This design comes from an exercise in tuning for a short achievable clock period and few clock cycles on the open sky130 flow, not from production work. In this exercise RTL edits were held to simulation tests only and were not proved equivalent to the original. Some runs may be left out. An edit can pass the tests and still lose a function that they never use.

**Run 1: supply voltage drop heat map**

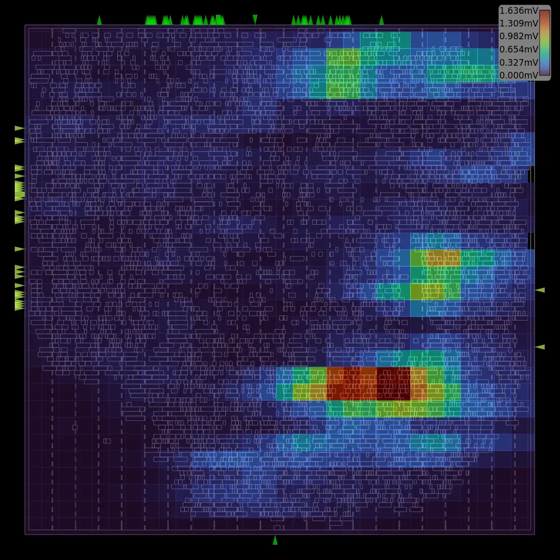
**Run 1: signal wires by layer**

Two of the layers only.
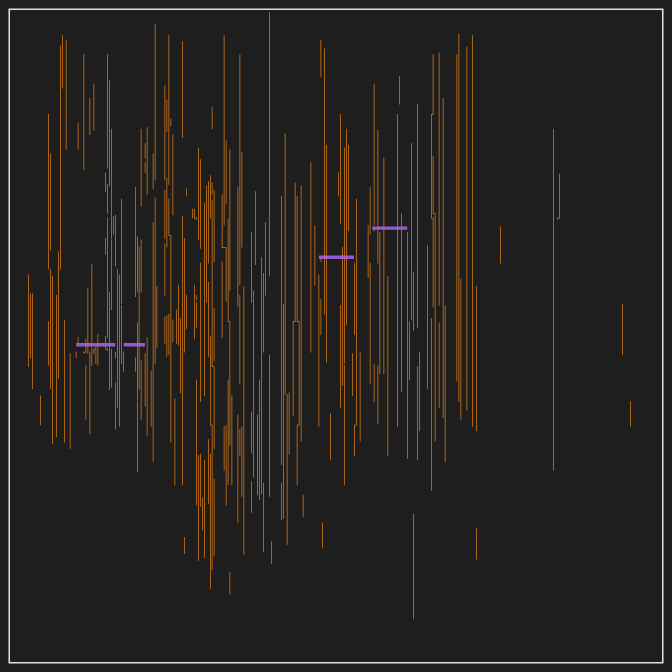
**Run 1: clock wiring as the flow saved it**

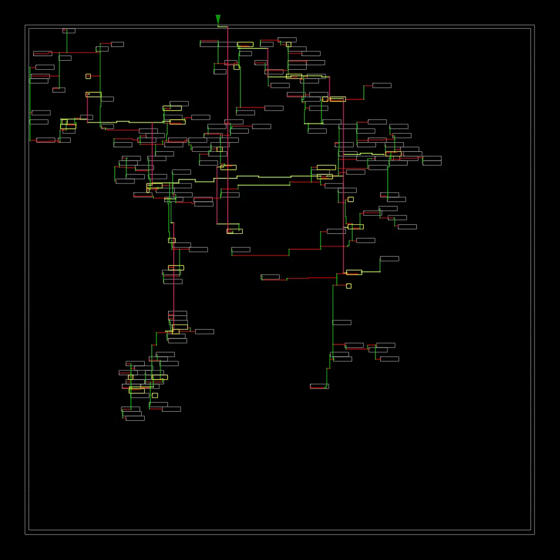
==> design.v <==
`timescale 1ns / 1ps
module SimpleCPU(clk, rst, data_fromRAM, wrEn, addr_toRAM, data_toRAM);
parameter SIZE = 10;
localparam ADD  = 3'd0;
localparam NAND = 3'd1;
localparam SRL  = 3'd2;
localparam LT   = 3'd3;
localparam CP   = 3'd4;
localparam CPI  = 3'd5;
localparam BZJ  = 3'd6;
localparam MUL  = 3'd7;
localparam S_FETCH = 4'd0;   
localparam S_DEC   = 4'd1;   
localparam S_RDA   = 4'd2;   
localparam S_RDB   = 4'd3;   
localparam S_CPI1  = 4'd4;   
localparam S_CPI2  = 4'd5;   
localparam S_BZ1   = 4'd6;   
localparam S_BZ2   = 4'd7;   
localparam S_MUL1  = 4'd8;
localparam S_MUL2  = 4'd9;
localparam S_WR    = 4'd10;  
input clk, rst;
input wire [31:0] data_fromRAM;
output reg wrEn;
output reg [SIZE-1:0] addr_toRAM;
output reg [31:0] data_toRAM;
reg [3:0]  state, stateNext;
reg [SIZE-1:0] PC, PCNext;
reg [31:0] IW, IWNext;
reg        iwLive, iwLiveNext;    
reg [31:0] R1, R1Next;
reg [31:0] R2, R2Next;
reg [31:0] Res, ResNext;
reg [SIZE-1:0] WA, WANext;        
reg        Z, ZNext;
wire [31:0] iwc = iwLive ? data_fromRAM : IW;
wire [2:0]  opc = iwc[31:29];
wire        imc = iwc[28];
wire [2:0]  op  = IW[31:29];
wire        im  = IW[28];
wire [SIZE-1:0] fA = IW[SIZE+13:14];
wire [SIZE-1:0] fB = IW[SIZE-1:0];
wire [31:0] immB = {18'd0, IW[13:0]};
wire [SIZE-1:0] PC1 = PC + 1'b1;
function [31:0] alu;
	input [2:0] o;
	input [31:0] a;
	input [31:0] b;
	begin
		case (o)
			ADD:  alu = a + b;
			NAND: alu = ~(a & b);
			SRL:  alu = (b < 32) ? (a >> b[4:0]) : ((b[31:6] == 0) ? (a << b[4:0]) : 32'd0);
			LT:   alu = (a < b) ? 32'd1 : 32'd0;
			default: alu = b;
		endcase
	end
endfunction
always @(posedge clk) begin
	state  <= stateNext;
	PC     <= PCNext;
	IW     <= IWNext;
	iwLive <= iwLiveNext;
	R1     <= R1Next;
	R2     <= R2Next;
	Res    <= ResNext;
	WA     <= WANext;
	Z      <= ZNext;
end
always @(*) begin
	stateNext  = state;
	PCNext     = PC;
	IWNext     = IW;
	iwLiveNext = 1'b0;
	R1Next     = R1;
	R2Next     = R2;
	ResNext    = Res;
	WANext     = WA;
	ZNext      = Z;
	wrEn       = 1'b0;
	addr_toRAM = PC;
	data_toRAM = Res;
	if (rst) begin
		addr_toRAM = 0;
		PCNext     = 0;
		stateNext  = S_DEC;
		iwLiveNext = 1'b1;
	end else begin
		case (state)
			S_FETCH: begin
				addr_toRAM = PC;
				iwLiveNext = 1'b1;
				stateNext  = S_DEC;
			end
			S_DEC: begin
				IWNext = iwc;
				WANext = iwc[SIZE+13:14];
				R2Next = {18'd0, iwc[13:0]};
				case (opc)
					CP: begin
						if (imc) begin
							ResNext    = {18'd0, iwc[13:0]};
							addr_toRAM = PC1;
							stateNext  = S_WR;
						end else begin
							addr_toRAM = iwc[SIZE-1:0];
							stateNext  = S_RDB;
						end
					end
					CPI: begin
						if (imc) begin
							addr_toRAM = iwc[SIZE+13:14];
							stateNext  = S_RDA;
						end else begin
							addr_toRAM = iwc[SIZE-1:0];
							stateNext  = S_CPI1;
						end
					end
					BZJ: begin
						if (imc) begin
							addr_toRAM = iwc[SIZE+13:14];
							stateNext  = S_RDA;
						end else begin
							addr_toRAM = iwc[SIZE-1:0];
							stateNext  = S_BZ1;
						end
					end
					default: begin
						addr_toRAM = iwc[SIZE+13:14];
						stateNext  = S_RDA;
					end
				endcase
			end
			S_RDA: begin
				R1Next = data_fromRAM;
				case (op)
					CPI: begin        
						WANext     = data_fromRAM[SIZE-1:0];
						addr_toRAM = fB;
						stateNext  = S_RDB;
					end
					BZJ: begin        
						PCNext    = data_fromRAM[SIZE-1:0] + fB;
						stateNext = S_FETCH;
					end
					MUL: begin
						if (im) stateNext = S_MUL1;
						else begin
							addr_toRAM = fB;
							stateNext  = S_RDB;
						end
					end
					default: begin
						if (im) begin
							ResNext    = alu(op, data_fromRAM, immB);
							addr_toRAM = PC1;
							stateNext  = S_WR;
						end else begin
							addr_toRAM = fB;
							stateNext  = S_RDB;
						end
					end
				endcase
			end
			S_RDB: begin
				R2Next = data_fromRAM;
				if (op == MUL) stateNext = S_MUL1;
				else begin
					ResNext    = alu(op, R1, data_fromRAM);
					addr_toRAM = PC1;
					stateNext  = S_WR;
				end
			end
			S_CPI1: begin
				addr_toRAM = data_fromRAM[SIZE-1:0];
				stateNext  = S_CPI2;
			end
			S_CPI2: begin
				ResNext    = data_fromRAM;
				addr_toRAM = PC1;
				stateNext  = S_WR;
			end
			S_BZ1: begin
				ZNext      = (data_fromRAM == 32'd0);
				addr_toRAM = fA;
				stateNext  = S_BZ2;
			end
			S_BZ2: begin
				PCNext     = Z ? data_fromRAM[SIZE-1:0] : PC1;
				addr_toRAM = PCNext;
				iwLiveNext = 1'b1;
				stateNext  = S_DEC;
			end
			S_MUL1: begin
				ResNext   = R1 * {16'd0, R2[15:0]};
				stateNext = S_MUL2;
			end
			S_MUL2: begin
				ResNext    = Res + {R1[15:0] * R2[31:16], 16'd0};
				addr_toRAM = PC1;
				stateNext  = S_WR;
			end
			S_WR: begin
				wrEn       = 1'b1;
				addr_toRAM = WA;
				data_toRAM = Res;
				PCNext     = PC1;
				IWNext     = (WA == PC1) ? Res : data_fromRAM;
				stateNext  = S_DEC;
			end
			default: stateNext = S_FETCH;
		endcase
	end
end
endmodule
==> run.sh <==
#!/bin/bash
# synth_recipe.tcl (not shown) runs the flow's synth.tcl, then flattens the netlist and writes it again
# the make line also repeats each setting of config.mk as NAME=value (left out here)
make -C /OpenROAD-flow-scripts/flow DESIGN_CONFIG=/design/flow/config.mk WORK_HOME=/design/flow/orfs CLKGATE_MAP_FILE= SYNTH_SCRIPT=/design/flow/synth_recipe.tcl finish
==> config.mk <==
export PLATFORM = sky130hd
export DESIGN_NAME = SimpleCPU
export DESIGN_NICKNAME = SimpleCPU
export VERILOG_FILES = /design/flow/design.v
export SDC_FILE = /design/flow/constraint.sdc
export NUM_CORES = 4
export LEC_CHECK = 0
export CAP_MARGIN = 20
export CORE_MARGIN = 2
export CORE_UTILIZATION = 40
export SLEW_MARGIN = 20
==> constraint.sdc <==
create_clock -name core_clock -period 10.0 [get_ports {clk}]
set_input_delay 2.0000 -clock core_clock [delete_from_list [all_inputs] [get_ports {clk}]]
set_output_delay 2.0000 -clock core_clock [all_outputs]
set_load 0.01 [all_outputs]
==> run summary, run 1 <==
- Fin. Hold Viols: 0
- YS warnings: 1
- Filler cells: approximately 9.1k
- Vias in the first global route: roughly 34k
- Type of origin of the critical path: flip-flop
- Syn avg cell area: about 8 um2
- DR DRC count: 0
- I/O Buffers: 76
- Setup violations, final: 0
- Clk_skew: between 0.02 and 0.03 ns
- Root Buffer: clkbuf_16
- Synth async-reset ratio: 0%
- Class of the worst hold path: reg -> reg
- Clk pin slew, worst setup/hold paths: approximately 0.080 ns
- Most common cell in the netlist: inv_1
- Initial DRC Count: about 4.4k
- Initial Utilization: about two fifths
- Worst slew margin: between 10% and 20%
- Total Wirelength: between 150000 and 200000 um
- RSZ-0062 raised after global routing: no
- Ports: 77
- Crit share post-route: 77.9%
- CTS tree: done
- WP data required: 10.23 ns
- Die area: about 0.09 mm2
- Sequential share of the synthesized area: ~12%
- Final Wtd Congestion: about 1.0
- Cell count after synthesis: between 4k and 5k
- Number of synthesized register bits: 150
- Global-route wire length before repair: between 200000 and 250000 um
- CTS H-tree depth: 4
- P&R area growth vs syn: 7.15%
- Vias/cell: ~6.3
- Post-CTS Setup Inserts: 0
- Fraction of layout cells with a size suffix above 1: between 8 and 9%
- Fin Setup TNS: 0 ns
- Row count: 110
- Slew Viols, Final: 0
- Core ar.: between 0.08 and 0.09 mm2
- Fmax: approximately 130 MHz
- Synth unique cells: 90
- Final HPWL DP: ~120000 um
- Cell taking the most area after synthesis: fa_1
- Initial antenna violation count: 16
- Post-route ant nets: 0
- DRT Pass-1 Iters: 8
- Synth top area cells: fa_1 (22%), edfxtp_1 (11%), ha_1 (7.8%)
- Dpl ws: around 2.3 ns
- CP arrival: between 8 and 9 ns
- Crit path capture type: flip-flop
- Syn Std Cell Area: roughly 0.036 mm2
- Syn_nets: slightly above 5k
- Status: timing/DRC/antenna clean
- Maximum buffer depth of the clock tree: 2
- Dominant synthesized flop cell: edfxtp_1
- Post-synth top area share: 21.5%
- Hold buffer count at cts: 0
- Worst-Margin Slew: between 1 and 1.5 ns
- Post_cts resized: 0
- Post-synth EDFFs: around 140
- Synth cell count leaders: inv_1 (554), nand2_1 (545), fa_1 (387)
- Total grt overflow: 0
- Largest net degree at the start of global routing: 75
- Die height: between 300 and 400 um
- Fin nets: between 4k and 5k
- Fin crit period: between 7 and 8 ns
- Max-Cap Viols: 0
- Min setup slack post-route: around 2.2 ns
- CTS buffer count: 17
- Die width: between 300 and 400 um
- Kind of critical path: reg -> reg
- Worst Path Max Fanout: 24
Testbench counts for the RTL of run 1, summed over its fixed seeds: cycles 158,490.
## Picture notes: 'supply voltage drop heat map'

## Picture notes: 'signal wires by layer'
purple -> met5  # wire length 54.3 um
orange -> met4  # wire length 11100 um
drt wl/cell: 30.3 um
Overall Global Routing Usage: 35.6%
vias: 34.8k

## Picture notes: 'clock wiring as the flow saved it'
clock sinks: 150
Worst-Skew Late Latency: 0.51 ns
clock buf count: 17

run 1: critical path, stage by stage, from the launching register on:
cell and delay, ns:
edfxtp_1 0.88, buf_4 0.43, and2_1 0.20, fa_1 0.41, fa_1 0.46, ha_1 0.21
fa_1 0.48, inv_1 0.06, fa_1 0.49, fa_1 0.49, inv_1 0.04, ha_1 0.31
nor2b_1 0.15, o21a_1 0.18, o21a_1 0.17, o21a_1 0.17, o41ai_1 0.30, xnor2_1 0.25
ha_1 0.34, nand2b_1 0.10, o21ai_0 0.17, a221oi_1 0.33, o311ai_0 0.19, a211o_1 0.29
a211oi_1 0.26, nand4_1 0.12
run 1: logic make-up (layout without fill, tap and decap cells):
kind of cell	after synthesis	count (layout)	share of synthesized area, %
buffers and inverters	876	803	9.54
XOR/XNOR	175	175	4.28
AO/OA/AOI/OAI	929	929	16.7
AND/OR/NAND/NOR	1372	1372	17.4
flip-flops	150	150	12.1
other	0	8	0
adder cells (fa/ha/maj)	611	611	29.3
multiplexers	270	270	10.7
run 1: flip-flops by register name, summed over array words and instances (netlist names):
| name | flops |
|---|---|
| Z | 1 |
| iwLive | 1 |
| R1 | 32 |
| IW | 28 |
| PC | 10 |
| Res | 32 |
| WA | 10 |
| R2 | 32 |
| state | 4 |
run 1: path summary, 6_finish.rpt:
kind | from | to | slack, ns | cells past startpoint
setup / recovery | R1[3]$_DFFE_PP_ | Res[30]$_DFFE_PP_ | 2.21 | 25
hold / removal | PC[3]$_SDFFE_PP0P_ | PC[3]$_SDFFE_PP0P_ | 0.56 | 2
setup reg to reg | R1[3]$_DFFE_PP_ | Res[30]$_DFFE_PP_ | 2.21 | 25
hold reg to reg | PC[3]$_SDFFE_PP0P_ | PC[3]$_SDFFE_PP0P_ | 0.56 | 2
run 1: cell type report:
type,count,area [um2],area share [%]
Tap cell,1176,1470,3.81
Multi-Input combinational cell,3357,28300,73.3
Timing Repair Buffer,208,1750,4.53
Clock buffer,17,425,1.10
Clock inverter,15,169,0.438
Inverter,563,2110,5.48
Sequential cell,150,4360,11.3
Antenna cell,8,20.0,0.0519
run 1: routing by layer:
| metal | GRT usage (%) | vias up | part of all wire, % |
|---|---|---|---|
| met3 | 8.50 | 498 | 11 |
| li1 | - | 14734 | - |
| met5 | 0 | - | 0.032 |
| met2 | 52.9 | 2296 | 42 |
| met4 | 20.2 | 8 | 6.7 |
| met1 | 47.4 | 17248 | 40 |
run 1: cells in the final DEF (no fill, tap or decap), types with 135 or more instances in the layout:
cell,synthesis,layout
inv_1,554,553
nand2_1,545,545
fa_1,387,387
ha_1,224,224
xnor2_1,138,138
o21ai_0,182,181
and2_1,226,226
edfxtp_1,135,135
a21oi_1,241,239
nor2_1,346,341
run 1: metrics by stage:
step	hold slack [ns]	util [%]	std cells	cell area (um2)
after CTS	0.555	43.0	5486	38600
after global placement	0.539	42.3	5451	37900
after global routing	0.577	43.0	5486	38600
final	0.555	43.1	5494	38600
after detailed placement	0.543	42.4	5454	38000
after floorplan	0.490	-	4383	36000
==> run 2: a larger rewrite; changed files in full <==
==> design.v <==
`timescale 1ns / 1ps
module SimpleCPU(clk, rst, data_fromRAM, wrEn, addr_toRAM, data_toRAM);
parameter SIZE = 10;
parameter NC   = 64;         
parameter PW   = 6;          
localparam ADD  = 3'd0;
localparam NAND = 3'd1;
localparam SRL  = 3'd2;
localparam LT   = 3'd3;
localparam CP   = 3'd4;
localparam CPI  = 3'd5;
localparam BZJ  = 3'd6;
localparam MUL  = 3'd7;
localparam S_EX   = 3'd0;    
localparam S_CPI2 = 3'd1;    
localparam S_CPW  = 3'd2;    
localparam S_MUL1 = 3'd3;
localparam S_MUL2 = 3'd4;
input clk, rst;
input wire [31:0] data_fromRAM;
output wire wrEn;
output reg [SIZE-1:0] addr_toRAM;
output wire [31:0] data_toRAM;
reg [2:0]      state;
reg            rflag;           
reg [SIZE-1:0] PC;
reg [31:0]     IW;
reg            IWv;
reg [SIZE-1:0] P;                
reg [31:0]     R1, R2, Res;
reg            wpend;           
reg [SIZE-1:0] WO_A;
reg [31:0]     WO_D;
reg            fillv;           
reg [SIZE-1:0] fillA;
reg            pwen;            
reg [SIZE-1:0] pwaddr;
reg [SIZE-1:0] ctag [0:NC-1];
reg [31:0]     cdat [0:NC-1];
reg [NC-1:0]   cval;
reg [PW-1:0]   ptr;
assign wrEn       = wpend & ~rst;
assign data_toRAM = WO_D;
wire [2:0]      op  = IW[31:29];
wire            im  = IW[28];
wire [SIZE-1:0] fA  = IW[SIZE+13:14];
wire [SIZE-1:0] fB  = IW[SIZE-1:0];
wire [31:0]     immB = {18'd0, IW[13:0]};
wire [SIZE-1:0] PC1 = PC + 1'b1;
wire [SIZE-1:0] laAddr = (state == S_CPW) ? P : fA;
wire [SIZE-1:0] lbAddr = (state == S_CPI2) ? P : fB;
wire [SIZE-1:0] liAddr = IWv ? PC1 : PC;
reg [NC-1:0] mA, mB, mI;
reg [31:0]   vA, vB, vI;
integer i;
always @(*) begin
	vA = 32'd0; vB = 32'd0; vI = 32'd0;
	for (i = 0; i < NC; i = i + 1) begin
		mA[i] = cval[i] && (ctag[i] == laAddr);
		mB[i] = cval[i] && (ctag[i] == lbAddr);
		mI[i] = cval[i] && (ctag[i] == liAddr);
		vA = vA | ({32{mA[i]}} & cdat[i]);
		vB = vB | ({32{mB[i]}} & cdat[i]);
		vI = vI | ({32{mI[i]}} & cdat[i]);
	end
end
wire inA = |mA;
wire inB = |mB;
wire inI = |mI;
wire hitA = inA | (fillv && fillA == laAddr);
wire hitB = inB | (fillv && fillA == lbAddr);
wire hitI = inI | (fillv && fillA == liAddr);
wire [31:0] valA = inA ? vA : data_fromRAM;
wire [31:0] valB = inB ? vB : data_fromRAM;
wire [31:0] valI = inI ? vI : data_fromRAM;
wire isALU = (op == ADD) | (op == NAND) | (op == SRL) | (op == LT);
wire needA = (op != CP) && !(op == CPI && !im);
wire needB = !im || (op == CPI);
wire ready = (!needA || hitA) && (!needB || hitB);
wire [31:0] opB = im ? immB : valB;
reg [31:0] aluOut;
always @(*) begin
	case (op)
		ADD:  aluOut = valA + opB;
		NAND: aluOut = ~(valA & opB);
		SRL:  aluOut = (opB < 32) ? (valA >> opB[4:0]) :
		               ((opB[31:6] == 0) ? (valA << opB[4:0]) : 32'd0);
		LT:   aluOut = (valA < opB) ? 32'd1 : 32'd0;
		default: aluOut = opB;       
	endcase
end
wire [31:0] mulLo = R1 * {16'd0, R2[15:0]};
wire [15:0] mulHi = R1[15:0] * R2[31:16];
reg            wen;              
reg [SIZE-1:0] waddr;
reg [31:0]     wdata;
reg            step;             
reg            rd;               
reg [SIZE-1:0] raddr;
reg [2:0]      stateN;
reg [SIZE-1:0] PCN, PN;
reg [31:0]     IWN, R1N, R2N, ResN;
reg            IWvN;
always @(*) begin
	wen = 1'b0; waddr = fA; wdata = aluOut;
	step = 1'b0;
	rd = 1'b0; raddr = PC;
	stateN = state; PCN = PC; PN = P;
	IWN = IW; IWvN = IWv;
	R1N = R1; R2N = R2; ResN = Res;
	case (state)
		S_EX: begin
			if (!IWv) begin
				if (hitI) begin
					IWN = valI; IWvN = 1'b1;
				end else begin
					rd = 1'b1; raddr = PC;
				end
			end else if (!ready) begin
				rd = 1'b1;
				raddr = (needA && !hitA) ? fA : fB;
			end else begin
				case (op)
					CP, ADD, NAND, SRL, LT: begin
						wen = 1'b1; step = 1'b1;
					end
					CPI: begin
						if (im) begin
							PN = valA[SIZE-1:0]; ResN = valB; stateN = S_CPW;
						end else begin
							PN = valB[SIZE-1:0]; stateN = S_CPI2;
						end
					end
					BZJ: begin
						if (im) begin
							PCN = valA[SIZE-1:0] + fB; IWvN = 1'b0;
						end else if (valB == 32'd0) begin
							PCN = valA[SIZE-1:0]; IWvN = 1'b0;
						end else
							step = 1'b1;
					end
					MUL: begin
						R1N = valA; R2N = opB; stateN = S_MUL1;
					end
				endcase
			end
		end
		S_CPI2: begin
			if (hitB) begin
				wen = 1'b1; wdata = valB; step = 1'b1; stateN = S_EX;
			end else begin
				rd = 1'b1; raddr = P;
			end
		end
		S_CPW: begin
			wen = 1'b1; waddr = P; wdata = Res; step = 1'b1; stateN = S_EX;
		end
		S_MUL1: begin
			ResN = mulLo; stateN = S_MUL2;
		end
		S_MUL2: begin
			wen = 1'b1; wdata = Res + {mulHi, 16'd0}; step = 1'b1; stateN = S_EX;
		end
		default: stateN = S_EX;
	endcase
	if (step) begin
		PCN = PC1;
		IWN = valI;
		IWvN = hitI && !(wen && waddr == PC1);
		if (!rd && !hitI) begin
			rd = 1'b1; raddr = PC1;
		end
	end
	if (state == S_MUL1 && !hitI) begin
		rd = 1'b1; raddr = PC1;
	end
end
wire rdgo = rd && !wpend;
always @(*) begin
	addr_toRAM = wpend ? WO_A : raddr;
end
wire allocW = wen && !inA;
wire fillOK = fillv && !(wen && waddr == fillA) && !(pwen && pwaddr == fillA);
wire [PW-1:0] ptrF = allocW ? ptr + 1'b1 : ptr;
integer j;
always @(posedge clk) begin
	if (rst) begin
		cval <= {NC{1'b0}};
		ptr  <= 0;
	end else begin
		for (j = 0; j < NC; j = j + 1) begin
			if (wen && (mA[j] || (allocW && ptr == j))) begin
				ctag[j] <= waddr; cdat[j] <= wdata; cval[j] <= 1'b1;
			end else if (fillOK && ptrF == j) begin
				ctag[j] <= fillA; cdat[j] <= data_fromRAM; cval[j] <= 1'b1;
			end
		end
		ptr <= ptr + allocW + fillOK;
	end
end
always @(posedge clk) begin
	rflag <= rst;
	if (rst) begin
		state <= S_EX;
		PC    <= 0;
		IWv   <= 1'b0;
		wpend <= 1'b0;
		pwen  <= 1'b0;
		fillv <= rflag;
		fillA <= 0;
	end else begin
		state <= stateN;
		PC    <= PCN;
		IW    <= IWN;
		IWv   <= IWvN;
		P     <= PN;
		R1    <= R1N;
		R2    <= R2N;
		Res   <= ResN;
		wpend <= wen;
		WO_A  <= waddr;
		WO_D  <= wdata;
		pwen  <= wen;
		pwaddr <= waddr;
		fillv <= rdgo;
		fillA <= raddr;
	end
end
endmodule
==> run summary, run 2 <==
- Maximum buffer depth of the clock tree: 4 (+2)
- Vias in the first global route: roughly 240k
- I/O Buffers: 76 (unchanged)
- Global-route wire length before repair: 2790000 um
- Die height: 729 um (+140%)
- YS warnings: 3 (+2)
- Dpl ws: -0.514 ns (-2.82 ns)
- Error msg: [ERROR GRT-0116] Global routing finished with congestion. Check the congestion regions in the DRC Viewer.
- Root Buffer: clkbuf_16
- Most common cell in the netlist: edfxtp_1
- Status: did not finish
- Clock sinks: 2961 (+1900%)
- Synth unique cells: 118 (+31%)
- Syn_nets: 22.5k (+350%)
- Initial Utilization: 40.1% (-0.069 points)
- Largest net degree at the start of global routing: 68
- Synth cell count leaders: edfxtp_1 (2864), nand2_1 (2510), clkbuf_1 (1684)
- Synth top area cells: edfxtp_1 (41%), xnor2_1 (5.6%), nand2_1 (4.5%)
- Total grt overflow: 10
- Post-synth top area share: 40.9% (+19 points)
- Row count: 266 (+140%)
- Ports: 77 (unchanged)
- Sequential share of the synthesized area: 41.8% (+30 points)
- Syn Std Cell Area: 0.210 mm2 (+480%)
- Post-DP Area: 0.246 mm2 (+550%)
- Exit stage: global routing (5_1_grt)
- Hold buffer count at cts: 0 (unchanged)
- Overall Global Routing Usage: between 80% and 90%
- Final HPWL DP: 1530000 um (+1100%)
- Synth async-reset ratio: 0% (unchanged)
- Dominant synthesized flop cell: edfxtp_1
- Cell taking the most area after synthesis: edfxtp_1
- CTS buffer count: 363 (+346)
- Syn avg cell area: 9.61 um2 (+17%)
- CTS H-tree depth: 5 (+1)
- Placed Cells: 29.6k (+440%)
- Number of synthesized register bits: 2961 (+1900%)
- Post-synth EDFFs: 2864 (+2000%)
- Die width: 729 um (+140%)
- Cell count after synthesis: 21.9k (+400%)
- Final Wtd Congestion: 1.30 (+25%)
Testbench counts for the RTL of run 2, summed over its fixed seeds: cycles 79,329.
-- run 2: layer usage --
metal / GRT usage, % / overflow
met5: 56.9 / 0
met4: 76.2 / 7
met3: 70.8 / 1
met2: 90.7 / 2
met1: 83.9 / 0
-- run 2: kinds of logic after synthesis --
family                   share of synthesized area [%]
AO/OA/AOI/OAI                                     20.5
XOR/XNOR                                          8.89
adder cells (fa/ha/maj)                           4.93
buffers and inverters                             6.19
flip-flops                                        41.8
multiplexers                                      4.26
AND/OR/NAND/NOR                                   13.4
-- run 2: worst min path at each step --
stage	cells after the start	to	slack [ns]	from
after floorplan	1	fillv$_DFF_P_	0.41	rflag$_DFF_P_
after global placement	1	fillv$_DFF_P_	0.42	rflag$_DFF_P_
after detailed placement	1	fillv$_DFF_P_	0.43	rflag$_DFF_P_
after CTS	1	fillv$_DFF_P_	0.46	rflag$_DFF_P_
-- run 2: timing repair --
action | in CTS
cloned | 8
setup buffers | 115
setup endpoints to repair | 388
pin swaps | 90
hold endpoints to repair | 0
resized for setup | 269
-- run 2: per-stage QoR --
| stage | TNS, ns |
|---|---|
| after floorplan | 0 |
| after global placement | -2061.14 |
| after detailed placement | -10.37 |
| after CTS | 0 |
--- run 3: outline of the changes from run 2 ---
design.v: 229 -> 2195 lines; modules unchanged: 0
  SimpleCPU: edited, 228 -> 227 lines
  SimpleCPU_ksadd: new, 27 lines
  SimpleCPU_inc: new, 14 lines
  SimpleCPU_mulcsa: new, 1926 lines
==> module SimpleCPU_inc as of run 3 <==
module SimpleCPU_inc #(parameter W = 10) (a, s);
input  [W-1:0] a;
output [W-1:0] s;
genvar n;
generate
	for (n = 0; n < W; n = n + 1) begin : bt
		if (n == 0) begin : z
			assign s[n] = ~a[0];
		end else begin : o
			assign s[n] = a[n] ^ (&a[n-1:0]);
		end
	end
endgenerate
endmodule
==> module SimpleCPU_ksadd as of run 3 <==
module SimpleCPU_ksadd #(parameter W = 32, parameter L = 5) (a, b, cin, s, cout);
input  [W-1:0] a, b;
input          cin;
output [W-1:0] s;
output         cout;
wire [W-1:0] g [0:L];
wire [W-1:0] p [0:L];
wire [W-1:0] x = a ^ b;
assign g[0] = (a & b) | {{(W-1){1'b0}}, x[0] & cin};
assign p[0] = x;
genvar l, n;
generate
	for (l = 0; l < L; l = l + 1) begin : lv
		for (n = 0; n < W; n = n + 1) begin : bt
			if (n >= (1 << l)) begin : m
				assign g[l+1][n] = g[l][n] | (p[l][n] & g[l][n - (1 << l)]);
				assign p[l+1][n] = p[l][n] & p[l][n - (1 << l)];
			end else begin : c
				assign g[l+1][n] = g[l][n];
				assign p[l+1][n] = p[l][n];
			end
		end
	end
endgenerate
assign s    = x ^ {g[L][W-2:0], cin};
assign cout = g[L][W-1];
endmodule
==> module SimpleCPU as of run 3 <==
module SimpleCPU(clk, rst, data_fromRAM, wrEn, addr_toRAM, data_toRAM);
parameter SIZE = 10;
localparam ADD  = 3'd0;
localparam NAND = 3'd1;
localparam SRL  = 3'd2;
localparam LT   = 3'd3;
localparam CP   = 3'd4;
localparam CPI  = 3'd5;
localparam BZJ  = 3'd6;
localparam MUL  = 3'd7;
localparam S_FETCH = 4'd0;   
localparam S_DEC   = 4'd1;   
localparam S_RDA   = 4'd2;   
localparam S_RDB   = 4'd3;   
localparam S_CPI1  = 4'd4;   
localparam S_CPI2  = 4'd5;   
localparam S_BZ1   = 4'd6;   
localparam S_BZ2   = 4'd7;   
localparam S_MUL1  = 4'd8;
localparam S_MUL2  = 4'd9;
localparam S_WR    = 4'd10;  
input clk, rst;
input wire [31:0] data_fromRAM;
output reg wrEn;
output reg [SIZE-1:0] addr_toRAM;
output reg [31:0] data_toRAM;
reg [3:0]  state, stateNext;
reg [SIZE-1:0] PC, PCNext;
reg [31:0] IW, IWNext;
reg        iwLive, iwLiveNext;    
reg [31:0] R1, R1Next;
reg [31:0] R2, R2Next;
reg [31:0] Res, ResNext;
reg [SIZE-1:0] WA, WANext;        
reg        Z, ZNext;
wire [31:0] iwc = iwLive ? data_fromRAM : IW;
wire [2:0]  opc = iwc[31:29];
wire        imc = iwc[28];
wire [2:0]  op  = IW[31:29];
wire        im  = IW[28];
wire [SIZE-1:0] fA = IW[SIZE+13:14];
wire [SIZE-1:0] fB = IW[SIZE-1:0];
wire [31:0] immB = {18'd0, IW[13:0]};
wire [SIZE-1:0] PC1;
SimpleCPU_inc #(SIZE) pcinc (.a(PC), .s(PC1));
wire [31:0] aluA = (state == S_RDA) ? data_fromRAM : R1;
wire [31:0] aluB = (state == S_RDA) ? immB : data_fromRAM;
wire [31:0] sum, dif_unused;
wire        sumC, geC;
SimpleCPU_ksadd #(32, 5) add_ (.a(aluA), .b(aluB), .cin(1'b0), .s(sum), .cout(sumC));
SimpleCPU_ksadd #(32, 5) cmp_ (.a(aluA), .b(~aluB), .cin(1'b1), .s(dif_unused), .cout(geC));
reg [31:0] aluOut;
always @(*) begin
	case (op)
		ADD:  aluOut = sum;
		NAND: aluOut = ~(aluA & aluB);
		SRL:  aluOut = (~|aluB[31:5]) ? (aluA >> aluB[4:0]) :
		               ((~|aluB[31:6]) ? (aluA << aluB[4:0]) : 32'd0);
		LT:   aluOut = {31'd0, ~geC};
		default: aluOut = aluB;
	endcase
end
wire [31:0] csaS, csaC, prod;
wire        prodC;
reg  [31:0] MS, MC;
SimpleCPU_mulcsa mulcsa (.a(R1), .b(R2), .s(csaS), .c(csaC));
SimpleCPU_ksadd #(32, 5) mula_ (.a(MS), .b(MC), .cin(1'b0), .s(prod), .cout(prodC));
always @(posedge clk) begin
	MS <= csaS;
	MC <= csaC;
end
always @(posedge clk) begin
	state  <= stateNext;
	PC     <= PCNext;
	IW     <= IWNext;
	iwLive <= iwLiveNext;
	R1     <= R1Next;
	R2     <= R2Next;
	Res    <= ResNext;
	WA     <= WANext;
	Z      <= ZNext;
end
always @(*) begin
	stateNext  = state;
	PCNext     = PC;
	IWNext     = IW;
	iwLiveNext = 1'b0;
	R1Next     = R1;
	R2Next     = R2;
	ResNext    = Res;
	WANext     = WA;
	ZNext      = Z;
	wrEn       = 1'b0;
	addr_toRAM = PC;
	data_toRAM = Res;
	if (rst) begin
		addr_toRAM = 0;
		PCNext     = 0;
		stateNext  = S_DEC;
		iwLiveNext = 1'b1;
	end else begin
		case (state)
			S_FETCH: begin
				addr_toRAM = PC;
				iwLiveNext = 1'b1;
				stateNext  = S_DEC;
			end
			S_DEC: begin
				IWNext = iwc;
				WANext = iwc[SIZE+13:14];
				R2Next = {18'd0, iwc[13:0]};
				case (opc)
					CP: begin
						if (imc) begin
							ResNext    = {18'd0, iwc[13:0]};
							addr_toRAM = PC1;
							stateNext  = S_WR;
						end else begin
							addr_toRAM = iwc[SIZE-1:0];
							stateNext  = S_RDB;
						end
					end
					CPI: begin
						if (imc) begin
							addr_toRAM = iwc[SIZE+13:14];
							stateNext  = S_RDA;
						end else begin
							addr_toRAM = iwc[SIZE-1:0];
							stateNext  = S_CPI1;
						end
					end
					BZJ: begin
						if (imc) begin
							addr_toRAM = iwc[SIZE+13:14];
							stateNext  = S_RDA;
						end else begin
							addr_toRAM = iwc[SIZE-1:0];
							stateNext  = S_BZ1;
						end
					end
					default: begin
						addr_toRAM = iwc[SIZE+13:14];
						stateNext  = S_RDA;
					end
				endcase
			end
			S_RDA: begin
				R1Next = data_fromRAM;
				case (op)
					CPI: begin        
						WANext     = data_fromRAM[SIZE-1:0];
						addr_toRAM = fB;
						stateNext  = S_RDB;
					end
					BZJ: begin        
						PCNext    = data_fromRAM[SIZE-1:0] + fB;
						stateNext = S_FETCH;
					end
					MUL: begin
						if (im) stateNext = S_MUL1;
						else begin
							addr_toRAM = fB;
							stateNext  = S_RDB;
						end
					end
					default: begin
						if (im) begin
							ResNext    = aluOut;
							addr_toRAM = PC1;
							stateNext  = S_WR;
						end else begin
							addr_toRAM = fB;
							stateNext  = S_RDB;
						end
					end
				endcase
			end
			S_RDB: begin
				R2Next = data_fromRAM;
				if (op == MUL) stateNext = S_MUL1;
				else begin
					ResNext    = aluOut;
					addr_toRAM = PC1;
					stateNext  = S_WR;
				end
			end
			S_CPI1: begin
				addr_toRAM = data_fromRAM[SIZE-1:0];
				stateNext  = S_CPI2;
			end
			S_CPI2: begin
				ResNext    = data_fromRAM;
				addr_toRAM = PC1;
				stateNext  = S_WR;
			end
			S_BZ1: begin
				ZNext      = (data_fromRAM == 32'd0);
				addr_toRAM = fA;
				stateNext  = S_BZ2;
			end
			S_BZ2: begin
				PCNext     = Z ? data_fromRAM[SIZE-1:0] : PC1;
				addr_toRAM = PCNext;
				iwLiveNext = 1'b1;
				stateNext  = S_DEC;
			end
			S_MUL1: begin
				stateNext = S_MUL2;
			end
			S_MUL2: begin
				ResNext    = prod;
				addr_toRAM = PC1;
				stateNext  = S_WR;
			end
			S_WR: begin
				wrEn       = 1'b1;
				addr_toRAM = WA;
				data_toRAM = Res;
				PCNext     = PC1;
				IWNext     = (WA == PC1) ? Res : data_fromRAM;
				stateNext  = S_DEC;
			end
			default: stateNext = S_FETCH;
		endcase
	end
end
endmodule
--- a/config.mk
+++ b/config.mk
@@ -6,6 +6,9 @@
 export NUM_CORES = 4
 export LEC_CHECK = 0
+export ABC_CLOCK_PERIOD_IN_PS = 4000
 export CAP_MARGIN = 20
 export CORE_MARGIN = 2
 export CORE_UTILIZATION = 40
+export SETUP_SLACK_MARGIN = 5
 export SLEW_MARGIN = 20
+export TNS_END_PERCENT = 100
==> run summary, run 3 <==
- Status: timing/DRC/antenna clean
- P&R area growth vs syn: 17.6%
- Fin cells: between 5k and 6k
- CP arrival: ~3.6 ns
- Total Wirelength: ~160000 um
- Post-synth top area share: 24.5% (-16 points)
- Cells along the critical path: buf_6 > buf_12 > buf_4 > nand2_4 > a31oi_4 > nand2b_4 > o221ai_2 > a2111oi_4 > nor2_1 > buf_2
- Crit share post-route: 56.0%
- Worst Path Max Fanout: 5
- CTS buffer count: 28 (-92%)
- Root Buffer: clkbuf_16
- Setup violations, final: 0
- DR DRC count: 0
- Vias in the first global route: 31.4k
- Overall Global Routing Usage: 35.8%
- Core ar.: 0.0837 mm2
- Fin nets: between 4k and 5k
- Fmax: between 150 and 200 MHz
- Crit path capture type: primary output
- Commonest non-fill, non-tap cell in the layout: nand2_1
- Initial antenna violation count: 11
- Ports: 77 (unchanged)
- Initial DRC Count: ~4.6k
- Register area: about 0.0055 mm2
- Most common cell in the netlist: nand2_1
- RSZ-0062 raised after global routing: yes
- Row count: 106 (-60%)
- Cell count after synthesis: 3987 (-82%)
- Vias/cell: about 6
- Largest net degree at the start of global routing: between 60 and 70
- Final Wtd Congestion: 1.02 (-22%)
- Sequential share of the synthesized area: 16.2% (-26 points)
- Post-route ant nets: 0
- Area of the multi-input gates: between 0.02 and 0.03 mm2
- Class of the worst hold path: reg -> reg
- DRT Pass-1 Iters: 8
- Vias: between 30k and 40k
- Post-synth EDFFs: 135 (-95%)
- Delay-heaviest family, CP: compound AO/OA/AOI/OAI gates
- CTS H-tree depth: 1 (-4)
- Synth async-reset ratio: 0% (unchanged)
- Dominant synthesized flop cell: edfxtp_1
- Syn avg cell area: 8.49 um2 (-12%)
- YS warnings: 2 (-1)
- Clock sinks: 206 (-93%)
- Fin. Hold Viols: 0
- Clk pin slew, worst setup/hold paths: about 0.070 ns
- Synth cell count leaders: nand2_1 (522), inv_1 (457), fa_1 (414)
- Slowest stage delay, CP: 0.38 ns
- Fin crit period: about 5.6 ns
- Buf/Inv on CP: 4
- Die width: 295 um (-60%)
- Initial Utilization: 40.5% (+0.35 points)
- Synth unique cells: 90 (-24%)
- Syn Std Cell Area: 0.0339 mm2 (-84%)
- Number of synthesized register bits: 206 (-93%)
- Final HPWL DP: 109000 um (-93%)
- Synth top area cells: fa_1 (24%), edfxtp_1 (12%), mux2i_1 (8.1%)
- Worst-Margin Slew: 1.20 ns
- Placed Cells: 5003 (-83%)
- Fraction of layout cells with a size suffix above 1: 14.4%
- Cell taking the most area after synthesis: fa_1
- Post-DP Area: 0.0360 mm2 (-85%)
- Maximum buffer depth of the clock tree: 3 (-1)
- CTS tree: done
- I/O Buffers: 76 (unchanged)
- Most frequent cells in the layout: nand2_1 (504), inv_1 (449), fa_1 (406)
- Total grt overflow: 0
- WP data required: around 8 ns
- Die height: 295 um (-60%)
- Critical Path Slowest Stage Cell: a2111oi_4
- Slew Viols, Final: 0
- Filler cells: 8026
- Global-route wire length before repair: roughly 230000 um
- Syn_nets: 4573 (-80%)
- Max-Cap Viols: 0
- Fin Setup TNS: 0 ns
- Fin area: 0.0398 mm2
- Kind of critical path: in -> out
- Die area: a little under 0.09 mm2
- Drt wl/cell: between 30 and 40 um
- Worst slew margin: around a fifth
- Type of origin of the critical path: primary input
Testbench counts for the RTL of run 3, summed over its fixed seeds: cycles 158,490.
## run 3: through the flow
| step | hold slack, ns | util (%) | setup slack (ns) |
|---|---|---|---|
| 2_1_floorplan | 0.512 | - | 4.70 |
| 3_3_place_gp | 0.544 | 43.0 | 3.04 |
| 3_5_place_dp | 0.551 | 43.0 | 3.02 |
| 4_1_cts | 0.569 | 46.3 | 4.29 |
| 5_1_grt | 0.617 | 47.6 | 4.36 |
| 6_report | 0.573 | 47.6 | 4.40 |
## run 3: what timing repair did
| action | CTS | global route |
|---|---|---|
| hold buffers | 0 | 0 |
| resized for setup | 279 | 148 |
| pin swaps | 43 | 51 |
| setup buffers | 98 | 47 |
| gates cloned | 13 | 4 |
| setup endpoints to repair | 58 | 45 |
## run 3: routing by layer
layer / wire length [um] / share of wire [%] / up-vias / global-route usage (%)
li1: - / - / 13504 / -
met5: 39 / 0.025 / - / 0
met4: 10000 / 6.3 / 6 / 18.2
met1: 62500 / 40 / 15957 / 49.4
met3: 18900 / 12 / 439 / 8.53
met2: 66300 / 42 / 2214 / 52.2
## run 3: cells by family after synthesis
| group | count (synthesis) | synth area share [%] |
|---|---|---|
| xor+xnor | 134 | 3.47 |
| simple gates | 1285 | 18.0 |
| fa+ha+maj | 552 | 29.6 |
| compound gates | 707 | 13.9 |
| mux | 335 | 10.2 |
| flops | 206 | 16.2 |
| buf+inv | 768 | 8.73 |
## run 3: final cells by class
| type | count | area share [%] |
|---|---|---|
| well taps | 1134 | 3.56 |
| diodes | 3 | 0.0189 |
| clock buffers | 38 | 1.96 |
| inverters | 462 | 4.44 |
| clock inverters | 14 | 0.408 |
| repair buffers | 345 | 9.32 |
| flip-flops and latches | 206 | 13.8 |
| multi-input cells | 3018 | 66.5 |
## run 3: worst paths after layout
check | cells past startpoint | slack [ns] | from | end
worst max-delay path | 10 | 4.40 | data_fromRAM[30] | addr_toRAM[7]
worst min-delay path | 2 | 0.57 | PC[4]$_SDFFE_PP0P_ | PC[4]$_SDFFE_PP0P_
worst max register to register | 16 | 5.03 | R1[5]$_DFFE_PN_ | MC[31]$_DFF_P_
worst min register to register | 2 | 0.57 | PC[4]$_SDFFE_PP0P_ | PC[4]$_SDFFE_PP0P_
## run 3: tightest hold or removal path, delay by kind of cell, from the launching register on
family | cells | cell delay [ns]
DFF | 1 | 0.36
AOI/OAI and AO/OA | 1 | 0.05
and+or+nand+nor | 1 | 0.12
**Run 3: clock wiring as the flow saved it**

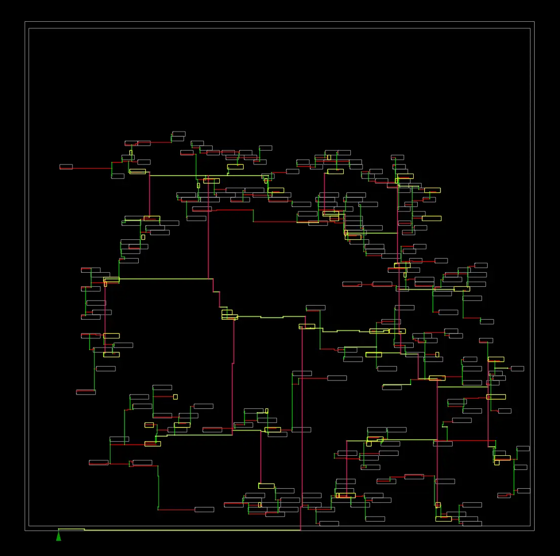
clk_skew: 0.0320 ns
Worst-Skew Late Latency: 0.61 ns

**Run 3: supply voltage drop heat map**

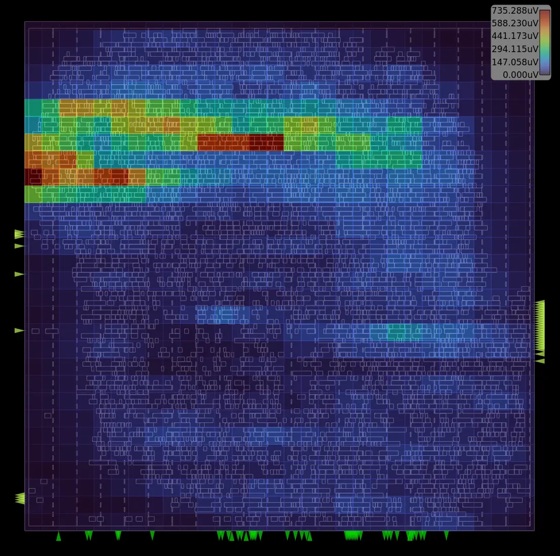

**Run 3: signal wires by layer**

Two of the layers only.
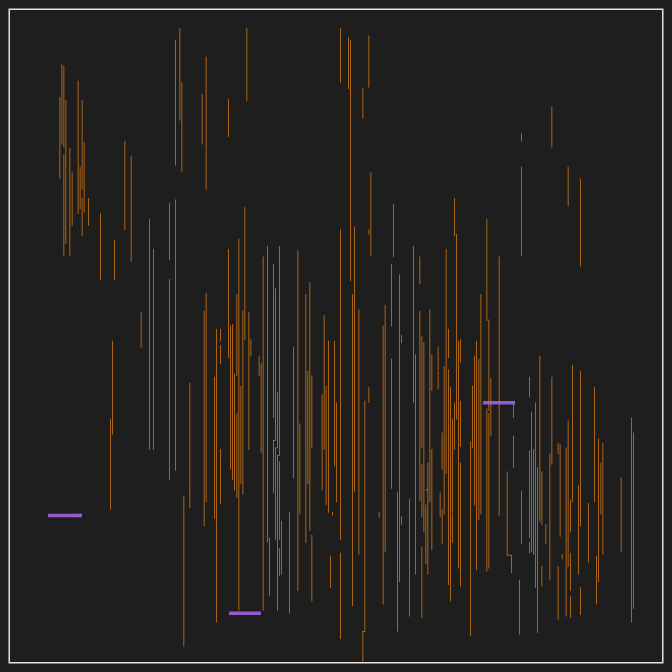
purple -> met5  # wire length 39.6 um
orange -> met4  # wire length 10000 um

**Run 3: close-up of the layout**

Window x 122 to 172, y 122 to 172 um. Cells in grey, sequential cells in the stronger grey; small squares are vias.
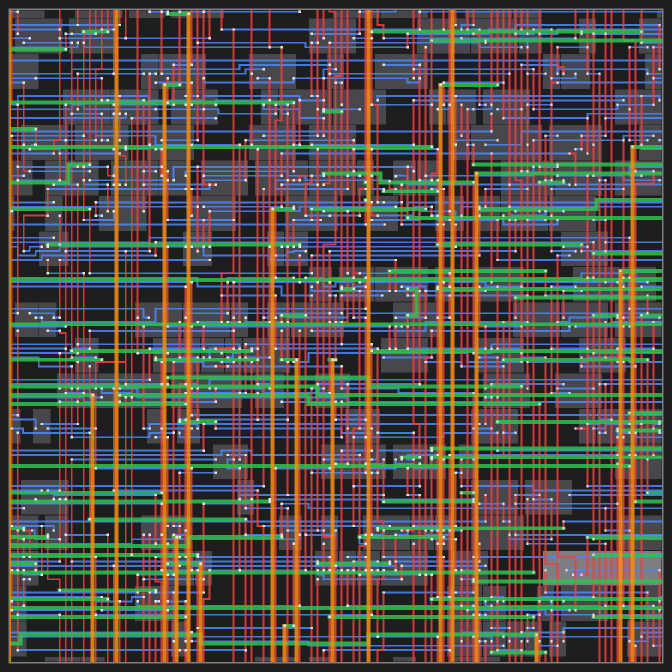
blue -> met1
orange -> met4
green -> met3
red -> met2
netlist names of flops here include = R1 (1)
sequential cells in the window = 1
cells with their middle in the window = 148
most frequent = mux2i_1 (47), nand2_1 (18), nor2_1 (16)

==> run 3 -> run 4 <==
--- a/design.v
+++ b/design.v
@@ -20,11 +20,12 @@
 localparam S_MUL1  = 4'd8;
 localparam S_MUL2  = 4'd9;
 localparam S_WR    = 4'd10;  
+localparam S_CPF   = 4'd12;  
 input clk, rst;
 input wire [31:0] data_fromRAM;
-output reg wrEn;
-output reg [SIZE-1:0] addr_toRAM;
-output reg [31:0] data_toRAM;
+output wire wrEn;
+output wire [SIZE-1:0] addr_toRAM;
+output wire [31:0] data_toRAM;
 reg [3:0]  state, stateNext;
 reg [SIZE-1:0] PC, PCNext;
 reg [31:0] IW, IWNext;
@@ -34,6 +35,8 @@
 reg [31:0] Res, ResNext;
 reg [SIZE-1:0] WA, WANext;        
 reg        Z, ZNext;
+reg [SIZE-1:0] aOld;
+wire [3:0] st = state;
 wire [31:0] iwc = iwLive ? data_fromRAM : IW;
 wire [2:0]  opc = iwc[31:29];
 wire        imc = iwc[28];
@@ -81,6 +84,31 @@
 	WA     <= WANext;
 	Z      <= ZNext;
 end
+wire dSelB = !data_fromRAM[28] && data_fromRAM[31] && !(data_fromRAM[30] && data_fromRAM[29]);
+wire [SIZE-1:0] dfrAddr = (st == S_DEC && !dSelB) ? data_fromRAM[SIZE+13:14] : data_fromRAM[SIZE-1:0];
+wire liveSel = (st == S_DEC && iwLive) || (st == S_CPI1) || (st == S_BZ2 && Z);
+reg [SIZE-1:0] regAddr;
+always @(*) begin
+	regAddr = PC;
+	case (st)
+		S_DEC: begin
+			if (op == CP && im) regAddr = PC1;
+			else if (!im && (op == CP || op == CPI || op == BZJ)) regAddr = fB;
+			else regAddr = fA;
+		end
+		S_RDA: begin
+			if (op == CPI || (!im && op != BZJ)) regAddr = fB;
+			else regAddr = PC1;
+		end
+		S_RDB, S_CPI2, S_BZ2, S_MUL2, S_CPF: regAddr = PC1;
+		S_BZ1: regAddr = fA;
+		S_WR:  regAddr = WA;
+		default: regAddr = PC;
+	endcase
+end
+assign addr_toRAM = liveSel ? dfrAddr : regAddr;
+assign wrEn       = (state == S_WR) & ~rst;
+assign data_toRAM = Res;
 always @(*) begin
 	stateNext  = state;
 	PCNext     = PC;
@@ -91,18 +119,14 @@
 	ResNext    = Res;
 	WANext     = WA;
 	ZNext      = Z;
-	wrEn       = 1'b0;
-	addr_toRAM = PC;
-	data_toRAM = Res;
+	aOld = PC;
 	if (rst) begin
-		addr_toRAM = 0;
 		PCNext     = 0;
-		stateNext  = S_DEC;
-		iwLiveNext = 1'b1;
+		stateNext  = S_FETCH;
 	end else begin
-		case (state)
+		case (st)
 			S_FETCH: begin
-				addr_toRAM = PC;
+				aOld = PC;
 				iwLiveNext = 1'b1;
 				stateNext  = S_DEC;
 			end
@@ -114,33 +138,33 @@
 					CP: begin
 						if (imc) begin
 							ResNext    = {18'd0, iwc[13:0]};
-							addr_toRAM = PC1;
-							stateNext  = S_WR;
+							aOld = PC1;
+							stateNext  = iwLive ? S_CPF : S_WR;
 						end else begin
-							addr_toRAM = iwc[SIZE-1:0];
+							aOld = iwc[SIZE-1:0];
 							stateNext  = S_RDB;
 						end
 					end
 					CPI: begin
 						if (imc) begin
-							addr_toRAM = iwc[SIZE+13:14];
+							aOld = iwc[SIZE+13:14];
 							stateNext  = S_RDA;
 						end else begin
-							addr_toRAM = iwc[SIZE-1:0];
+							aOld = iwc[SIZE-1:0];
 							stateNext  = S_CPI1;
 						end
 					end
 					BZJ: begin
 						if (imc) begin
-							addr_toRAM = iwc[SIZE+13:14];
+							aOld = iwc[SIZE+13:14];
 							stateNext  = S_RDA;
 						end else begin
-							addr_toRAM = iwc[SIZE-1:0];
+							aOld = iwc[SIZE-1:0];
 							stateNext  = S_BZ1;
 						end
 					end
 					default: begin
-						addr_toRAM = iwc[SIZE+13:14];
+						aOld = iwc[SIZE+13:14];
 						stateNext  = S_RDA;
 					end
 				endcase
@@ -150,7 +174,7 @@
 				case (op)
 					CPI: begin        
 						WANext     = data_fromRAM[SIZE-1:0];
-						addr_toRAM = fB;
+						aOld = fB;
 						stateNext  = S_RDB;
 					end
 					BZJ: begin        
@@ -160,17 +184,17 @@
 					MUL: begin
 						if (im) stateNext = S_MUL1;
 						else begin
-							addr_toRAM = fB;
+							aOld = fB;
 							stateNext  = S_RDB;
 						end
 					end
 					default: begin
 						if (im) begin
 							ResNext    = aluOut;
-							addr_toRAM = PC1;
+							aOld = PC1;
 							stateNext  = S_WR;
 						end else begin
-							addr_toRAM = fB;
+							aOld = fB;
 							stateNext  = S_RDB;
 						end
 					end
@@ -181,27 +205,27 @@
 				if (op == MUL) stateNext = S_MUL1;
 				else begin
 					ResNext    = aluOut;
-					addr_toRAM = PC1;
+					aOld = PC1;
 					stateNext  = S_WR;
 				end
 			end
 			S_CPI1: begin
-				addr_toRAM = data_fromRAM[SIZE-1:0];
+				aOld = data_fromRAM[SIZE-1:0];
 				stateNext  = S_CPI2;
 			end
 			S_CPI2: begin
 				ResNext    = data_fromRAM;
-				addr_toRAM = PC1;
+				aOld = PC1;
 				stateNext  = S_WR;
 			end
 			S_BZ1: begin
 				ZNext      = (data_fromRAM == 32'd0);
-				addr_toRAM = fA;
+				aOld = fA;
 				stateNext  = S_BZ2;
 			end
 			S_BZ2: begin
 				PCNext     = Z ? data_fromRAM[SIZE-1:0] : PC1;
-				addr_toRAM = PCNext;
+				aOld = PCNext;
 				iwLiveNext = 1'b1;
 				stateNext  = S_DEC;
 			end
@@ -210,14 +234,15 @@
 			end
 			S_MUL2: begin
 				ResNext    = prod;
-				addr_toRAM = PC1;
+				aOld = PC1;
 				stateNext  = S_WR;
 			end
+			S_CPF: begin
+				stateNext = S_WR;
+			end
 			S_WR: begin
-				wrEn       = 1'b1;
-				addr_toRAM = WA;
-				data_toRAM = Res;
-				PCNext     = PC1;
+				aOld = WA;
+							PCNext     = PC1;
 				IWNext     = (WA == PC1) ? Res : data_fromRAM;
 				stateNext  = S_DEC;
 			end
==> run summary, run 4 <==
- Crit share post-route: 53.5% (-2.5 points)
- Slew Viols, Final: 0 (unchanged)
- Ports: 77 (unchanged)
- Min-delay src: PC[1]$_SDFFE_PP0P_
- Crit path from: data_fromRAM[30]
- DR DRC count: 0 (unchanged)
- Drt wl/cell: 30.2 um (about the same)
- WHS: 0.547 ns (-0.0262 ns)
- Clock sinks: 206 (unchanged)
- R2R cell count: 15 (-1)
- CTS H-tree depth: 1 (unchanged)
- Sequential share of the synthesized area: 16.2% (about the same)
- Die height: 295 um (about the same)
- Worst slew margin: 28.3% (+9.4 points)
- Fraction of layout cells with a size suffix above 1: 16.2% (+1.8 points)
- Fin Setup TNS: 0 ns (unchanged)
- Fmax: 187 MHz (+4.6%)
- Flop2flop setup slack: 4.96 ns (-0.07 ns)
- Cell count after synthesis: 3992 (+0.13%)
- Global-route wire length before repair: 224000 um (-0.53%)
- Die area: 0.0871 mm2 (about the same)
- Dominant synthesized flop cell: edfxtp_1
- Filler cells: 8223 (+2.5%)
- Overall Global Routing Usage: 35.4% (-0.37 points)
- Synth cell count leaders: nand2_1 (584), inv_1 (442), fa_1 (414)
- Root Buffer: clkbuf_16
- Syn avg cell area: 8.49 um2 (about the same)
- Max-Cap Viols: 0 (unchanged)
- Initial DRC Count: 4123 (-9.7%)
- Row count: 106 (unchanged)
- Kind of critical path: in -> out
- Type of origin of the critical path: primary input
- Die width: 295 um (about the same)
- RSZ-0062 raised after global routing: yes
- YS warnings: 2 (unchanged)
- Total grt overflow: 0 (unchanged)
- Worst-Skew Late Latency: 0.59 ns (-0.02 ns)
- Vias: 32.5k (+1.1%)
- Worst-Margin Slew: 1.06 ns (-0.142 ns)
- Cell taking the most area after synthesis: fa_1
- Largest net degree at the start of global routing: 61 (-1.6%)
- Fin. Hold Viols: 0 (unchanged)
- CTS tree: done
- Class of the worst hold path: reg -> reg
- I/O Buffers: 76 (unchanged)
- Post-synth top area share: 24.5% (about the same)
- Slowest stage delay, CP: 0.32 ns (-0.06 ns)
- Crit path capture type: primary output
- Syn_nets: 4578 (+0.11%)
- CP arrival: 3.35 ns (-0.25 ns)
- Final Wtd Congestion: 1.04 (+2.5%)
- FF-to-FF Start: R1[23]$_DFFE_PN_
- Synth top area cells: fa_1 (24%), edfxtp_1 (12%), mux2i_1 (6.8%)
- Post-synth EDFFs: 135 (unchanged)
- Vias/cell: 6.19 (+0.63%)
- DRT Pass-1 Iters: 8 (unchanged)
- Critical Path Slowest Stage Cell: mux2_2
- Most frequent cells in the layout: nand2_1 (552), inv_1 (433), fa_1 (407)
- CTS buffer count: 27 (-3.6%)
- P&R area growth vs syn: 17.8%
- Synth unique cells: 86 (-4.4%)
- R2R Path End: MC[31]$_DFF_P_
- Status: timing/DRC/antenna clean
- Initial antenna violation count: 4 (-7)
- Final Util: 47.6% (about the same)
- Syn Std Cell Area: 0.0339 mm2 (about the same)
- Total Wirelength: 159000 um (+0.51%)
- Cells along the critical path: buf_4 > nand2_2 > a21oi_4 > buf_12 > mux2_2 > nand2_1 > o21ai_0 > buf_2
- Fin crit period: 5.35 ns (-0.248 ns)
- Hold Path Sink: PC[1]$_SDFFE_PP0P_
- Setup violations, final: 0 (unchanged)
- Maximum buffer depth of the clock tree: 3 (unchanged)
- Number of synthesized register bits: 206 (unchanged)
- Worst Path Max Fanout: 11 (+6)
- Initial Utilization: 40.4% (about the same)
- Final HPWL DP: 108000 um (-1.3%)
- Worst Hold Depth: 2 (unchanged)
- Clk pin slew, worst setup/hold paths: 0.07 ns (about the same)
- Vias in the first global route: 32.3k (+2.6%)
- Fin nets: 4675 (+0.60%)
- Core ar.: 0.0838 mm2 (+0.16%)
- Most common cell in the netlist: nand2_1
- Clk_skew: 0.0362 ns (+0.00410 ns)
- Commonest non-fill, non-tap cell in the layout: nand2_1
- Post-route ant nets: 0 (unchanged)
- WP data required: 8.00 ns (about the same)
- Synth async-reset ratio: 0% (unchanged)
Testbench counts for the RTL of run 4, summed over its fixed seeds: cycles 159,730.
[run 4: cell types whose count changed after synthesis, sizes merged, moves of 26 or more]
cell | previous run | this run
nand2 | 522 | 584
mux2i | 276 | 231
nor2 | 233 | 195
nand3 | 36 | 72
or3 | 4 | 31
o22ai | 39 | 13
[run 4: cell type report]
cell class	instances	area, um2	share of cell area (%)
Multi-Input combinational cell	3022	26500	66.4
Sequential cell	206	5480	13.7
Timing Repair Buffer	384	3930	9.86
Inverter	447	1710	4.27
Tap cell	1134	1420	3.56
Clock buffer	35	768	1.92
Clock inverter	14	97.6	0.245
Antenna cell	3	7.51	0.0188
Timing Repair inverter	1	5.00	0.0125
[run 4: worst max-delay path by stage]
stage                                    to  slack [ns]  cells past startpoint
final                         addr_toRAM[9]        4.65                      8
after detailed placement  Res[31]$_DFFE_PP_        3.01                     16
after global routing          addr_toRAM[9]        4.61                      9
after floorplan           Res[31]$_DFFE_PP_        4.56                     17
after global placement    Res[31]$_DFFE_PP_        3.09                     16
after CTS                     addr_toRAM[7]        4.67                     10
[run 4: logic make-up after synthesis]
family	Yosys count	share of synthesized area, %
AO/OA/AOI/OAI	682	13.5
XOR/XNOR	135	3.49
adder cells (fa/ha/maj)	552	29.6
buffers and inverters	766	8.78
flip-flops	206	16.2
multiplexers	298	9.42
AND/OR/NAND/NOR	1353	19.0
[run 4: timing repair]
item                       in CTS  in global routing
cloned                         14                  7
setup endpoints to repair      58                 34
hold buffers                    0                  0
pin swaps                      28                 47
resized for setup             254                138
setup buffers                 103                 68
[run 4: critical path: cells and delay by family]
family                 cells  cell delay [ns]
AOI/OAI and AO/OA          2             0.31
buffers and inverters      3             0.55
muxes                      1             0.32
and+or+nand+nor            2             0.16
[run 4: metrics by stage]
step | cells | cell area [um2] | setup slack [ns]
after floorplan | 3992 | 34300 | 4.56
after global placement | 5001 | 36000 | 3.09
after detailed placement | 5002 | 36000 | 3.01
after CTS | 5168 | 38700 | 4.67
after global routing | 5243 | 39900 | 4.61
final | 5246 | 39900 | 4.65
[run 4: per-layer routing]
layer | GRT usage [%] | vias to the layer above | wire [um] | part of all wire (%)
met2 | 53.4 | 2200 | 67400 | 43
met5 | 0 | - | 12 | 0.0076
met1 | 45.7 | 16171 | 58800 | 37
li1 | - | 13539 | - | -
met3 | 7.90 | 571 | 18400 | 12
met4 | 23.5 | 2 | 13900 | 8.8
**Run 4: pin map**

Scale bar: 100 um. Pins as bars across the die edge, other pins in grey.
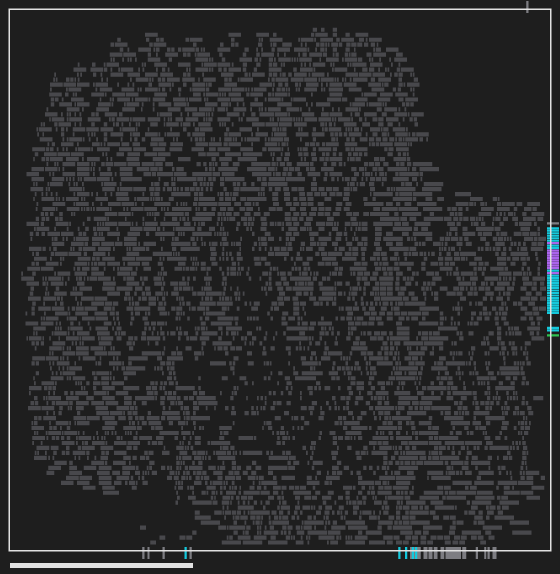
cyan -> data_fromRAM  # pins 32, direction input, edge 27 right, 5 bottom
green -> wrEn  # pins 1, direction output, edge right
purple -> addr_toRAM  # pins 10, direction output, edge right
all pins by edge = 39 right, 37 bottom, 1 top

**Run 4: close-up of the layout**

Window x 123 to 173, y 123 to 173 um. Cells in grey, sequential cells in the stronger grey; small squares are vias.
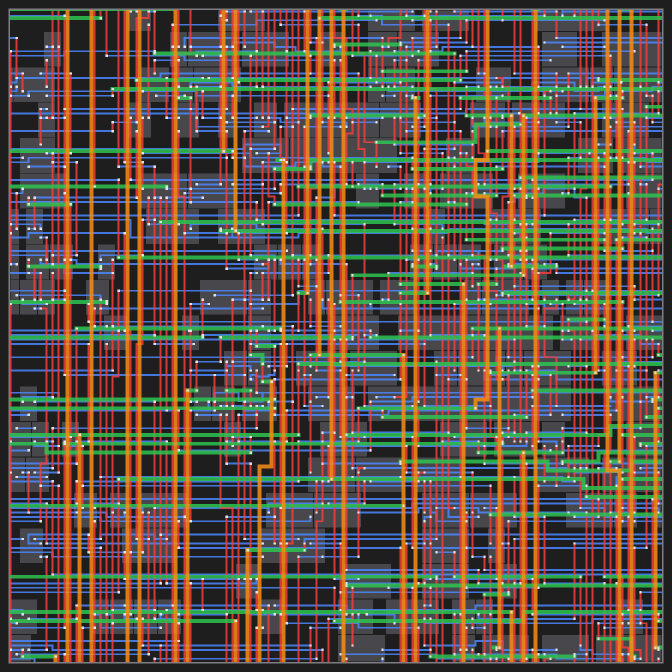
green -> met3
blue -> met1
red -> met2
orange -> met4
cells with their middle in the window = 154
sequential cells in the window = 0
most frequent = mux2i_1 (42), nand2_1 (18), a21oi_1 (16)

**Run 4: the metal 2 layer**

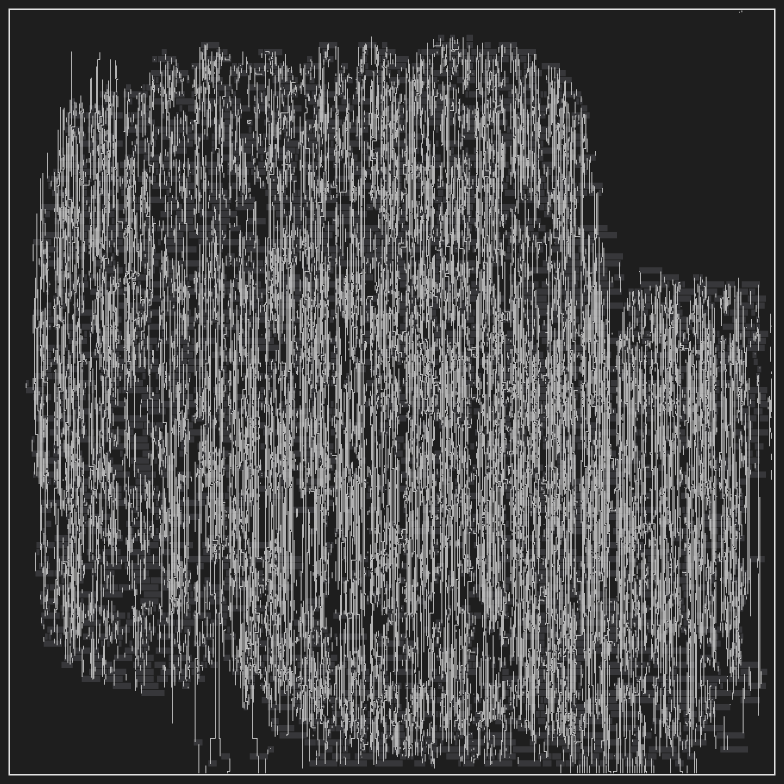
main direction = vertical
nets with wire on the layer = 3892

**Run 4: signal wires by layer**

Two of the layers only.
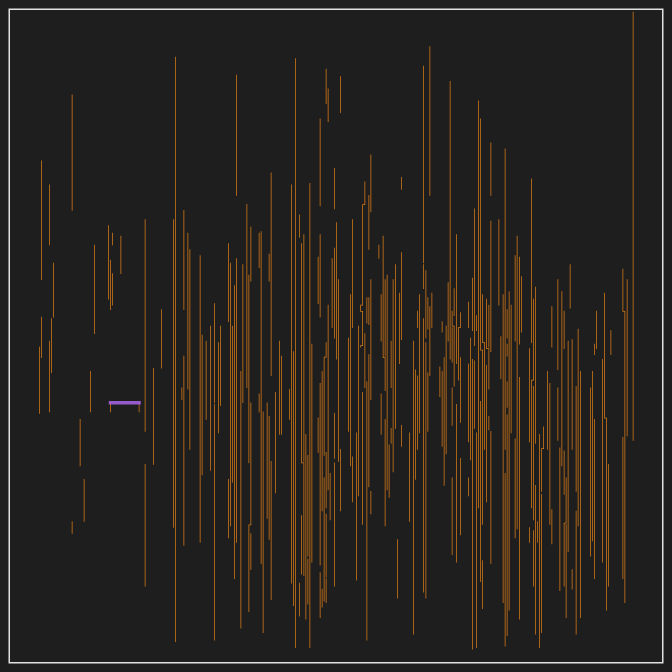
orange -> met4  # wire length 13900 um
purple -> met5  # wire length 12.9 um

==> run 4 -> run 5 <==
--- a/design.v
+++ b/design.v
@@ -84,8 +84,7 @@
 	WA     <= WANext;
 	Z      <= ZNext;
 end
-wire dSelB = !data_fromRAM[28] && data_fromRAM[31] && !(data_fromRAM[30] && data_fromRAM[29]);
-wire [SIZE-1:0] dfrAddr = (st == S_DEC && !dSelB) ? data_fromRAM[SIZE+13:14] : data_fromRAM[SIZE-1:0];
+wire [SIZE-1:0] dfrAddr = (st == S_DEC) ? data_fromRAM[SIZE+13:14] : data_fromRAM[SIZE-1:0];
 wire liveSel = (st == S_DEC && iwLive) || (st == S_CPI1) || (st == S_BZ2 && Z);
 reg [SIZE-1:0] regAddr;
 always @(*) begin
@@ -134,12 +133,15 @@
 				IWNext = iwc;
 				WANext = iwc[SIZE+13:14];
 				R2Next = {18'd0, iwc[13:0]};
+				if (iwLive && (opc == CP || (!imc && (opc == CPI || opc == BZJ)))) begin
+					stateNext = S_DEC;
+				end else
 				case (opc)
 					CP: begin
 						if (imc) begin
 							ResNext    = {18'd0, iwc[13:0]};
 							aOld = PC1;
-							stateNext  = iwLive ? S_CPF : S_WR;
+							stateNext  = S_WR;
 						end else begin
 							aOld = iwc[SIZE-1:0];
 							stateNext  = S_RDB;
==> run summary, run 5 <==
- Fin nets: 4715 (+0.86%)
- Global-route wire length before repair: 226000 um (+1.0%)
- Synth top area cells: fa_1 (25%), edfxtp_1 (12%), mux2i_1 (6.8%)
- Kind of critical path: reg -> reg
- Crit path capture type: flip-flop
- Initial antenna violation count: 7 (+3)
- R2R Path End: MC[31]$_DFF_P_
- Slowest stage delay, CP: 0.59 ns (+0.27 ns)
- Die area: 0.0865 mm2 (-0.68%)
- Total grt overflow: 0 (unchanged)
- Vias/cell: 6.23 (+0.55%)
- Synth Area in Compound Gates: 14.8% (+1.3 points)
- Mux cell area share after synthesis: 8.40% (-1.0 points)
- Synth unique cells: 88 (+2.3%)
- R2R cell count: 16 (+1)
- Vias in the first global route: 31.3k (-3.0%)
- Synth Area in Simple Gates: 18.3% (-0.75 points)
- Initial DRC Count: 4306 (+4.4%)
- Maximum buffer depth of the clock tree: 3 (unchanged)
- Fin. Hold Viols: 0 (unchanged)
- Die width: 294 um (-0.34%)
- Delay-heaviest family, CP: adder cells
- Crit path from: R1[17]$_DFFE_PN_
- Buf/Inv on CP: 2 (-1)
- Critical Path Slowest Stage Cell: fa_2
- DRT Pass-1 Iters: 9 (+1)
- Dpl ws: 3.33 ns (+0.321 ns)
- Syn_nets: 4598 (+0.44%)
- CTS tree: done
- Clk_skew: 0.0707 ns (+0.0345 ns)
- Commonest non-fill, non-tap cell in the layout: nand2_1
- CP arrival: 5.50 ns (+2.15 ns)
- Cell taking the most area after synthesis: fa_1
- Syn avg cell area: 8.39 um2 (-1.2%)
- Largest net degree at the start of global routing: 125 (+100%)
- Syn Std Cell Area: 0.0336 mm2 (-0.69%)
- I/O Buffers: 76 (unchanged)
- Worst Path Max Fanout: 2 (-9)
- Post-route ant nets: 0 (unchanged)
- Clock sinks: 206 (unchanged)
- Status: timing/DRC/antenna clean
- Min setup slack post-route: 4.97 ns (+0.320 ns)
- Fin crit period: 5.03 ns (-0.320 ns)
- YS warnings: 2 (unchanged)
- Die height: 294 um (-0.34%)
- DR DRC count: 0 (unchanged)
- FF-to-FF Start: R1[17]$_DFFE_PN_
- WP data required: 10.48 ns (+2.48 ns)
- Initial Utilization: 40.3% (-0.086 points)
- Synth async-reset ratio: 0% (unchanged)
- Fraction of layout cells with a size suffix above 1: 13.9% (-2.3 points)
- Root Buffer: clkbuf_16
- Worst-Margin Slew: 1.25 ns (+0.191 ns)
- Setup violations, final: 0 (unchanged)
- Most frequent cells in the layout: nand2_1 (538), inv_1 (472), fa_1 (407)
- CTS buffer count: 28 (+3.7%)
- Worst slew margin: 16.4% (-12 points)
- Core ar.: 0.0834 mm2 (-0.47%)
- Final HPWL DP: 110000 um (+2.3%)
- Ports: 77 (unchanged)
- Min-delay src: PC[1]$_SDFFE_PP0P_
- Fmax: 199 MHz (+6.4%)
- Sequential share of the synthesized area: 16.3% (+0.11 points)
- P&R area growth vs syn: 17.8% (about the same)
- Hold buffer count at cts: 0 (unchanged)
- Post-Synth Adder-Cell Area: 29.8% (+0.23 points)
- CTS H-tree depth: 1 (unchanged)
- Post-synth EDFFs: 135 (unchanged)
- Clk pin slew, worst setup/hold paths: 0.07 ns (about the same)
- Class of the worst hold path: reg -> reg
- Post-synth top area share: 24.6% (+0.17 points)
- Max-Cap Viols: 0 (unchanged)
- Cells along the critical path: buf_6 > and2_4 > fa_1 > inv_2 > fa_1 > fa_2 > fa_2 > fa_2 > fa_2 > xnor2_2 > xnor2_1 > xnor2_1 > xnor2_1 > xnor2_1 > xnor2_1 > xnor2_1
- Worst Hold Depth: 2 (unchanged)
- Most frequent CP cell: xnor2_1
- Fin Setup TNS: 0 ns (unchanged)
- Cell count after synthesis: 4012 (+0.50%)
- Dominant synthesized flop cell: edfxtp_1
- XOR/XNOR share of the synthesized area: 3.36% (-0.13 points)
- Hold Path Sink: PC[1]$_SDFFE_PP0P_
- Final Wtd Congestion: 1.04 (-0.21%)
- RSZ-0062 raised after global routing: yes
- Largest family of logic cells by synthesized area: adder cells
- Flop2flop setup slack: 4.97 ns (about the same)
- Slew Viols, Final: 0 (unchanged)
- Row count: 106 (unchanged)
- Type of origin of the critical path: flip-flop
- Synth cell count leaders: nand2_1 (543), inv_1 (485), fa_1 (414)
- Crit share post-route: 50.3% (-3.2 points)
- Number of synthesized register bits: 206 (unchanged)
- Most common cell in the netlist: nand2_1
Testbench counts for the RTL of run 5, summed over its fixed seeds: cycles 160,989.
run 5: changes by cell type after synthesis, moves of 13 or more:
cell      before  now
a21oi_1      182  219
inv_1        442  485
mux2_2        55   31
nand2_1      584  543
nor3_1        48   61
o211ai_1      20   40
o21ai_1        3   18
o221a_2       28    2
o22ai_1       13   38
or3_1         31   12
run 5: worst max-delay path by stage:
stage / to / slack, ns / cells past startpoint
6_report: MC[31]$_DFF_P_ / 4.97 / 16
3_5_place_dp: Res[29]$_DFFE_PP_ / 3.33 / 14
5_1_grt: MC[31]$_DFF_P_ / 4.88 / 16
2_1_floorplan: Res[20]$_DFFE_PP_ / 4.98 / 17
4_1_cts: addr_toRAM[5] / 4.85 / 5
3_3_place_gp: Res[29]$_DFFE_PP_ / 3.42 / 14
run 5: worst min-delay path: cells and delay by family (launching register included):
family | cells | cell delay (ns)
DFF | 1 | 0.36
and+or+nand+nor | 1 | 0.10
AOI/OAI and AO/OA | 1 | 0.05
run 5: layer usage:
layer	share of wire, %	track usage (%)	up-vias
met4	7.2	19.7	10
met5	0.13	0	-
met2	41	51.6	2442
li1	-	-	13603
met1	38	48.0	15993
met3	14	12.3	544
run 5: cell type report:
type | instances | area (um2)
antenna | 5 | 12.5
sequential | 206 | 5500
inverter | 491 | 1910
timing repair buffer | 393 | 3970
multi-input combinational | 3009 | 25900
clock buffer | 32 | 726
fill | 8083 | 43800
clock inverter | 19 | 235
tap | 1080 | 1350
run 5: cells by family after synthesis:
kind of cell / Yosys count
DFF: 206
adders and majority gates: 553
AOI/OAI and AO/OA: 767
and+or+nand+nor: 1289
xor gates and xnor gates: 129
buffers and inverters: 799
muxes: 269
run 5: per-stage QoR:
stage | area [um2] | hold WS (ns) | utilization, % | cells
2_1_floorplan | 34000 | 0.495 | - | 4012
3_3_place_gp | 35600 | 0.541 | 42.7 | 4968
3_5_place_dp | 35600 | 0.543 | 42.7 | 4969
4_1_cts | 38300 | 0.528 | 45.9 | 5139
5_1_grt | 39600 | 0.579 | 47.5 | 5231
6_report | 39600 | 0.553 | 47.5 | 5235
run 5: timing repair:
item,4_1_cts,5_1_grt
endpoints found under the setup margin,62,34
gates resized for setup,274,111
setup buffers,112,79
pin swaps,21,43
gates cloned,7,12
**Run 5: clock wiring as the flow saved it**

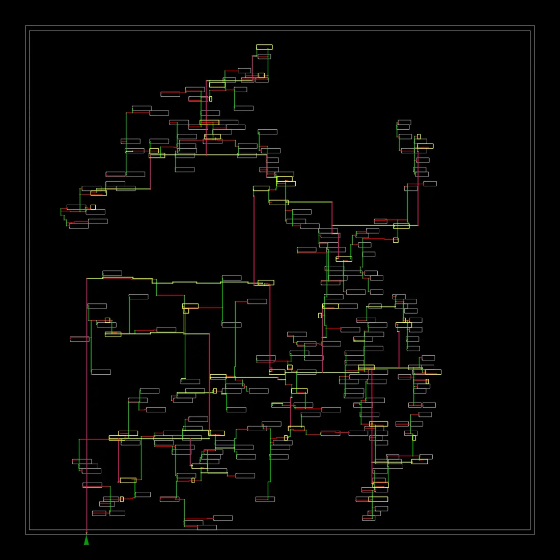
Worst-Skew Late Latency: 0.64 ns
clock buf count: 32
num sequential: 206

**Run 5: signal wires by layer**

Two of the layers only.
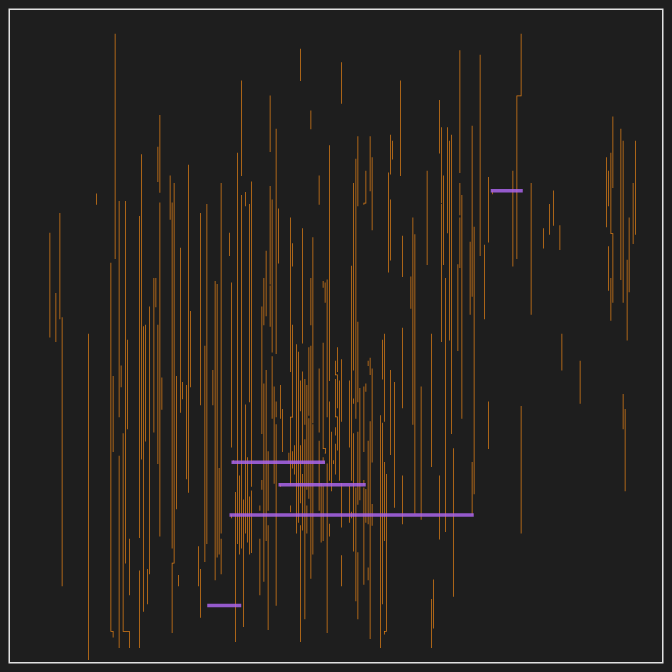
orange -> met4  # wire length 11700 um
purple -> met5  # wire length 213 um
Total Wirelength: 162000 um
drt wl/cell: 31.0 um
Overall Global Routing Usage: 36.2%
vias: 32.6k

**Run 5: pin map**

Scale bar: 100 um. Pins as bars across the die edge, other pins in grey.
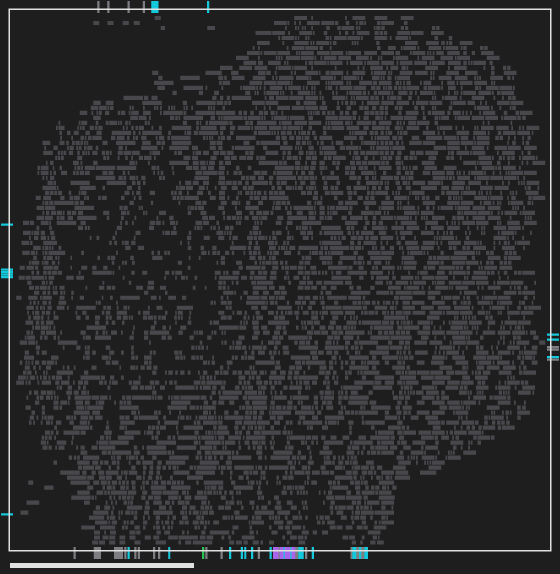
cyan -> data_fromRAM  # pins 32, direction input, edge 18 bottom, 6 left, 5 top, 3 right
purple -> addr_toRAM  # pins 10, direction output, edge bottom
green -> wrEn  # pins 1, direction output, edge bottom

**Run 5: the metal 2 layer**

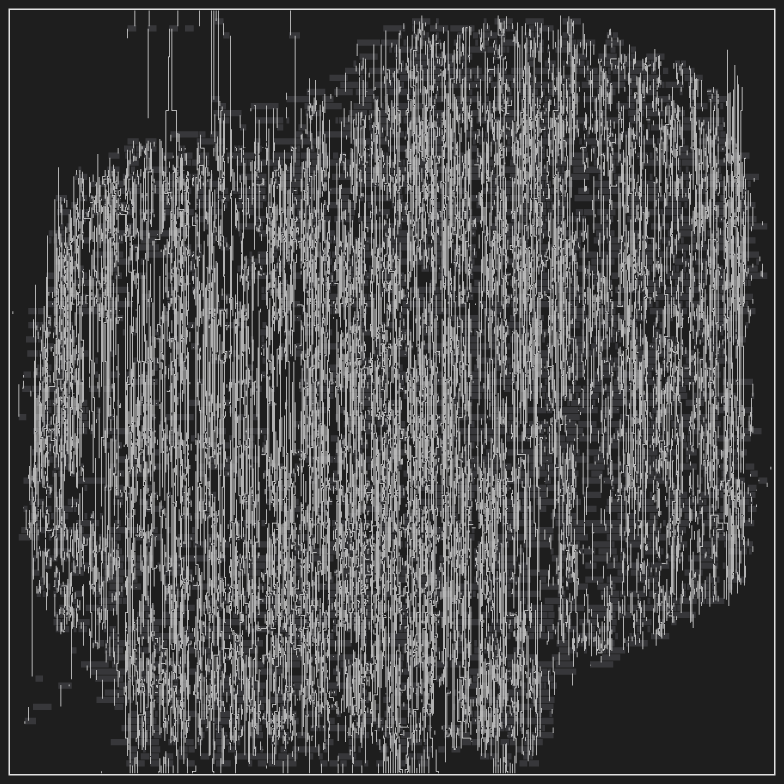
main direction = vertical
share of all routed wire = 41%
global-route met2 utilization: 51.6%

--- run 6: outline of the changes from run 5 ---
design.v: 2222 -> 2408 lines; modules unchanged: 2
  SimpleCPU: edited, 254 -> 262 lines
  SimpleCPU_mulh1: new, 1496 lines
  SimpleCPU_mulh2: new, 608 lines
  removed: SimpleCPU_mulcsa
==> module SimpleCPU as of run 6 <==
module SimpleCPU(clk, rst, data_fromRAM, wrEn, addr_toRAM, data_toRAM);
parameter SIZE = 10;
localparam ADD  = 3'd0;
localparam NAND = 3'd1;
localparam SRL  = 3'd2;
localparam LT   = 3'd3;
localparam CP   = 3'd4;
localparam CPI  = 3'd5;
localparam BZJ  = 3'd6;
localparam MUL  = 3'd7;
localparam S_FETCH = 4'd0;   
localparam S_DEC   = 4'd1;   
localparam S_RDA   = 4'd2;   
localparam S_RDB   = 4'd3;   
localparam S_CPI1  = 4'd4;   
localparam S_CPI2  = 4'd5;   
localparam S_BZ1   = 4'd6;   
localparam S_BZ2   = 4'd7;   
localparam S_MUL1  = 4'd8;
localparam S_MUL2  = 4'd9;
localparam S_MULX  = 4'd13;  
localparam S_WR    = 4'd10;  
localparam S_CPF   = 4'd12;  
input clk, rst;
input wire [31:0] data_fromRAM;
output wire wrEn;
output wire [SIZE-1:0] addr_toRAM;
output wire [31:0] data_toRAM;
reg [3:0]  state, stateNext;
reg [SIZE-1:0] PC, PCNext;
reg [31:0] IW, IWNext;
reg        iwLive, iwLiveNext;    
reg [31:0] R1, R1Next;
reg [31:0] R2, R2Next;
reg [31:0] Res, ResNext;
reg [SIZE-1:0] WA, WANext;        
reg        Z, ZNext;
reg [SIZE-1:0] aOld;
wire [3:0] st = state;
wire [31:0] iwc = iwLive ? data_fromRAM : IW;
wire [2:0]  opc = iwc[31:29];
wire        imc = iwc[28];
wire [2:0]  op  = IW[31:29];
wire        im  = IW[28];
wire [SIZE-1:0] fA = IW[SIZE+13:14];
wire [SIZE-1:0] fB = IW[SIZE-1:0];
wire [31:0] immB = {18'd0, IW[13:0]};
wire [SIZE-1:0] PC1;
SimpleCPU_inc #(SIZE) pcinc (.a(PC), .s(PC1));
wire [31:0] aluA = (state == S_RDA) ? data_fromRAM : R1;
wire [31:0] aluB = (state == S_RDA) ? immB : data_fromRAM;
wire [31:0] sum, dif_unused;
wire        sumC, geC;
SimpleCPU_ksadd #(32, 5) add_ (.a(aluA), .b(aluB), .cin(1'b0), .s(sum), .cout(sumC));
SimpleCPU_ksadd #(32, 5) cmp_ (.a(aluA), .b(~aluB), .cin(1'b1), .s(dif_unused), .cout(geC));
reg [31:0] aluOut;
always @(*) begin
	case (op)
		ADD:  aluOut = sum;
		NAND: aluOut = ~(aluA & aluB);
		SRL:  aluOut = (~|aluB[31:5]) ? (aluA >> aluB[4:0]) :
		               ((~|aluB[31:6]) ? (aluA << aluB[4:0]) : 32'd0);
		LT:   aluOut = {31'd0, ~geC};
		default: aluOut = aluB;
	endcase
end
wire [31:0] csaS, csaC, prod;
wire        prodC;
reg  [31:0] MS, MC, MS1, MC1;
wire [31:0] h1S, h1C;
SimpleCPU_mulh1 mulh1 (.a(R1), .b(R2), .s(h1S), .c(h1C));
SimpleCPU_mulh2 mulh2 (.a(R1), .b(R2), .x(MS1), .y(MC1), .s(csaS), .c(csaC));
SimpleCPU_ksadd #(32, 5) mula_ (.a(MS), .b(MC), .cin(1'b0), .s(prod), .cout(prodC));
always @(posedge clk) begin
	MS1 <= h1S;
	MC1 <= h1C;
	MS  <= csaS;
	MC  <= csaC;
end
always @(posedge clk) begin
	state  <= stateNext;
	PC     <= PCNext;
	IW     <= IWNext;
	iwLive <= iwLiveNext;
	R1     <= R1Next;
	R2     <= R2Next;
	Res    <= ResNext;
	WA     <= WANext;
	Z      <= ZNext;
end
wire [SIZE-1:0] dfrAddr = (st == S_DEC) ? data_fromRAM[SIZE+13:14] : data_fromRAM[SIZE-1:0];
wire liveSel = (st == S_DEC && iwLive) || (st == S_CPI1) || (st == S_BZ2 && Z);
reg [SIZE-1:0] regAddr;
always @(*) begin
	regAddr = PC;
	case (st)
		S_DEC: begin
			if (op == CP && im) regAddr = PC1;
			else if (!im && (op == CP || op == CPI || op == BZJ)) regAddr = fB;
			else regAddr = fA;
		end
		S_RDA: begin
			if (op == CPI || (!im && op != BZJ)) regAddr = fB;
			else regAddr = PC1;
		end
		S_RDB, S_CPI2, S_BZ2, S_MUL2, S_CPF: regAddr = PC1;
		S_BZ1: regAddr = fA;
		S_WR:  regAddr = WA;
		default: regAddr = PC;
	endcase
end
assign addr_toRAM = liveSel ? dfrAddr : regAddr;
assign wrEn       = (state == S_WR) & ~rst;
assign data_toRAM = Res;
always @(*) begin
	stateNext  = state;
	PCNext     = PC;
	IWNext     = IW;
	iwLiveNext = 1'b0;
	R1Next     = R1;
	R2Next     = R2;
	ResNext    = Res;
	WANext     = WA;
	ZNext      = Z;
	aOld = PC;
	if (rst) begin
		PCNext     = 0;
		stateNext  = S_FETCH;
	end else begin
		case (st)
			S_FETCH: begin
				aOld = PC;
				iwLiveNext = 1'b1;
				stateNext  = S_DEC;
			end
			S_DEC: begin
				IWNext = iwc;
				WANext = iwc[SIZE+13:14];
				R2Next = {18'd0, iwc[13:0]};
				if (iwLive && (opc == CP || (!imc && (opc == CPI || opc == BZJ)))) begin
					stateNext = S_DEC;
				end else
				case (opc)
					CP: begin
						if (imc) begin
							ResNext    = {18'd0, iwc[13:0]};
							aOld = PC1;
							stateNext  = S_WR;
						end else begin
							aOld = iwc[SIZE-1:0];
							stateNext  = S_RDB;
						end
					end
					CPI: begin
						if (imc) begin
							aOld = iwc[SIZE+13:14];
							stateNext  = S_RDA;
						end else begin
							aOld = iwc[SIZE-1:0];
							stateNext  = S_CPI1;
						end
					end
					BZJ: begin
						if (imc) begin
							aOld = iwc[SIZE+13:14];
							stateNext  = S_RDA;
						end else begin
							aOld = iwc[SIZE-1:0];
							stateNext  = S_BZ1;
						end
					end
					default: begin
						aOld = iwc[SIZE+13:14];
						stateNext  = S_RDA;
					end
				endcase
			end
			S_RDA: begin
				R1Next = data_fromRAM;
				case (op)
					CPI: begin        
						WANext     = data_fromRAM[SIZE-1:0];
						aOld = fB;
						stateNext  = S_RDB;
					end
					BZJ: begin        
						PCNext    = data_fromRAM[SIZE-1:0] + fB;
						stateNext = S_FETCH;
					end
					MUL: begin
						if (im) stateNext = S_MUL1;
						else begin
							aOld = fB;
							stateNext  = S_RDB;
						end
					end
					default: begin
						if (im) begin
							ResNext    = aluOut;
							aOld = PC1;
							stateNext  = S_WR;
						end else begin
							aOld = fB;
							stateNext  = S_RDB;
						end
					end
				endcase
			end
			S_RDB: begin
				R2Next = data_fromRAM;
				if (op == MUL) stateNext = S_MUL1;
				else begin
					ResNext    = aluOut;
					aOld = PC1;
					stateNext  = S_WR;
				end
			end
			S_CPI1: begin
				aOld = data_fromRAM[SIZE-1:0];
				stateNext  = S_CPI2;
			end
			S_CPI2: begin
				ResNext    = data_fromRAM;
				aOld = PC1;
				stateNext  = S_WR;
			end
			S_BZ1: begin
				ZNext      = (data_fromRAM == 32'd0);
				aOld = fA;
				stateNext  = S_BZ2;
			end
			S_BZ2: begin
				PCNext     = Z ? data_fromRAM[SIZE-1:0] : PC1;
				aOld = PCNext;
				iwLiveNext = 1'b1;
				stateNext  = S_DEC;
			end
			S_MUL1: begin
				stateNext = S_MULX;
			end
			S_MULX: begin
				stateNext = S_MUL2;
			end
			S_MUL2: begin
				ResNext    = prod;
				aOld = PC1;
				stateNext  = S_WR;
			end
			S_CPF: begin
				stateNext = S_WR;
			end
			S_WR: begin
				aOld = WA;
							PCNext     = PC1;
				IWNext     = (WA == PC1) ? Res : data_fromRAM;
				stateNext  = S_DEC;
			end
			default: stateNext = S_FETCH;
		endcase
	end
end
endmodule
==> run summary, run 6 <==
- P&R area growth vs syn: 13.0%
- Type of origin of the critical path: flip-flop
- GR peak layer: met2
- Critical Path Slowest Stage Cell: dfxtp_4
- Hold buffer count at cts: 0 (unchanged)
- Dominant synthesized flop cell: edfxtp_1
- Core ar.: 0.0868 mm2 (+4.0%)
- Sequential share of the synthesized area: 18.6% (+2.3 points)
- Die area: 0.0900 mm2 (+4.1%)
- Synth top area cells: fa_1 (24%), edfxtp_1 (12%), dfxtp_1 (7.0%)
- CTS H-tree depth: 2 (+1)
- Worst Path Max Fanout: 2 (unchanged)
- Worst-Skew Late Latency: 0.59 ns (-0.05 ns)
- Root Buffer: clkbuf_16
- Most frequent CP cell: and3_4
- Max-Cap Viols: 0 (unchanged)
- Final HPWL DP: 101000 um (-8.2%)
- Worst slew margin: 24.6% (+8.2 points)
- Most common cell in the netlist: nand2_1
- Global-route met2 utilization: 48.1% (-3.6 points)
- Slew Viols, Final: 0 (unchanged)
- Vias/cell: 6.03 (-3.1%)
- Post-synth top area share: 23.7% (-0.92 points)
- Cell count after synthesis: 4092 (+2.0%)
- Setup violations, final: 0 (unchanged)
- Die width: 300 um (+2.0%)
- Clk pin slew, worst setup/hold paths: 0.06 ns (about the same)
- Fin. Hold Viols: 0 (unchanged)
- Fraction of layout cells with a size suffix above 1: 10.3% (-3.5 points)
- DR DRC count: 0 (unchanged)
- Synth cell count leaders: nand2_1 (533), inv_1 (510), fa_1 (415)
- WP data required: 8.00 ns (-2.48 ns)
- Vias in the first global route: 31.4k (+0.36%)
- Global-route wire length before repair: 216000 um (-4.5%)
- DRT Pass-1 Iters: 10 (+1)
- Cell taking the most area after synthesis: fa_1
- Crit path from: PC[0]$_SDFFE_PP0P_
- Syn Std Cell Area: 0.0350 mm2 (+4.1%)
- Met3 Usage GRT: 9.43% (-2.9 points)
- GR Util met1: 43.2% (-4.9 points)
- Number of synthesized register bits: 258 (+25%)
- Register area: 0.00653 mm2 (+19%)
- Status: timing/DRC/antenna clean
- Crit path capture type: primary output
- Area of the multi-input gates: 0.0258 mm2 (-0.35%)
- Fin cells: 5284 (+0.94%)
- Synth async-reset ratio: 0% (unchanged)
- Fin Setup TNS: 0 ns (unchanged)
- Filler cells: 8519 (+5.4%)
- CTS buffer count: 34 (+21%)
- Post-synth EDFFs: 135 (unchanged)
- Total grt overflow: 0 (unchanged)
- Clk_skew: 0.0451 ns (-0.0256 ns)
- Total Wirelength: 148000 um (-8.6%)
- Most frequent cells in the layout: nand2_1 (529), inv_1 (507), fa_1 (415)
- Class of the worst hold path: reg -> reg
- Row count: 108 (+1.9%)
- Clock sinks: 258 (+25%)
- RSZ-0062 raised after global routing: yes
- Initial DRC Count: 3804 (-12%)
- Drt wl/cell: 28.0 um (-9.4%)
- Fin nets: 4703 (-0.25%)
- Post-route ant nets: 0 (unchanged)
- CP arrival: 3.04 ns (-2.46 ns)
- Min setup slack post-route: 4.96 ns (-0.0162 ns)
- Min-delay src: MC1[6]$_DFF_P_
- Kind of critical path: reg -> out
- Initial Utilization: 40.4% (+0.059 points)
- Worst-Margin Slew: 1.12 ns (-0.133 ns)
- Initial antenna violation count: 8 (+1)
Testbench counts for the RTL of run 6, summed over its fixed seeds: cycles 164,208.
-- run 6: what timing repair did --
item	CTS	global route
gates resized for setup	201	41
gates cloned	8	1
pin swaps	14	11
setup buffers	60	10
endpoints found under the setup margin	40	33
-- run 6: kinds of logic after synthesis --
logic type / share of synthesized area (%)
AOI/OAI and AO/OA: 12.8
xor gates and xnor gates: 3.42
buffers and inverters: 9.13
adders and majority gates: 29.4
and+or+nand+nor: 18.5
muxes: 8.13
DFF: 18.6
-- run 6: path summary, 6_finish.rpt --
kind | end | slack [ns] | cells past startpoint
worst min register to register | MC[6]$_DFF_P_ | 0.33 | 0
worst max-delay path | addr_toRAM[9] | 4.96 | 12
worst max register to register | Res[30]$_DFFE_PP_ | 5.13 | 14
worst min-delay path | MC[6]$_DFF_P_ | 0.33 | 0
-- run 6: critical path: cells and delay by family (launching register included) --
kind	cells	cell delay [ns]
buf+inv	1	0.15
xor+xnor	1	0.17
compound gates	4	0.70
simple gates	4	0.78
flops	1	0.35
fa+ha+maj	2	0.32
-- run 6: layer usage --
metal  vias to the layer above  routed length, um
met1                     15808              57200
met2                      2037              62300
met3                       459              18800
met5                         -                 96
met4                         8               9810
li1                      13562                  -
-- run 6: metrics by stage --
stage	hold WS [ns]	utilization, %	cell area (um2)
2_1_floorplan	0.310	-	35200
3_3_place_gp	0.310	42.6	37000
3_5_place_dp	0.312	42.6	37000
4_1_cts	0.323	45.3	39300
5_1_grt	0.324	45.6	39600
6_report	0.326	45.6	39600
-- run 6: layout make-up --
class                      instances  share of cell area [%]
clock buffer                      39                    2.33
multi-input combinational       3015                    65.3
sequential                       258                    16.5
tap                             1155                    3.65
clock inverter                    23                   0.582
antenna                            6                  0.0379
inverter                         515                    4.92
timing repair buffer             272                    6.70
timing repair inverter             1                  0.0126
**Run 6: signal wires by layer**

Two of the layers only.
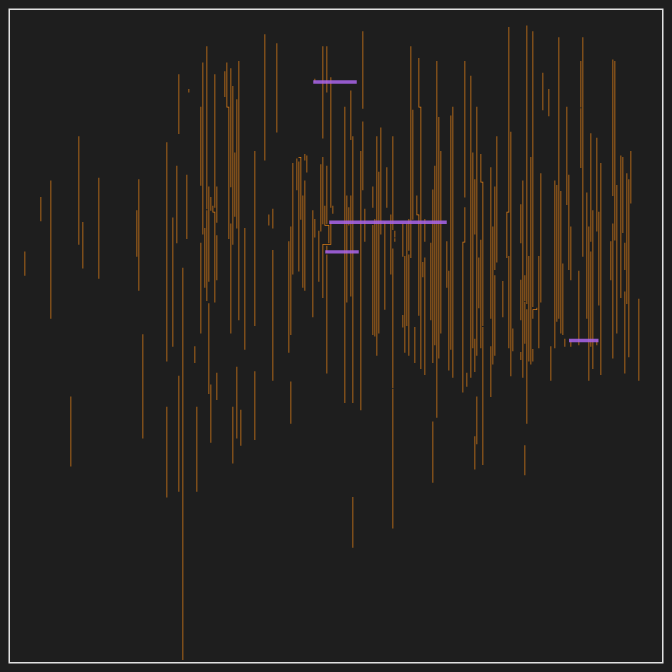
purple -> met5  # wire length 96.6 um
orange -> met4  # wire length 9810 um

**Run 6: the metal 2 layer**

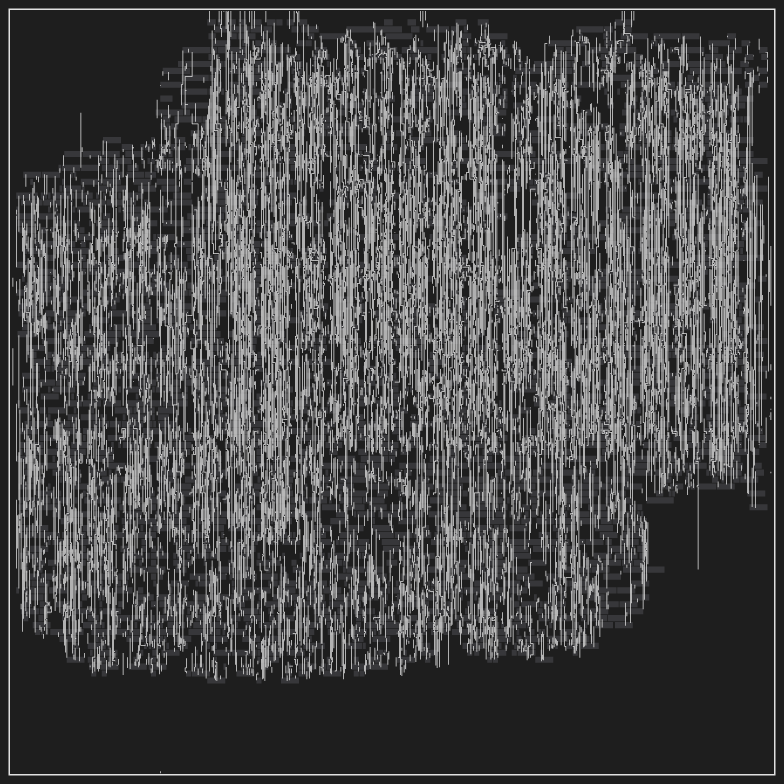
share of all routed wire = 42%
main direction = vertical
nets with wire on the layer = 3863
longest straight run = 119 um
wire length on this layer = 62.3 mm

**Run 6: pin map**

Scale bar: 100 um. Pins as bars across the die edge, other pins in grey.
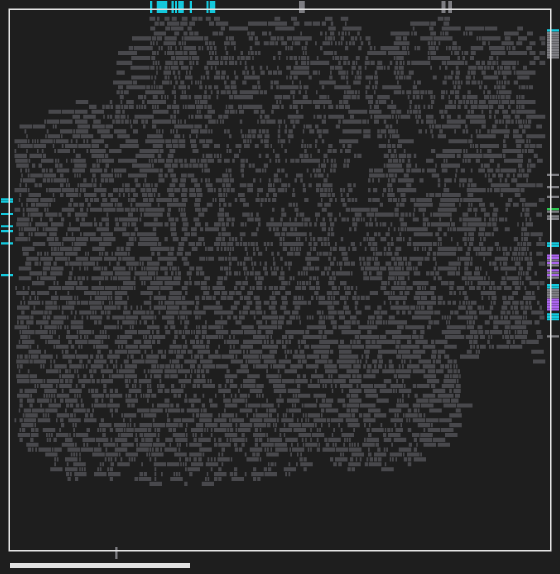
cyan -> data_fromRAM  # pins 32, direction input, edge 17 top, 8 right, 7 left
purple -> addr_toRAM  # pins 10, direction output, edge right
green -> wrEn  # pins 1, direction output, edge right
all pins by edge = 45 right, 24 top, 7 left, 1 bottom
I/O Buffers: 76
die height: 300 um

**Run 6: close-up of the layout**

Window x 125 to 175, y 125 to 175 um. Cells in grey, sequential cells in the stronger grey; small squares are vias.
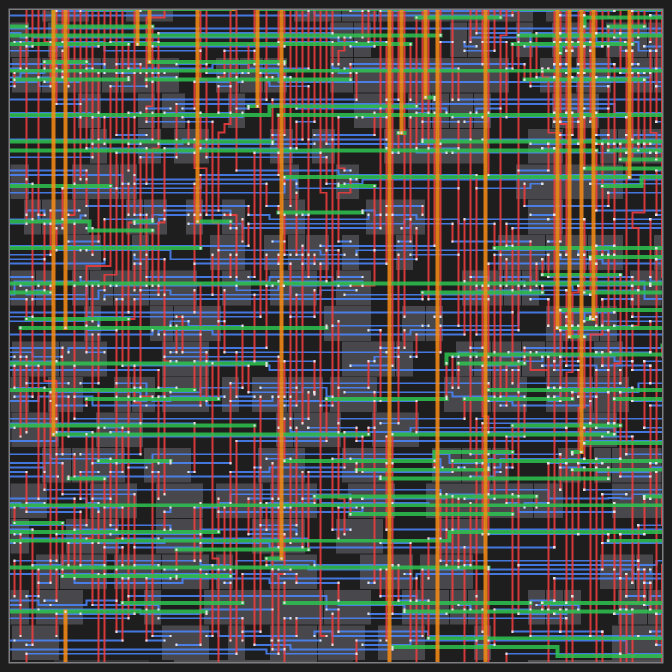
red -> met2
blue -> met1
orange -> met4
green -> met3
most frequent = mux2i_1 (42), nand2_1 (39), nor2_1 (13)
sequential cells in the window = 0
cells with their middle in the window = 180

==> run 6 -> run 7 <==
--- a/config.mk
+++ b/config.mk
@@ -8,7 +8,7 @@
 export ABC_CLOCK_PERIOD_IN_PS = 4000
 export CAP_MARGIN = 20
 export CORE_MARGIN = 2
-export CORE_UTILIZATION = 40
+export CORE_UTILIZATION = 30
 export SETUP_SLACK_MARGIN = 5
 export SLEW_MARGIN = 20
 export TNS_END_PERCENT = 100
==> run summary, run 7 <==
- Status: timing/DRC/antenna clean
- Drt wl/cell: 26.9 um (-4.0%)
- R2R Path End: Res[22]$_DFFE_PP_
- RSZ-0062 raised after global routing: yes
- Dpl ws: between 3 and 4 ns
- Slew Viols, Final: 0 (unchanged)
- Most frequent cells in the layout: nand2_1 (530), inv_1 (508), fa_1 (415)
- Kind of critical path: reg -> out
- Number of synthesized register bits: 258 (unchanged)
- Vias in the first global route: 31.9k (+1.7%)
- Clk_skew: 0.0388 ns (-0.00627 ns)
- DR DRC count: 0 (unchanged)
- Synth top area cells: fa_1 (24%), edfxtp_1 (12%), dfxtp_1 (7.0%)
- Worst Hold Depth: 0 (unchanged)
- CTS tree: done
- WP data required: 8.00 ns (about the same)
- Min setup slack post-route: 5.00 ns (+0.0443 ns)
- Final Util: 34.5% (-11 points)
- Placed Cells: approximately 5.5k
- Fmax: 200 MHz
- CTS buffer count: 34 (unchanged)
- Syn_nets: roughly 4.7k
- Fin. Hold Viols: 0 (unchanged)
- Overall Global Routing Usage: between 20% and 30%
- Post-synth EDFFs: 135 (unchanged)
- Worst-Skew Late Latency: 0.59 ns (about the same)
- Final Wtd Congestion: slightly below 1
- R2R cell count: 16 (+2)
- Dominant synthesized flop cell: edfxtp_1
- Fin crit period: about 5 ns
- Type of origin of the critical path: flip-flop
- Ports: 77
- Syn Std Cell Area: 0.0350 mm2 (unchanged)
- Fin nets: 4702 (-0.021%)
- Global-route wire length before repair: 220000 um (+1.9%)
- Commonest non-fill, non-tap cell in the layout: nand2_1
- CP arrival: 3.00 ns (-0.04 ns)
- Die area: 0.120 mm2 (+33%)
- Initial antenna violation count: 14 (+6)
- Total grt overflow: 0 (unchanged)
- Crit share post-route: ~50%
- Root Buffer: clkbuf_16
- Fin Setup TNS: 0 ns (unchanged)
- P&R area growth vs syn: 14.2%
- Row count: 125 (+16%)
- Clock sinks: 258 (unchanged)
- Die width: 346 um (+15%)
- I/O Buffers: 76 (unchanged)
- DRT Pass-1 Iters: 6 (-4)
- Fin cells: 5651 (+6.9%)
- Synth unique cells: 85
- Cell count after synthesis: 4092 (unchanged)
- FF-to-FF Start: state[0]$_SDFF_PP0_
- Cell taking the most area after synthesis: fa_1
- Final HPWL DP: 105000 um (+3.6%)
- Flop2flop setup slack: 5.33 ns (+0.20 ns)
- Setup violations, final: 0 (unchanged)
- Clk pin slew, worst setup/hold paths: 0.06 ns (about the same)
- Worst Path Max Fanout: 3 (+1)
- Sequential share of the synthesized area: 18.6% (unchanged)
- Post-route ant nets: 0 (unchanged)
- Core ar.: 0.116 mm2 (+34%)
- Filler cells: 12.0k (+41%)
- Largest net degree at the start of global routing: about 120
- Crit path capture type: primary output
- Initial Utilization: 30.2% (-10 points)
- Min-delay src: MS1[15]$_DFF_P_
- Worst-Margin Slew: 1.28 ns (+0.158 ns)
- Hold Path Sink: MS[15]$_DFF_P_
- Maximum buffer depth of the clock tree: 3
- Vias/cell: 5.68 (-5.9%)
- Class of the worst hold path: reg -> reg
- Most common cell in the netlist: nand2_1
- Initial DRC Count: 3810 (+0.16%)
- Synth async-reset ratio: 0% (unchanged)
- Worst slew margin: 14.8% (-9.8 points)
- Fraction of layout cells with a size suffix above 1: 10.1% (-0.26 points)
- Die height: 346 um (+15%)
- YS warnings: 2
- Post-synth top area share: 23.7% (unchanged)
- CTS H-tree depth: 2 (unchanged)
- Max-Cap Viols: 0 (unchanged)
- Hold buffer count at cts: 0 (unchanged)
- Synth cell count leaders: nand2_1 (533), inv_1 (510), fa_1 (415)
- Syn avg cell area: about 8.6 um2
## run 7: cell counts after synthesis
Identical to the previous run, type by type.
## run 7: area by class of cell
cell class / count / area [um2] / share of cell area [%]
multi-input combinational: 3015 / 25800 / 64.4
sequential: 258 / 6530 / 16.3
timing repair buffer: 271 / 2660 / 6.64
inverter: 515 / 1950 / 4.87
tap: 1524 / 1910 / 4.77
clock buffer: 44 / 961 / 2.40
clock inverter: 17 / 201 / 0.503
antenna: 6 / 15.0 / 0.0375
timing repair inverter: 1 / 5.00 / 0.0125
## run 7: timing repair
item	in CTS	in global routing
gates cloned	6	5
endpoints found under the setup margin	43	33
pin swaps	15	18
resized for setup	195	49
setup buffers	58	22
## run 7: logic make-up (layout without fill, tap and decap cells)
family	after synthesis	after routing	share of synthesized area (%)
DFF	258	258	18.6
AOI/OAI and AO/OA	678	678	12.8
buffers and inverters	821	848	9.13
muxes	273	273	8.13
xor gates and xnor gates	137	137	3.42
adders and majority gates	574	574	29.4
and+or+nand+nor	1351	1353	18.5
other	0	6	0
## run 7: worst max-delay path, stage by stage, from the launching register on
cell and delay, ns:
dfxtp_4 0.35, ha_4 0.15, and3_4 0.18, and3_4 0.18, and3_4 0.19, ha_4 0.17
xor2_4 0.16, o211ai_1 0.19, nand4_1 0.22, o21a_1 0.24, o22ai_2 0.15, o21ai_2 0.09
buf_2 0.14
## run 7: how the worst max path moves through the flow
stage / from / to / cells past startpoint
after floorplan: data_fromRAM[1] / Res[21]$_DFFE_PP_ / 16
after global placement: data_fromRAM[5] / Res[10]$_DFFE_PP_ / 15
after detailed placement: data_fromRAM[0] / addr_toRAM[0] / 7
after CTS: PC[0]$_SDFFE_PP0P_ / addr_toRAM[9] / 12
after global routing: PC[0]$_SDFFE_PP0P_ / addr_toRAM[9] / 12
final: PC[0]$_SDFFE_PP0P_ / addr_toRAM[9] / 12
## run 7: per-layer routing
layer	global-route usage [%]	wire length [um]	vias to the layer above
li1	-	-	13565
met1	32.4	60100	16067
met2	37.5	64900	1984
met3	5.60	16500	451
met4	14.5	10600	20
met5	0	175	-
## run 7: per-stage QoR
stage,hold slack [ns],area [um2]
2_1_floorplan,0.310,35200
3_3_place_gp,0.311,37400
3_5_place_dp,0.312,37400
4_1_cts,0.315,39600
5_1_grt,0.328,40000
6_report,0.321,40000
**Run 7: close-up of the layout**

Window x 148 to 198, y 148 to 198 um. Cells in grey, sequential cells in the stronger grey; small squares are vias.
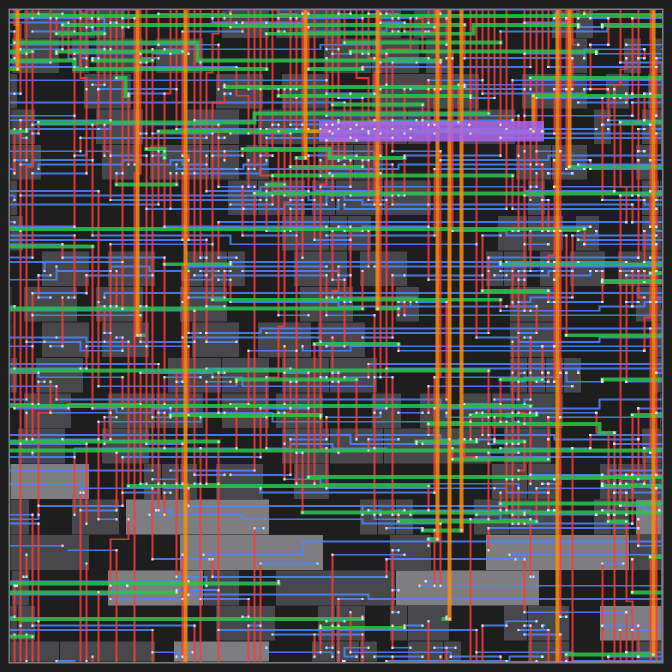
blue -> met1
purple -> met5
orange -> met4
green -> met3
red -> met2
sequential cells in the window = 8
most frequent = mux2i_1 (46), nand2_1 (28)
cells with their middle in the window = 157
netlist names of flops here include = R2 (3), MS (2), R1 (2)

**Run 7: signal wires by layer**

Two of the layers only.
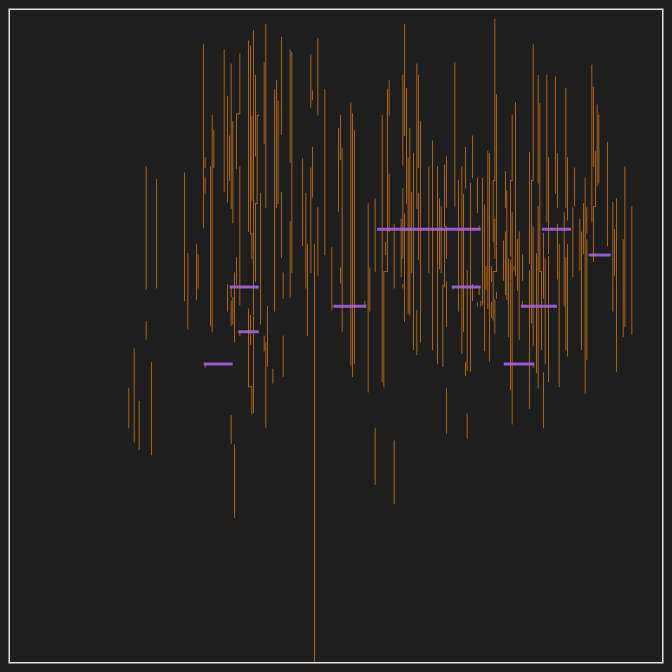
orange -> met4  # wire length 10600 um
purple -> met5  # wire length 176 um

**Run 7: supply voltage drop heat map**

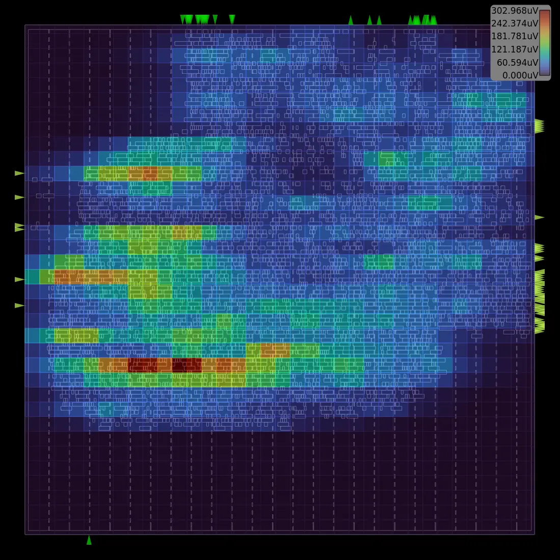

**Run 7: the metal 2 layer**

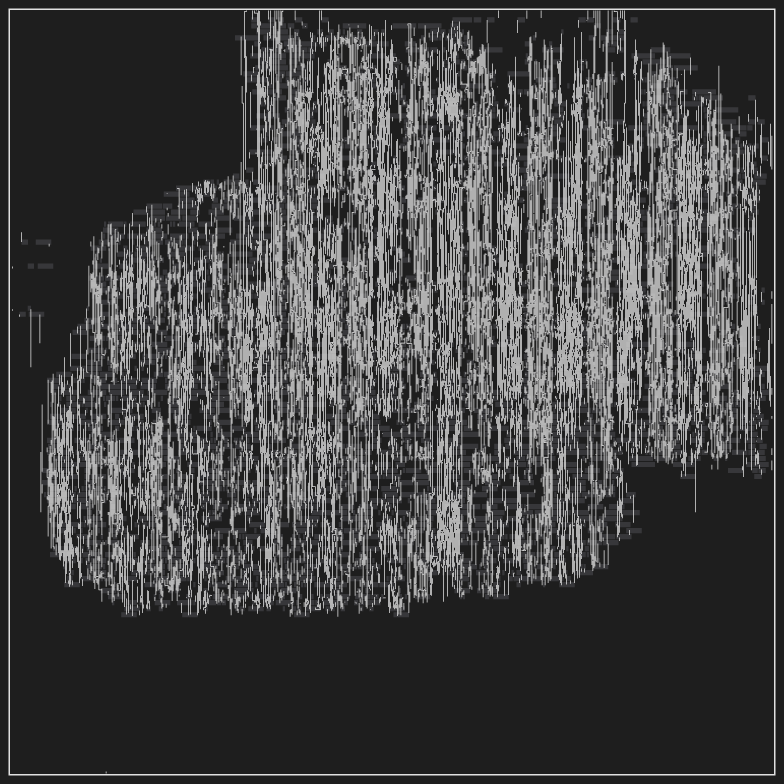
main direction = vertical
longest straight run = 100 um
nets with wire on the layer = 3923
Total Wirelength: 152000 um
vias: 32.1k
global-route met2 utilization: 37.5%

==> run 7 -> run 8 <==
--- a/design.v
+++ b/design.v
@@ -46,8 +46,10 @@
 wire [SIZE-1:0] fA = IW[SIZE+13:14];
 wire [SIZE-1:0] fB = IW[SIZE-1:0];
 wire [31:0] immB = {18'd0, IW[13:0]};
-wire [SIZE-1:0] PC1;
-SimpleCPU_inc #(SIZE) pcinc (.a(PC), .s(PC1));
+reg  [SIZE-1:0] PC1;
+wire [SIZE-1:0] PCNext1;
+SimpleCPU_inc #(SIZE) pcinc (.a(PCNext), .s(PCNext1));
+always @(posedge clk) PC1 <= PCNext1;
 wire [31:0] aluA = (state == S_RDA) ? data_fromRAM : R1;
 wire [31:0] aluB = (state == S_RDA) ? immB : data_fromRAM;
 wire [31:0] sum, dif_unused;
==> run summary, run 8 <==
- Status: timing/DRC/antenna clean
- Worst slew margin: 26.7% (+12 points)
- Vias in the first global route: 32.0k (+0.069%)
- Cell taking the most area after synthesis: fa_1
- Final HPWL DP: 103000 um (-1.3%)
- DRT Pass-1 Iters: 7 (+1)
- Drt wl/cell: 26.5 um (-1.5%)
- Slowest stage delay, CP: 0.54 ns (+0.19 ns)
- Largest net degree at the start of global routing: 74 (-36%)
- Die height: 348 um (+0.60%)
- Root Buffer: clkbuf_16
- Row count: 126 (+0.80%)
- Syn avg cell area: 8.60 um2 (+0.44%)
- Max-Cap Viols: 0 (unchanged)
- Fin. Hold Viols: 0 (unchanged)
- Post-route ant nets: 0 (unchanged)
- Synth unique cells: 100 (+18%)
- Type of origin of the critical path: primary input
- Initial antenna violation count: 22 (+8)
- Number of synthesized register bits: 268 (+3.9%)
- Commonest non-fill, non-tap cell in the layout: nand2_1
- Hold buffer count at cts: 0 (unchanged)
- I/O Buffers: 76 (unchanged)
- Slew Viols, Final: 0 (unchanged)
- Synth async-reset ratio: 0% (unchanged)
- Sequential share of the synthesized area: 18.9% (+0.34 points)
- CTS H-tree depth: 2 (unchanged)
- RSZ-0062 raised after global routing: no
- Syn Std Cell Area: 0.0355 mm2 (+1.2%)
- P&R area growth vs syn: 13.9%
- DR DRC count: 0 (unchanged)
- Final Wtd Congestion: 1.01 (+2.2%)
- Ports: 77 (unchanged)
- Syn_nets: 4730 (+0.68%)
- Overall Global Routing Usage: 24.2% (-0.57 points)
- Post-DP Area: 0.0378 mm2 (+1.2%)
- Vias/cell: 5.61 (-1.1%)
- YS warnings: 2 (unchanged)
- Most common cell in the netlist: nand2_1
- Fin crit period: 5.00 ns (-0.00407 ns)
- Die width: 348 um (+0.60%)
- CP arrival: 3.00 ns (about the same)
- Core ar.: 0.118 mm2 (+1.3%)
- Clk_skew: 0.0252 ns (-0.0136 ns)
- CTS tree: done
- Critical Path Slowest Stage Cell: clkdlybuf4s15_2
- Initial DRC Count: 3946 (+3.6%)
- Worst Path Max Fanout: 12 (+9)
- Post-synth top area share: 23.4% (-0.29 points)
- Post-synth EDFFs: 135 (unchanged)
- Total grt overflow: 0 (unchanged)
- Cell count after synthesis: 4124 (+0.78%)
- Kind of critical path: in -> out
- Global-route wire length before repair: 218000 um (-1.1%)
- Dominant synthesized flop cell: edfxtp_1
- Most frequent cells in the layout: nand2_1 (581), inv_1 (498), fa_1 (415)
- Cells along the critical path: clkdlybuf4s15_2 > nand2_1 > a31oi_1 > buf_2
- Worst-Margin Slew: 1.10 ns (-0.178 ns)
- Die area: 0.121 mm2 (+1.2%)
- Maximum buffer depth of the clock tree: 3 (unchanged)
- Class of the worst hold path: reg -> reg
- Fin Setup TNS: 0 ns (unchanged)
- Crit share post-route: 50.0% (about the same)
- Crit path capture type: primary output
- Clk pin slew, worst setup/hold paths: 0.06 ns (about the same)
- Synth cell count leaders: nand2_1 (585), inv_1 (503), fa_1 (415)
- Flop2flop setup slack: 5.32 ns (about the same)
- Synth top area cells: fa_1 (23%), edfxtp_1 (11%), dfxtp_1 (7.5%)
- Fin nets: 4727 (+0.53%)
- Fmax: 200 MHz (about the same)
- Initial Utilization: 30.2% (-0.034 points)
- Filler cells: 12.2k (+1.5%)
- WP data required: 8.00 ns (about the same)
- Setup violations, final: 0 (unchanged)
- Fraction of layout cells with a size suffix above 1: 10.4% (+0.36 points)
- Fin area: 0.0404 mm2 (+0.99%)
Testbench counts for the RTL of run 8, summed over its fixed seeds: cycles 164,208.
==> run 8: cell count changes after synthesis, sizes merged, moves of 10 or more <==
cell and change:
clkbuf -10, nand2 +54, a22oi +22, nor2 -37
o21ai -15, a31oi +26, a211oi -18, xnor2 +12
dfxtp +10, o22ai -21, buf +12, o211ai -10
==> run 8: routing by layer <==
| layer | GRT usage (%) | vias up | share of wire, % |
|---|---|---|---|
| li1 | - | 13647 | - |
| met1 | 32.0 | 15903 | 40 |
| met2 | 37.3 | 1918 | 43 |
| met3 | 6.46 | 449 | 12 |
| met4 | 10.3 | 34 | 4.9 |
| met5 | 0 | - | 0.14 |
==> run 8: final timing paths <==
| path | from | to | cells past startpoint |
|---|---|---|---|
| max reg2reg | R2[0]$_DFFE_PP_ | MC1[31]$_DFF_P_ | 14 |
| min | MC1[13]$_DFF_P_ | MC[13]$_DFF_P_ | 0 |
| min reg2reg | MC1[13]$_DFF_P_ | MC[13]$_DFF_P_ | 0 |
| max | data_fromRAM[18] | addr_toRAM[4] | 4 |
==> run 8: critical path, delay by kind of cell <==
kind | cells | cell delay, ns
buffers and inverters | 2 | 0.69
AOI/OAI and AO/OA | 1 | 0.18
and+or+nand+nor | 1 | 0.10
==> run 8: final cells by class <==
cell class | count | area [um2] | area share, %
Multi-Input combinational cell | 3042 | 26000 | 64.4
Sequential cell | 268 | 6730 | 16.7
Timing Repair Buffer | 264 | 2580 | 6.38
Inverter | 507 | 1930 | 4.77
Tap cell | 1536 | 1920 | 4.76
Clock buffer | 51 | 1080 | 2.68
Clock inverter | 19 | 139 | 0.344
Antenna cell | 4 | 10.0 | 0.0248
==> run 8: repair_timing <==
item / CTS / global route
pin swaps: 16 / 13
gates resized for setup: 191 / 64
endpoints found under the setup margin: 44 / 32
cloned: 4 / 4
setup buffers: 52 / 20
==> run 8: per-stage QoR <==
stage	std cells	setup WS, ns	hold slack (ns)	utilization (%)
2_1_floorplan	4124	4.95	0.310	-
3_3_place_gp	5536	3.51	0.311	32.2
3_5_place_dp	5536	3.46	0.312	32.2
4_1_cts	5662	4.87	0.326	34.0
5_1_grt	5689	4.99	0.339	34.4
6_report	5691	5.00	0.325	34.4
==> run 8: kinds of logic after synthesis <==
family | share of synthesized area [%]
fa+ha+maj | 29.0
compound gates | 13.0
simple gates | 18.4
buf+inv | 8.97
mux | 8.20
flops | 18.9
xor+xnor | 3.48
**Run 8: supply voltage drop heat map**

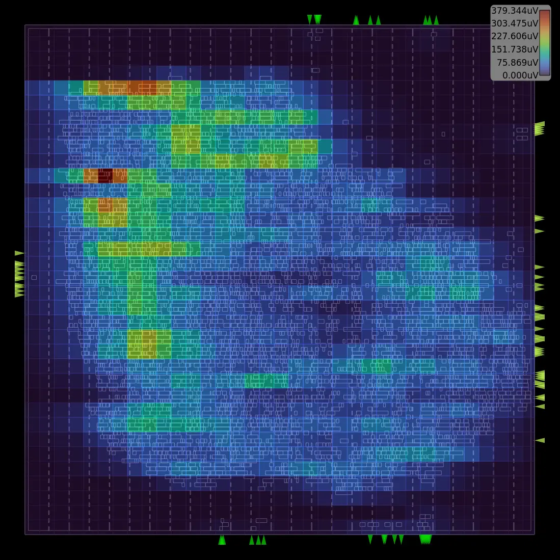

**Run 8: the metal 2 layer**

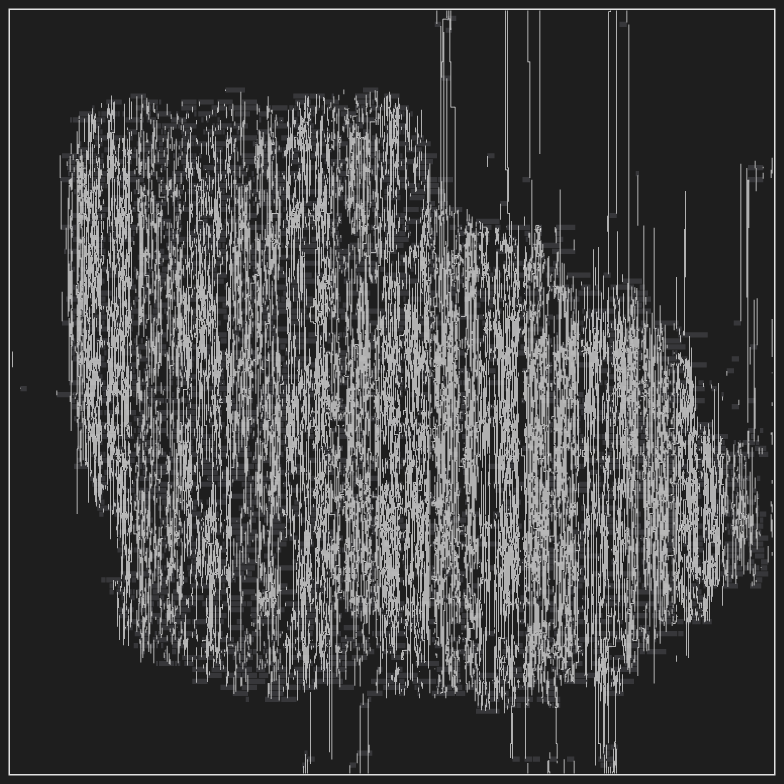
main direction = vertical
longest straight run = 139 um
wire length on this layer = 65.4 mm
share of all routed wire = 43%
nets with wire on the layer = 3911
Total Wirelength: 151000 um
vias: 32.0k
global-route met2 utilization: 37.3%

**Run 8: clock wiring as the flow saved it**

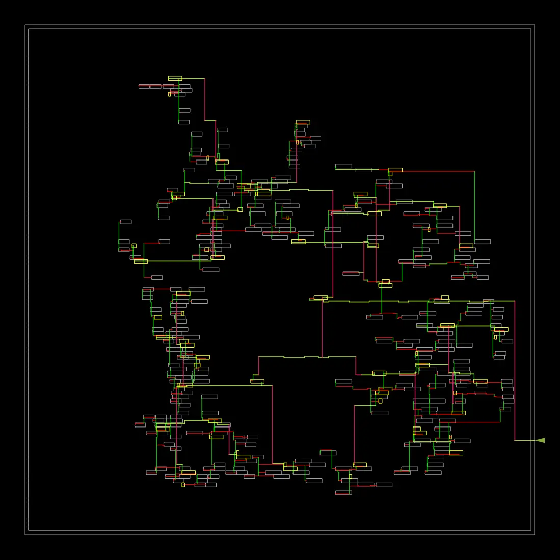
CTS buffer count: 38
clock buf count: 51
Worst-Skew Late Latency: 0.60 ns
clock sinks: 268

**Run 8: signal wires by layer**

Two of the layers only.
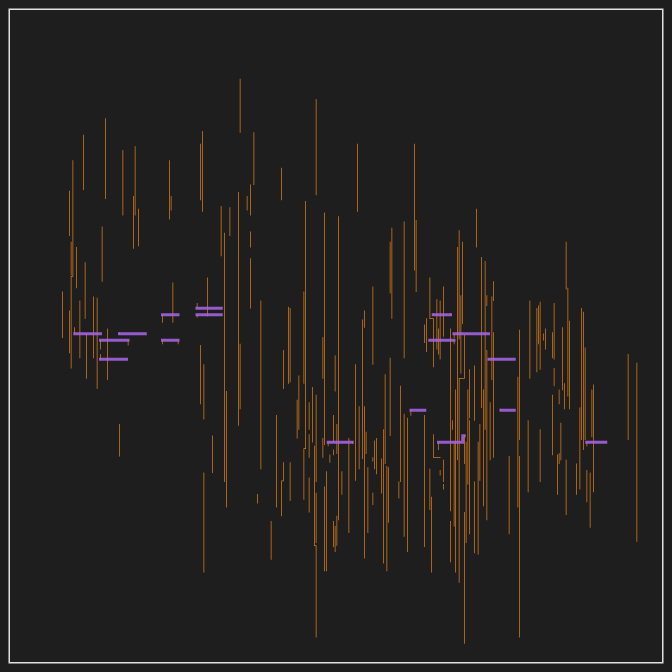
orange -> met4  # wire length 7370 um
purple -> met5  # wire length 207 um


## Gallery

Clock wiring as the flow saved it.
picture 1
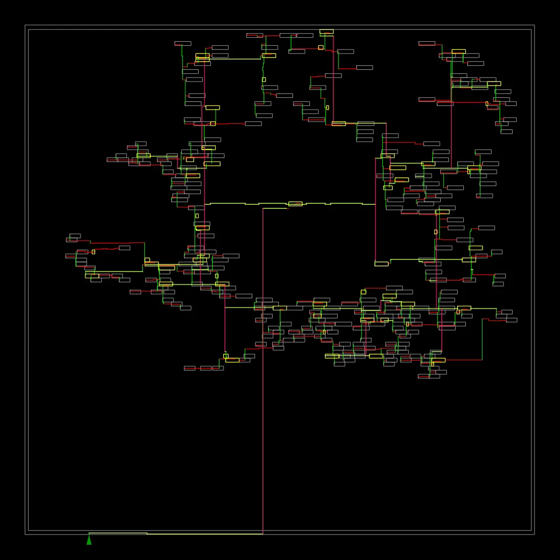
picture 2
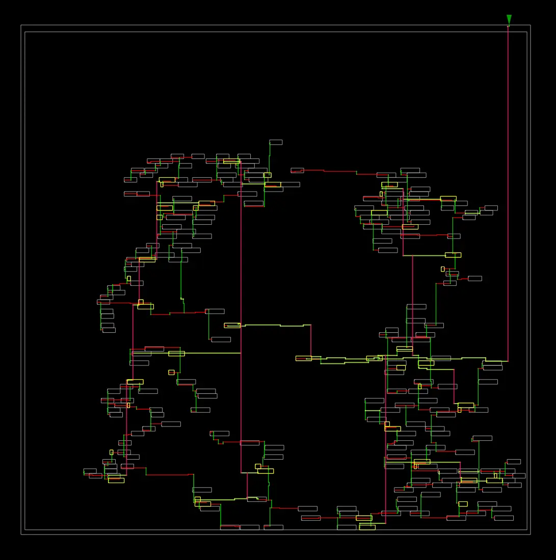
picture 3
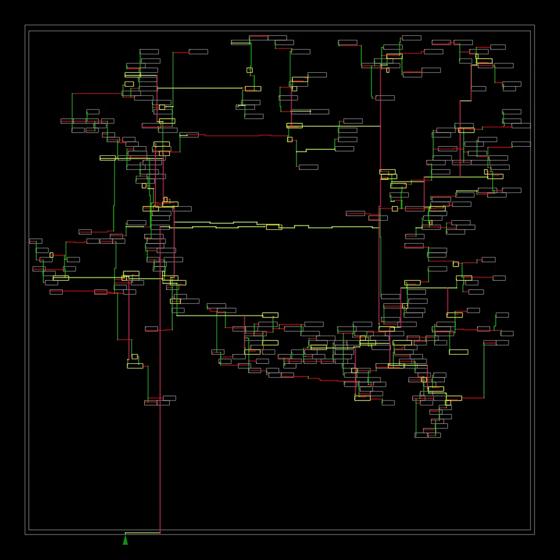
Picture 2 comes from run 4.
Picture 3 comes from run 6.
Picture 1 comes from run 7.
The one with the fewest sequential cells is picture 2.


==> screenshots <==
Pin map.
Scale bar: 100 um. Pins as bars across the die edge, other pins in grey.
panel A
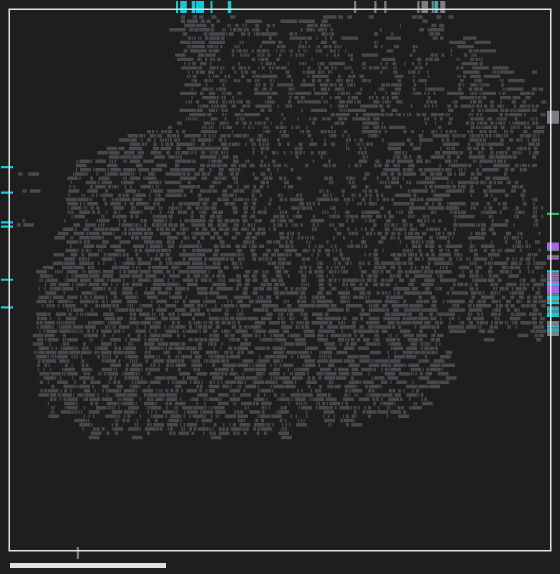
panel B
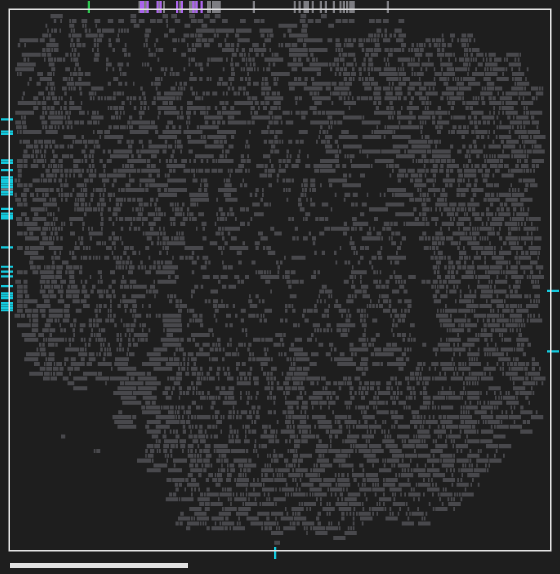
panel C
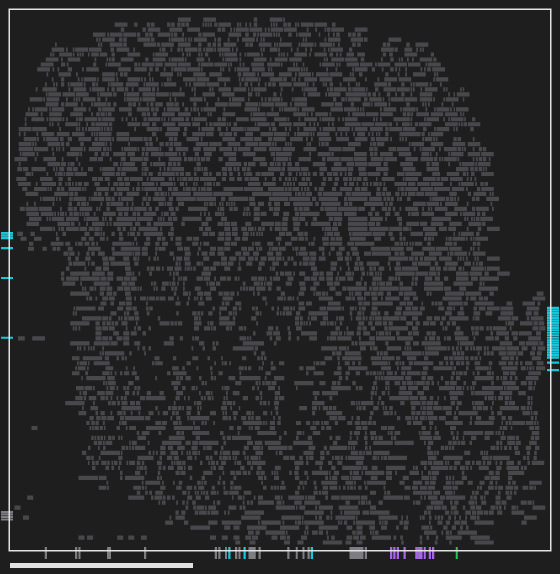
panel D
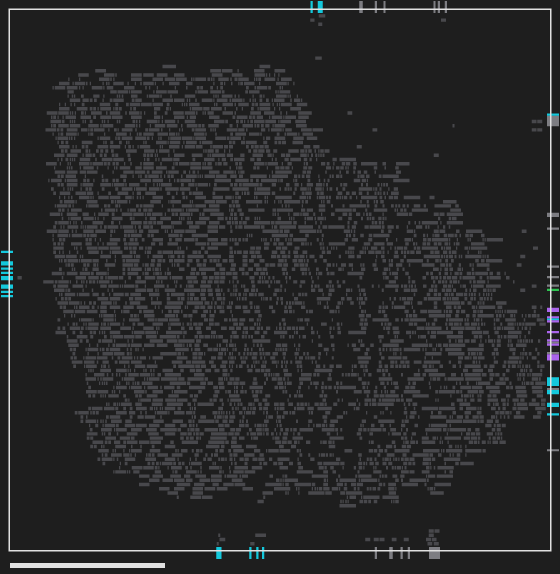
run 3 -> panel C
run 1 -> panel B
run 7 -> panel A
run 8 -> panel D

Key to panel B:
green -> wrEn  # pins 1, direction output, edge top
purple -> addr_toRAM  # pins 10, direction output, edge top
cyan -> data_fromRAM  # pins 32, direction input, edge 29 left, 2 right, 1 bottom

[static timing again, ports no longer ideal]
No port has a modelled driver above. Below, the same layouts with a new extraction and two added sets of constraints.
Step 1: set_driving_cell puts a clkbuf_16 on clk and a buf_2 on each other input, an assumption about the parent block.
Step 2 times the ports against the registers' clock, not the clock port: input delays grow and output delays shrink by t, the midpoint of the rising clock arrivals with the driver on.
a / b / c = ideal / step 1 / step 2; a / b = the first two.
run	t, ns	slack for setup (ns)	worst slew at a driven data input, ns
run 1	0.548	2.213 / 2.213 / 2.213	0.07
run 3	0.656	4.404 / 4.367 / 4.367	0.17
run 4	0.655	4.652 / 4.616 / 4.403	0.08
run 5	0.672	4.972 / 4.953 / 4.349	0.05
run 6	0.637	4.956 / 4.888 / 4.375	0.19
run 7	0.641	5.000 / 4.925 / 4.446	0.13
run 8	0.654	5.005 / 4.882 / 4.447	0.13
After both steps setup and hold are still met in every run listed. For run 5, which loses most, drivers alone change the setup slack by -0.019 ns; drivers and shift together by -0.623 ns.
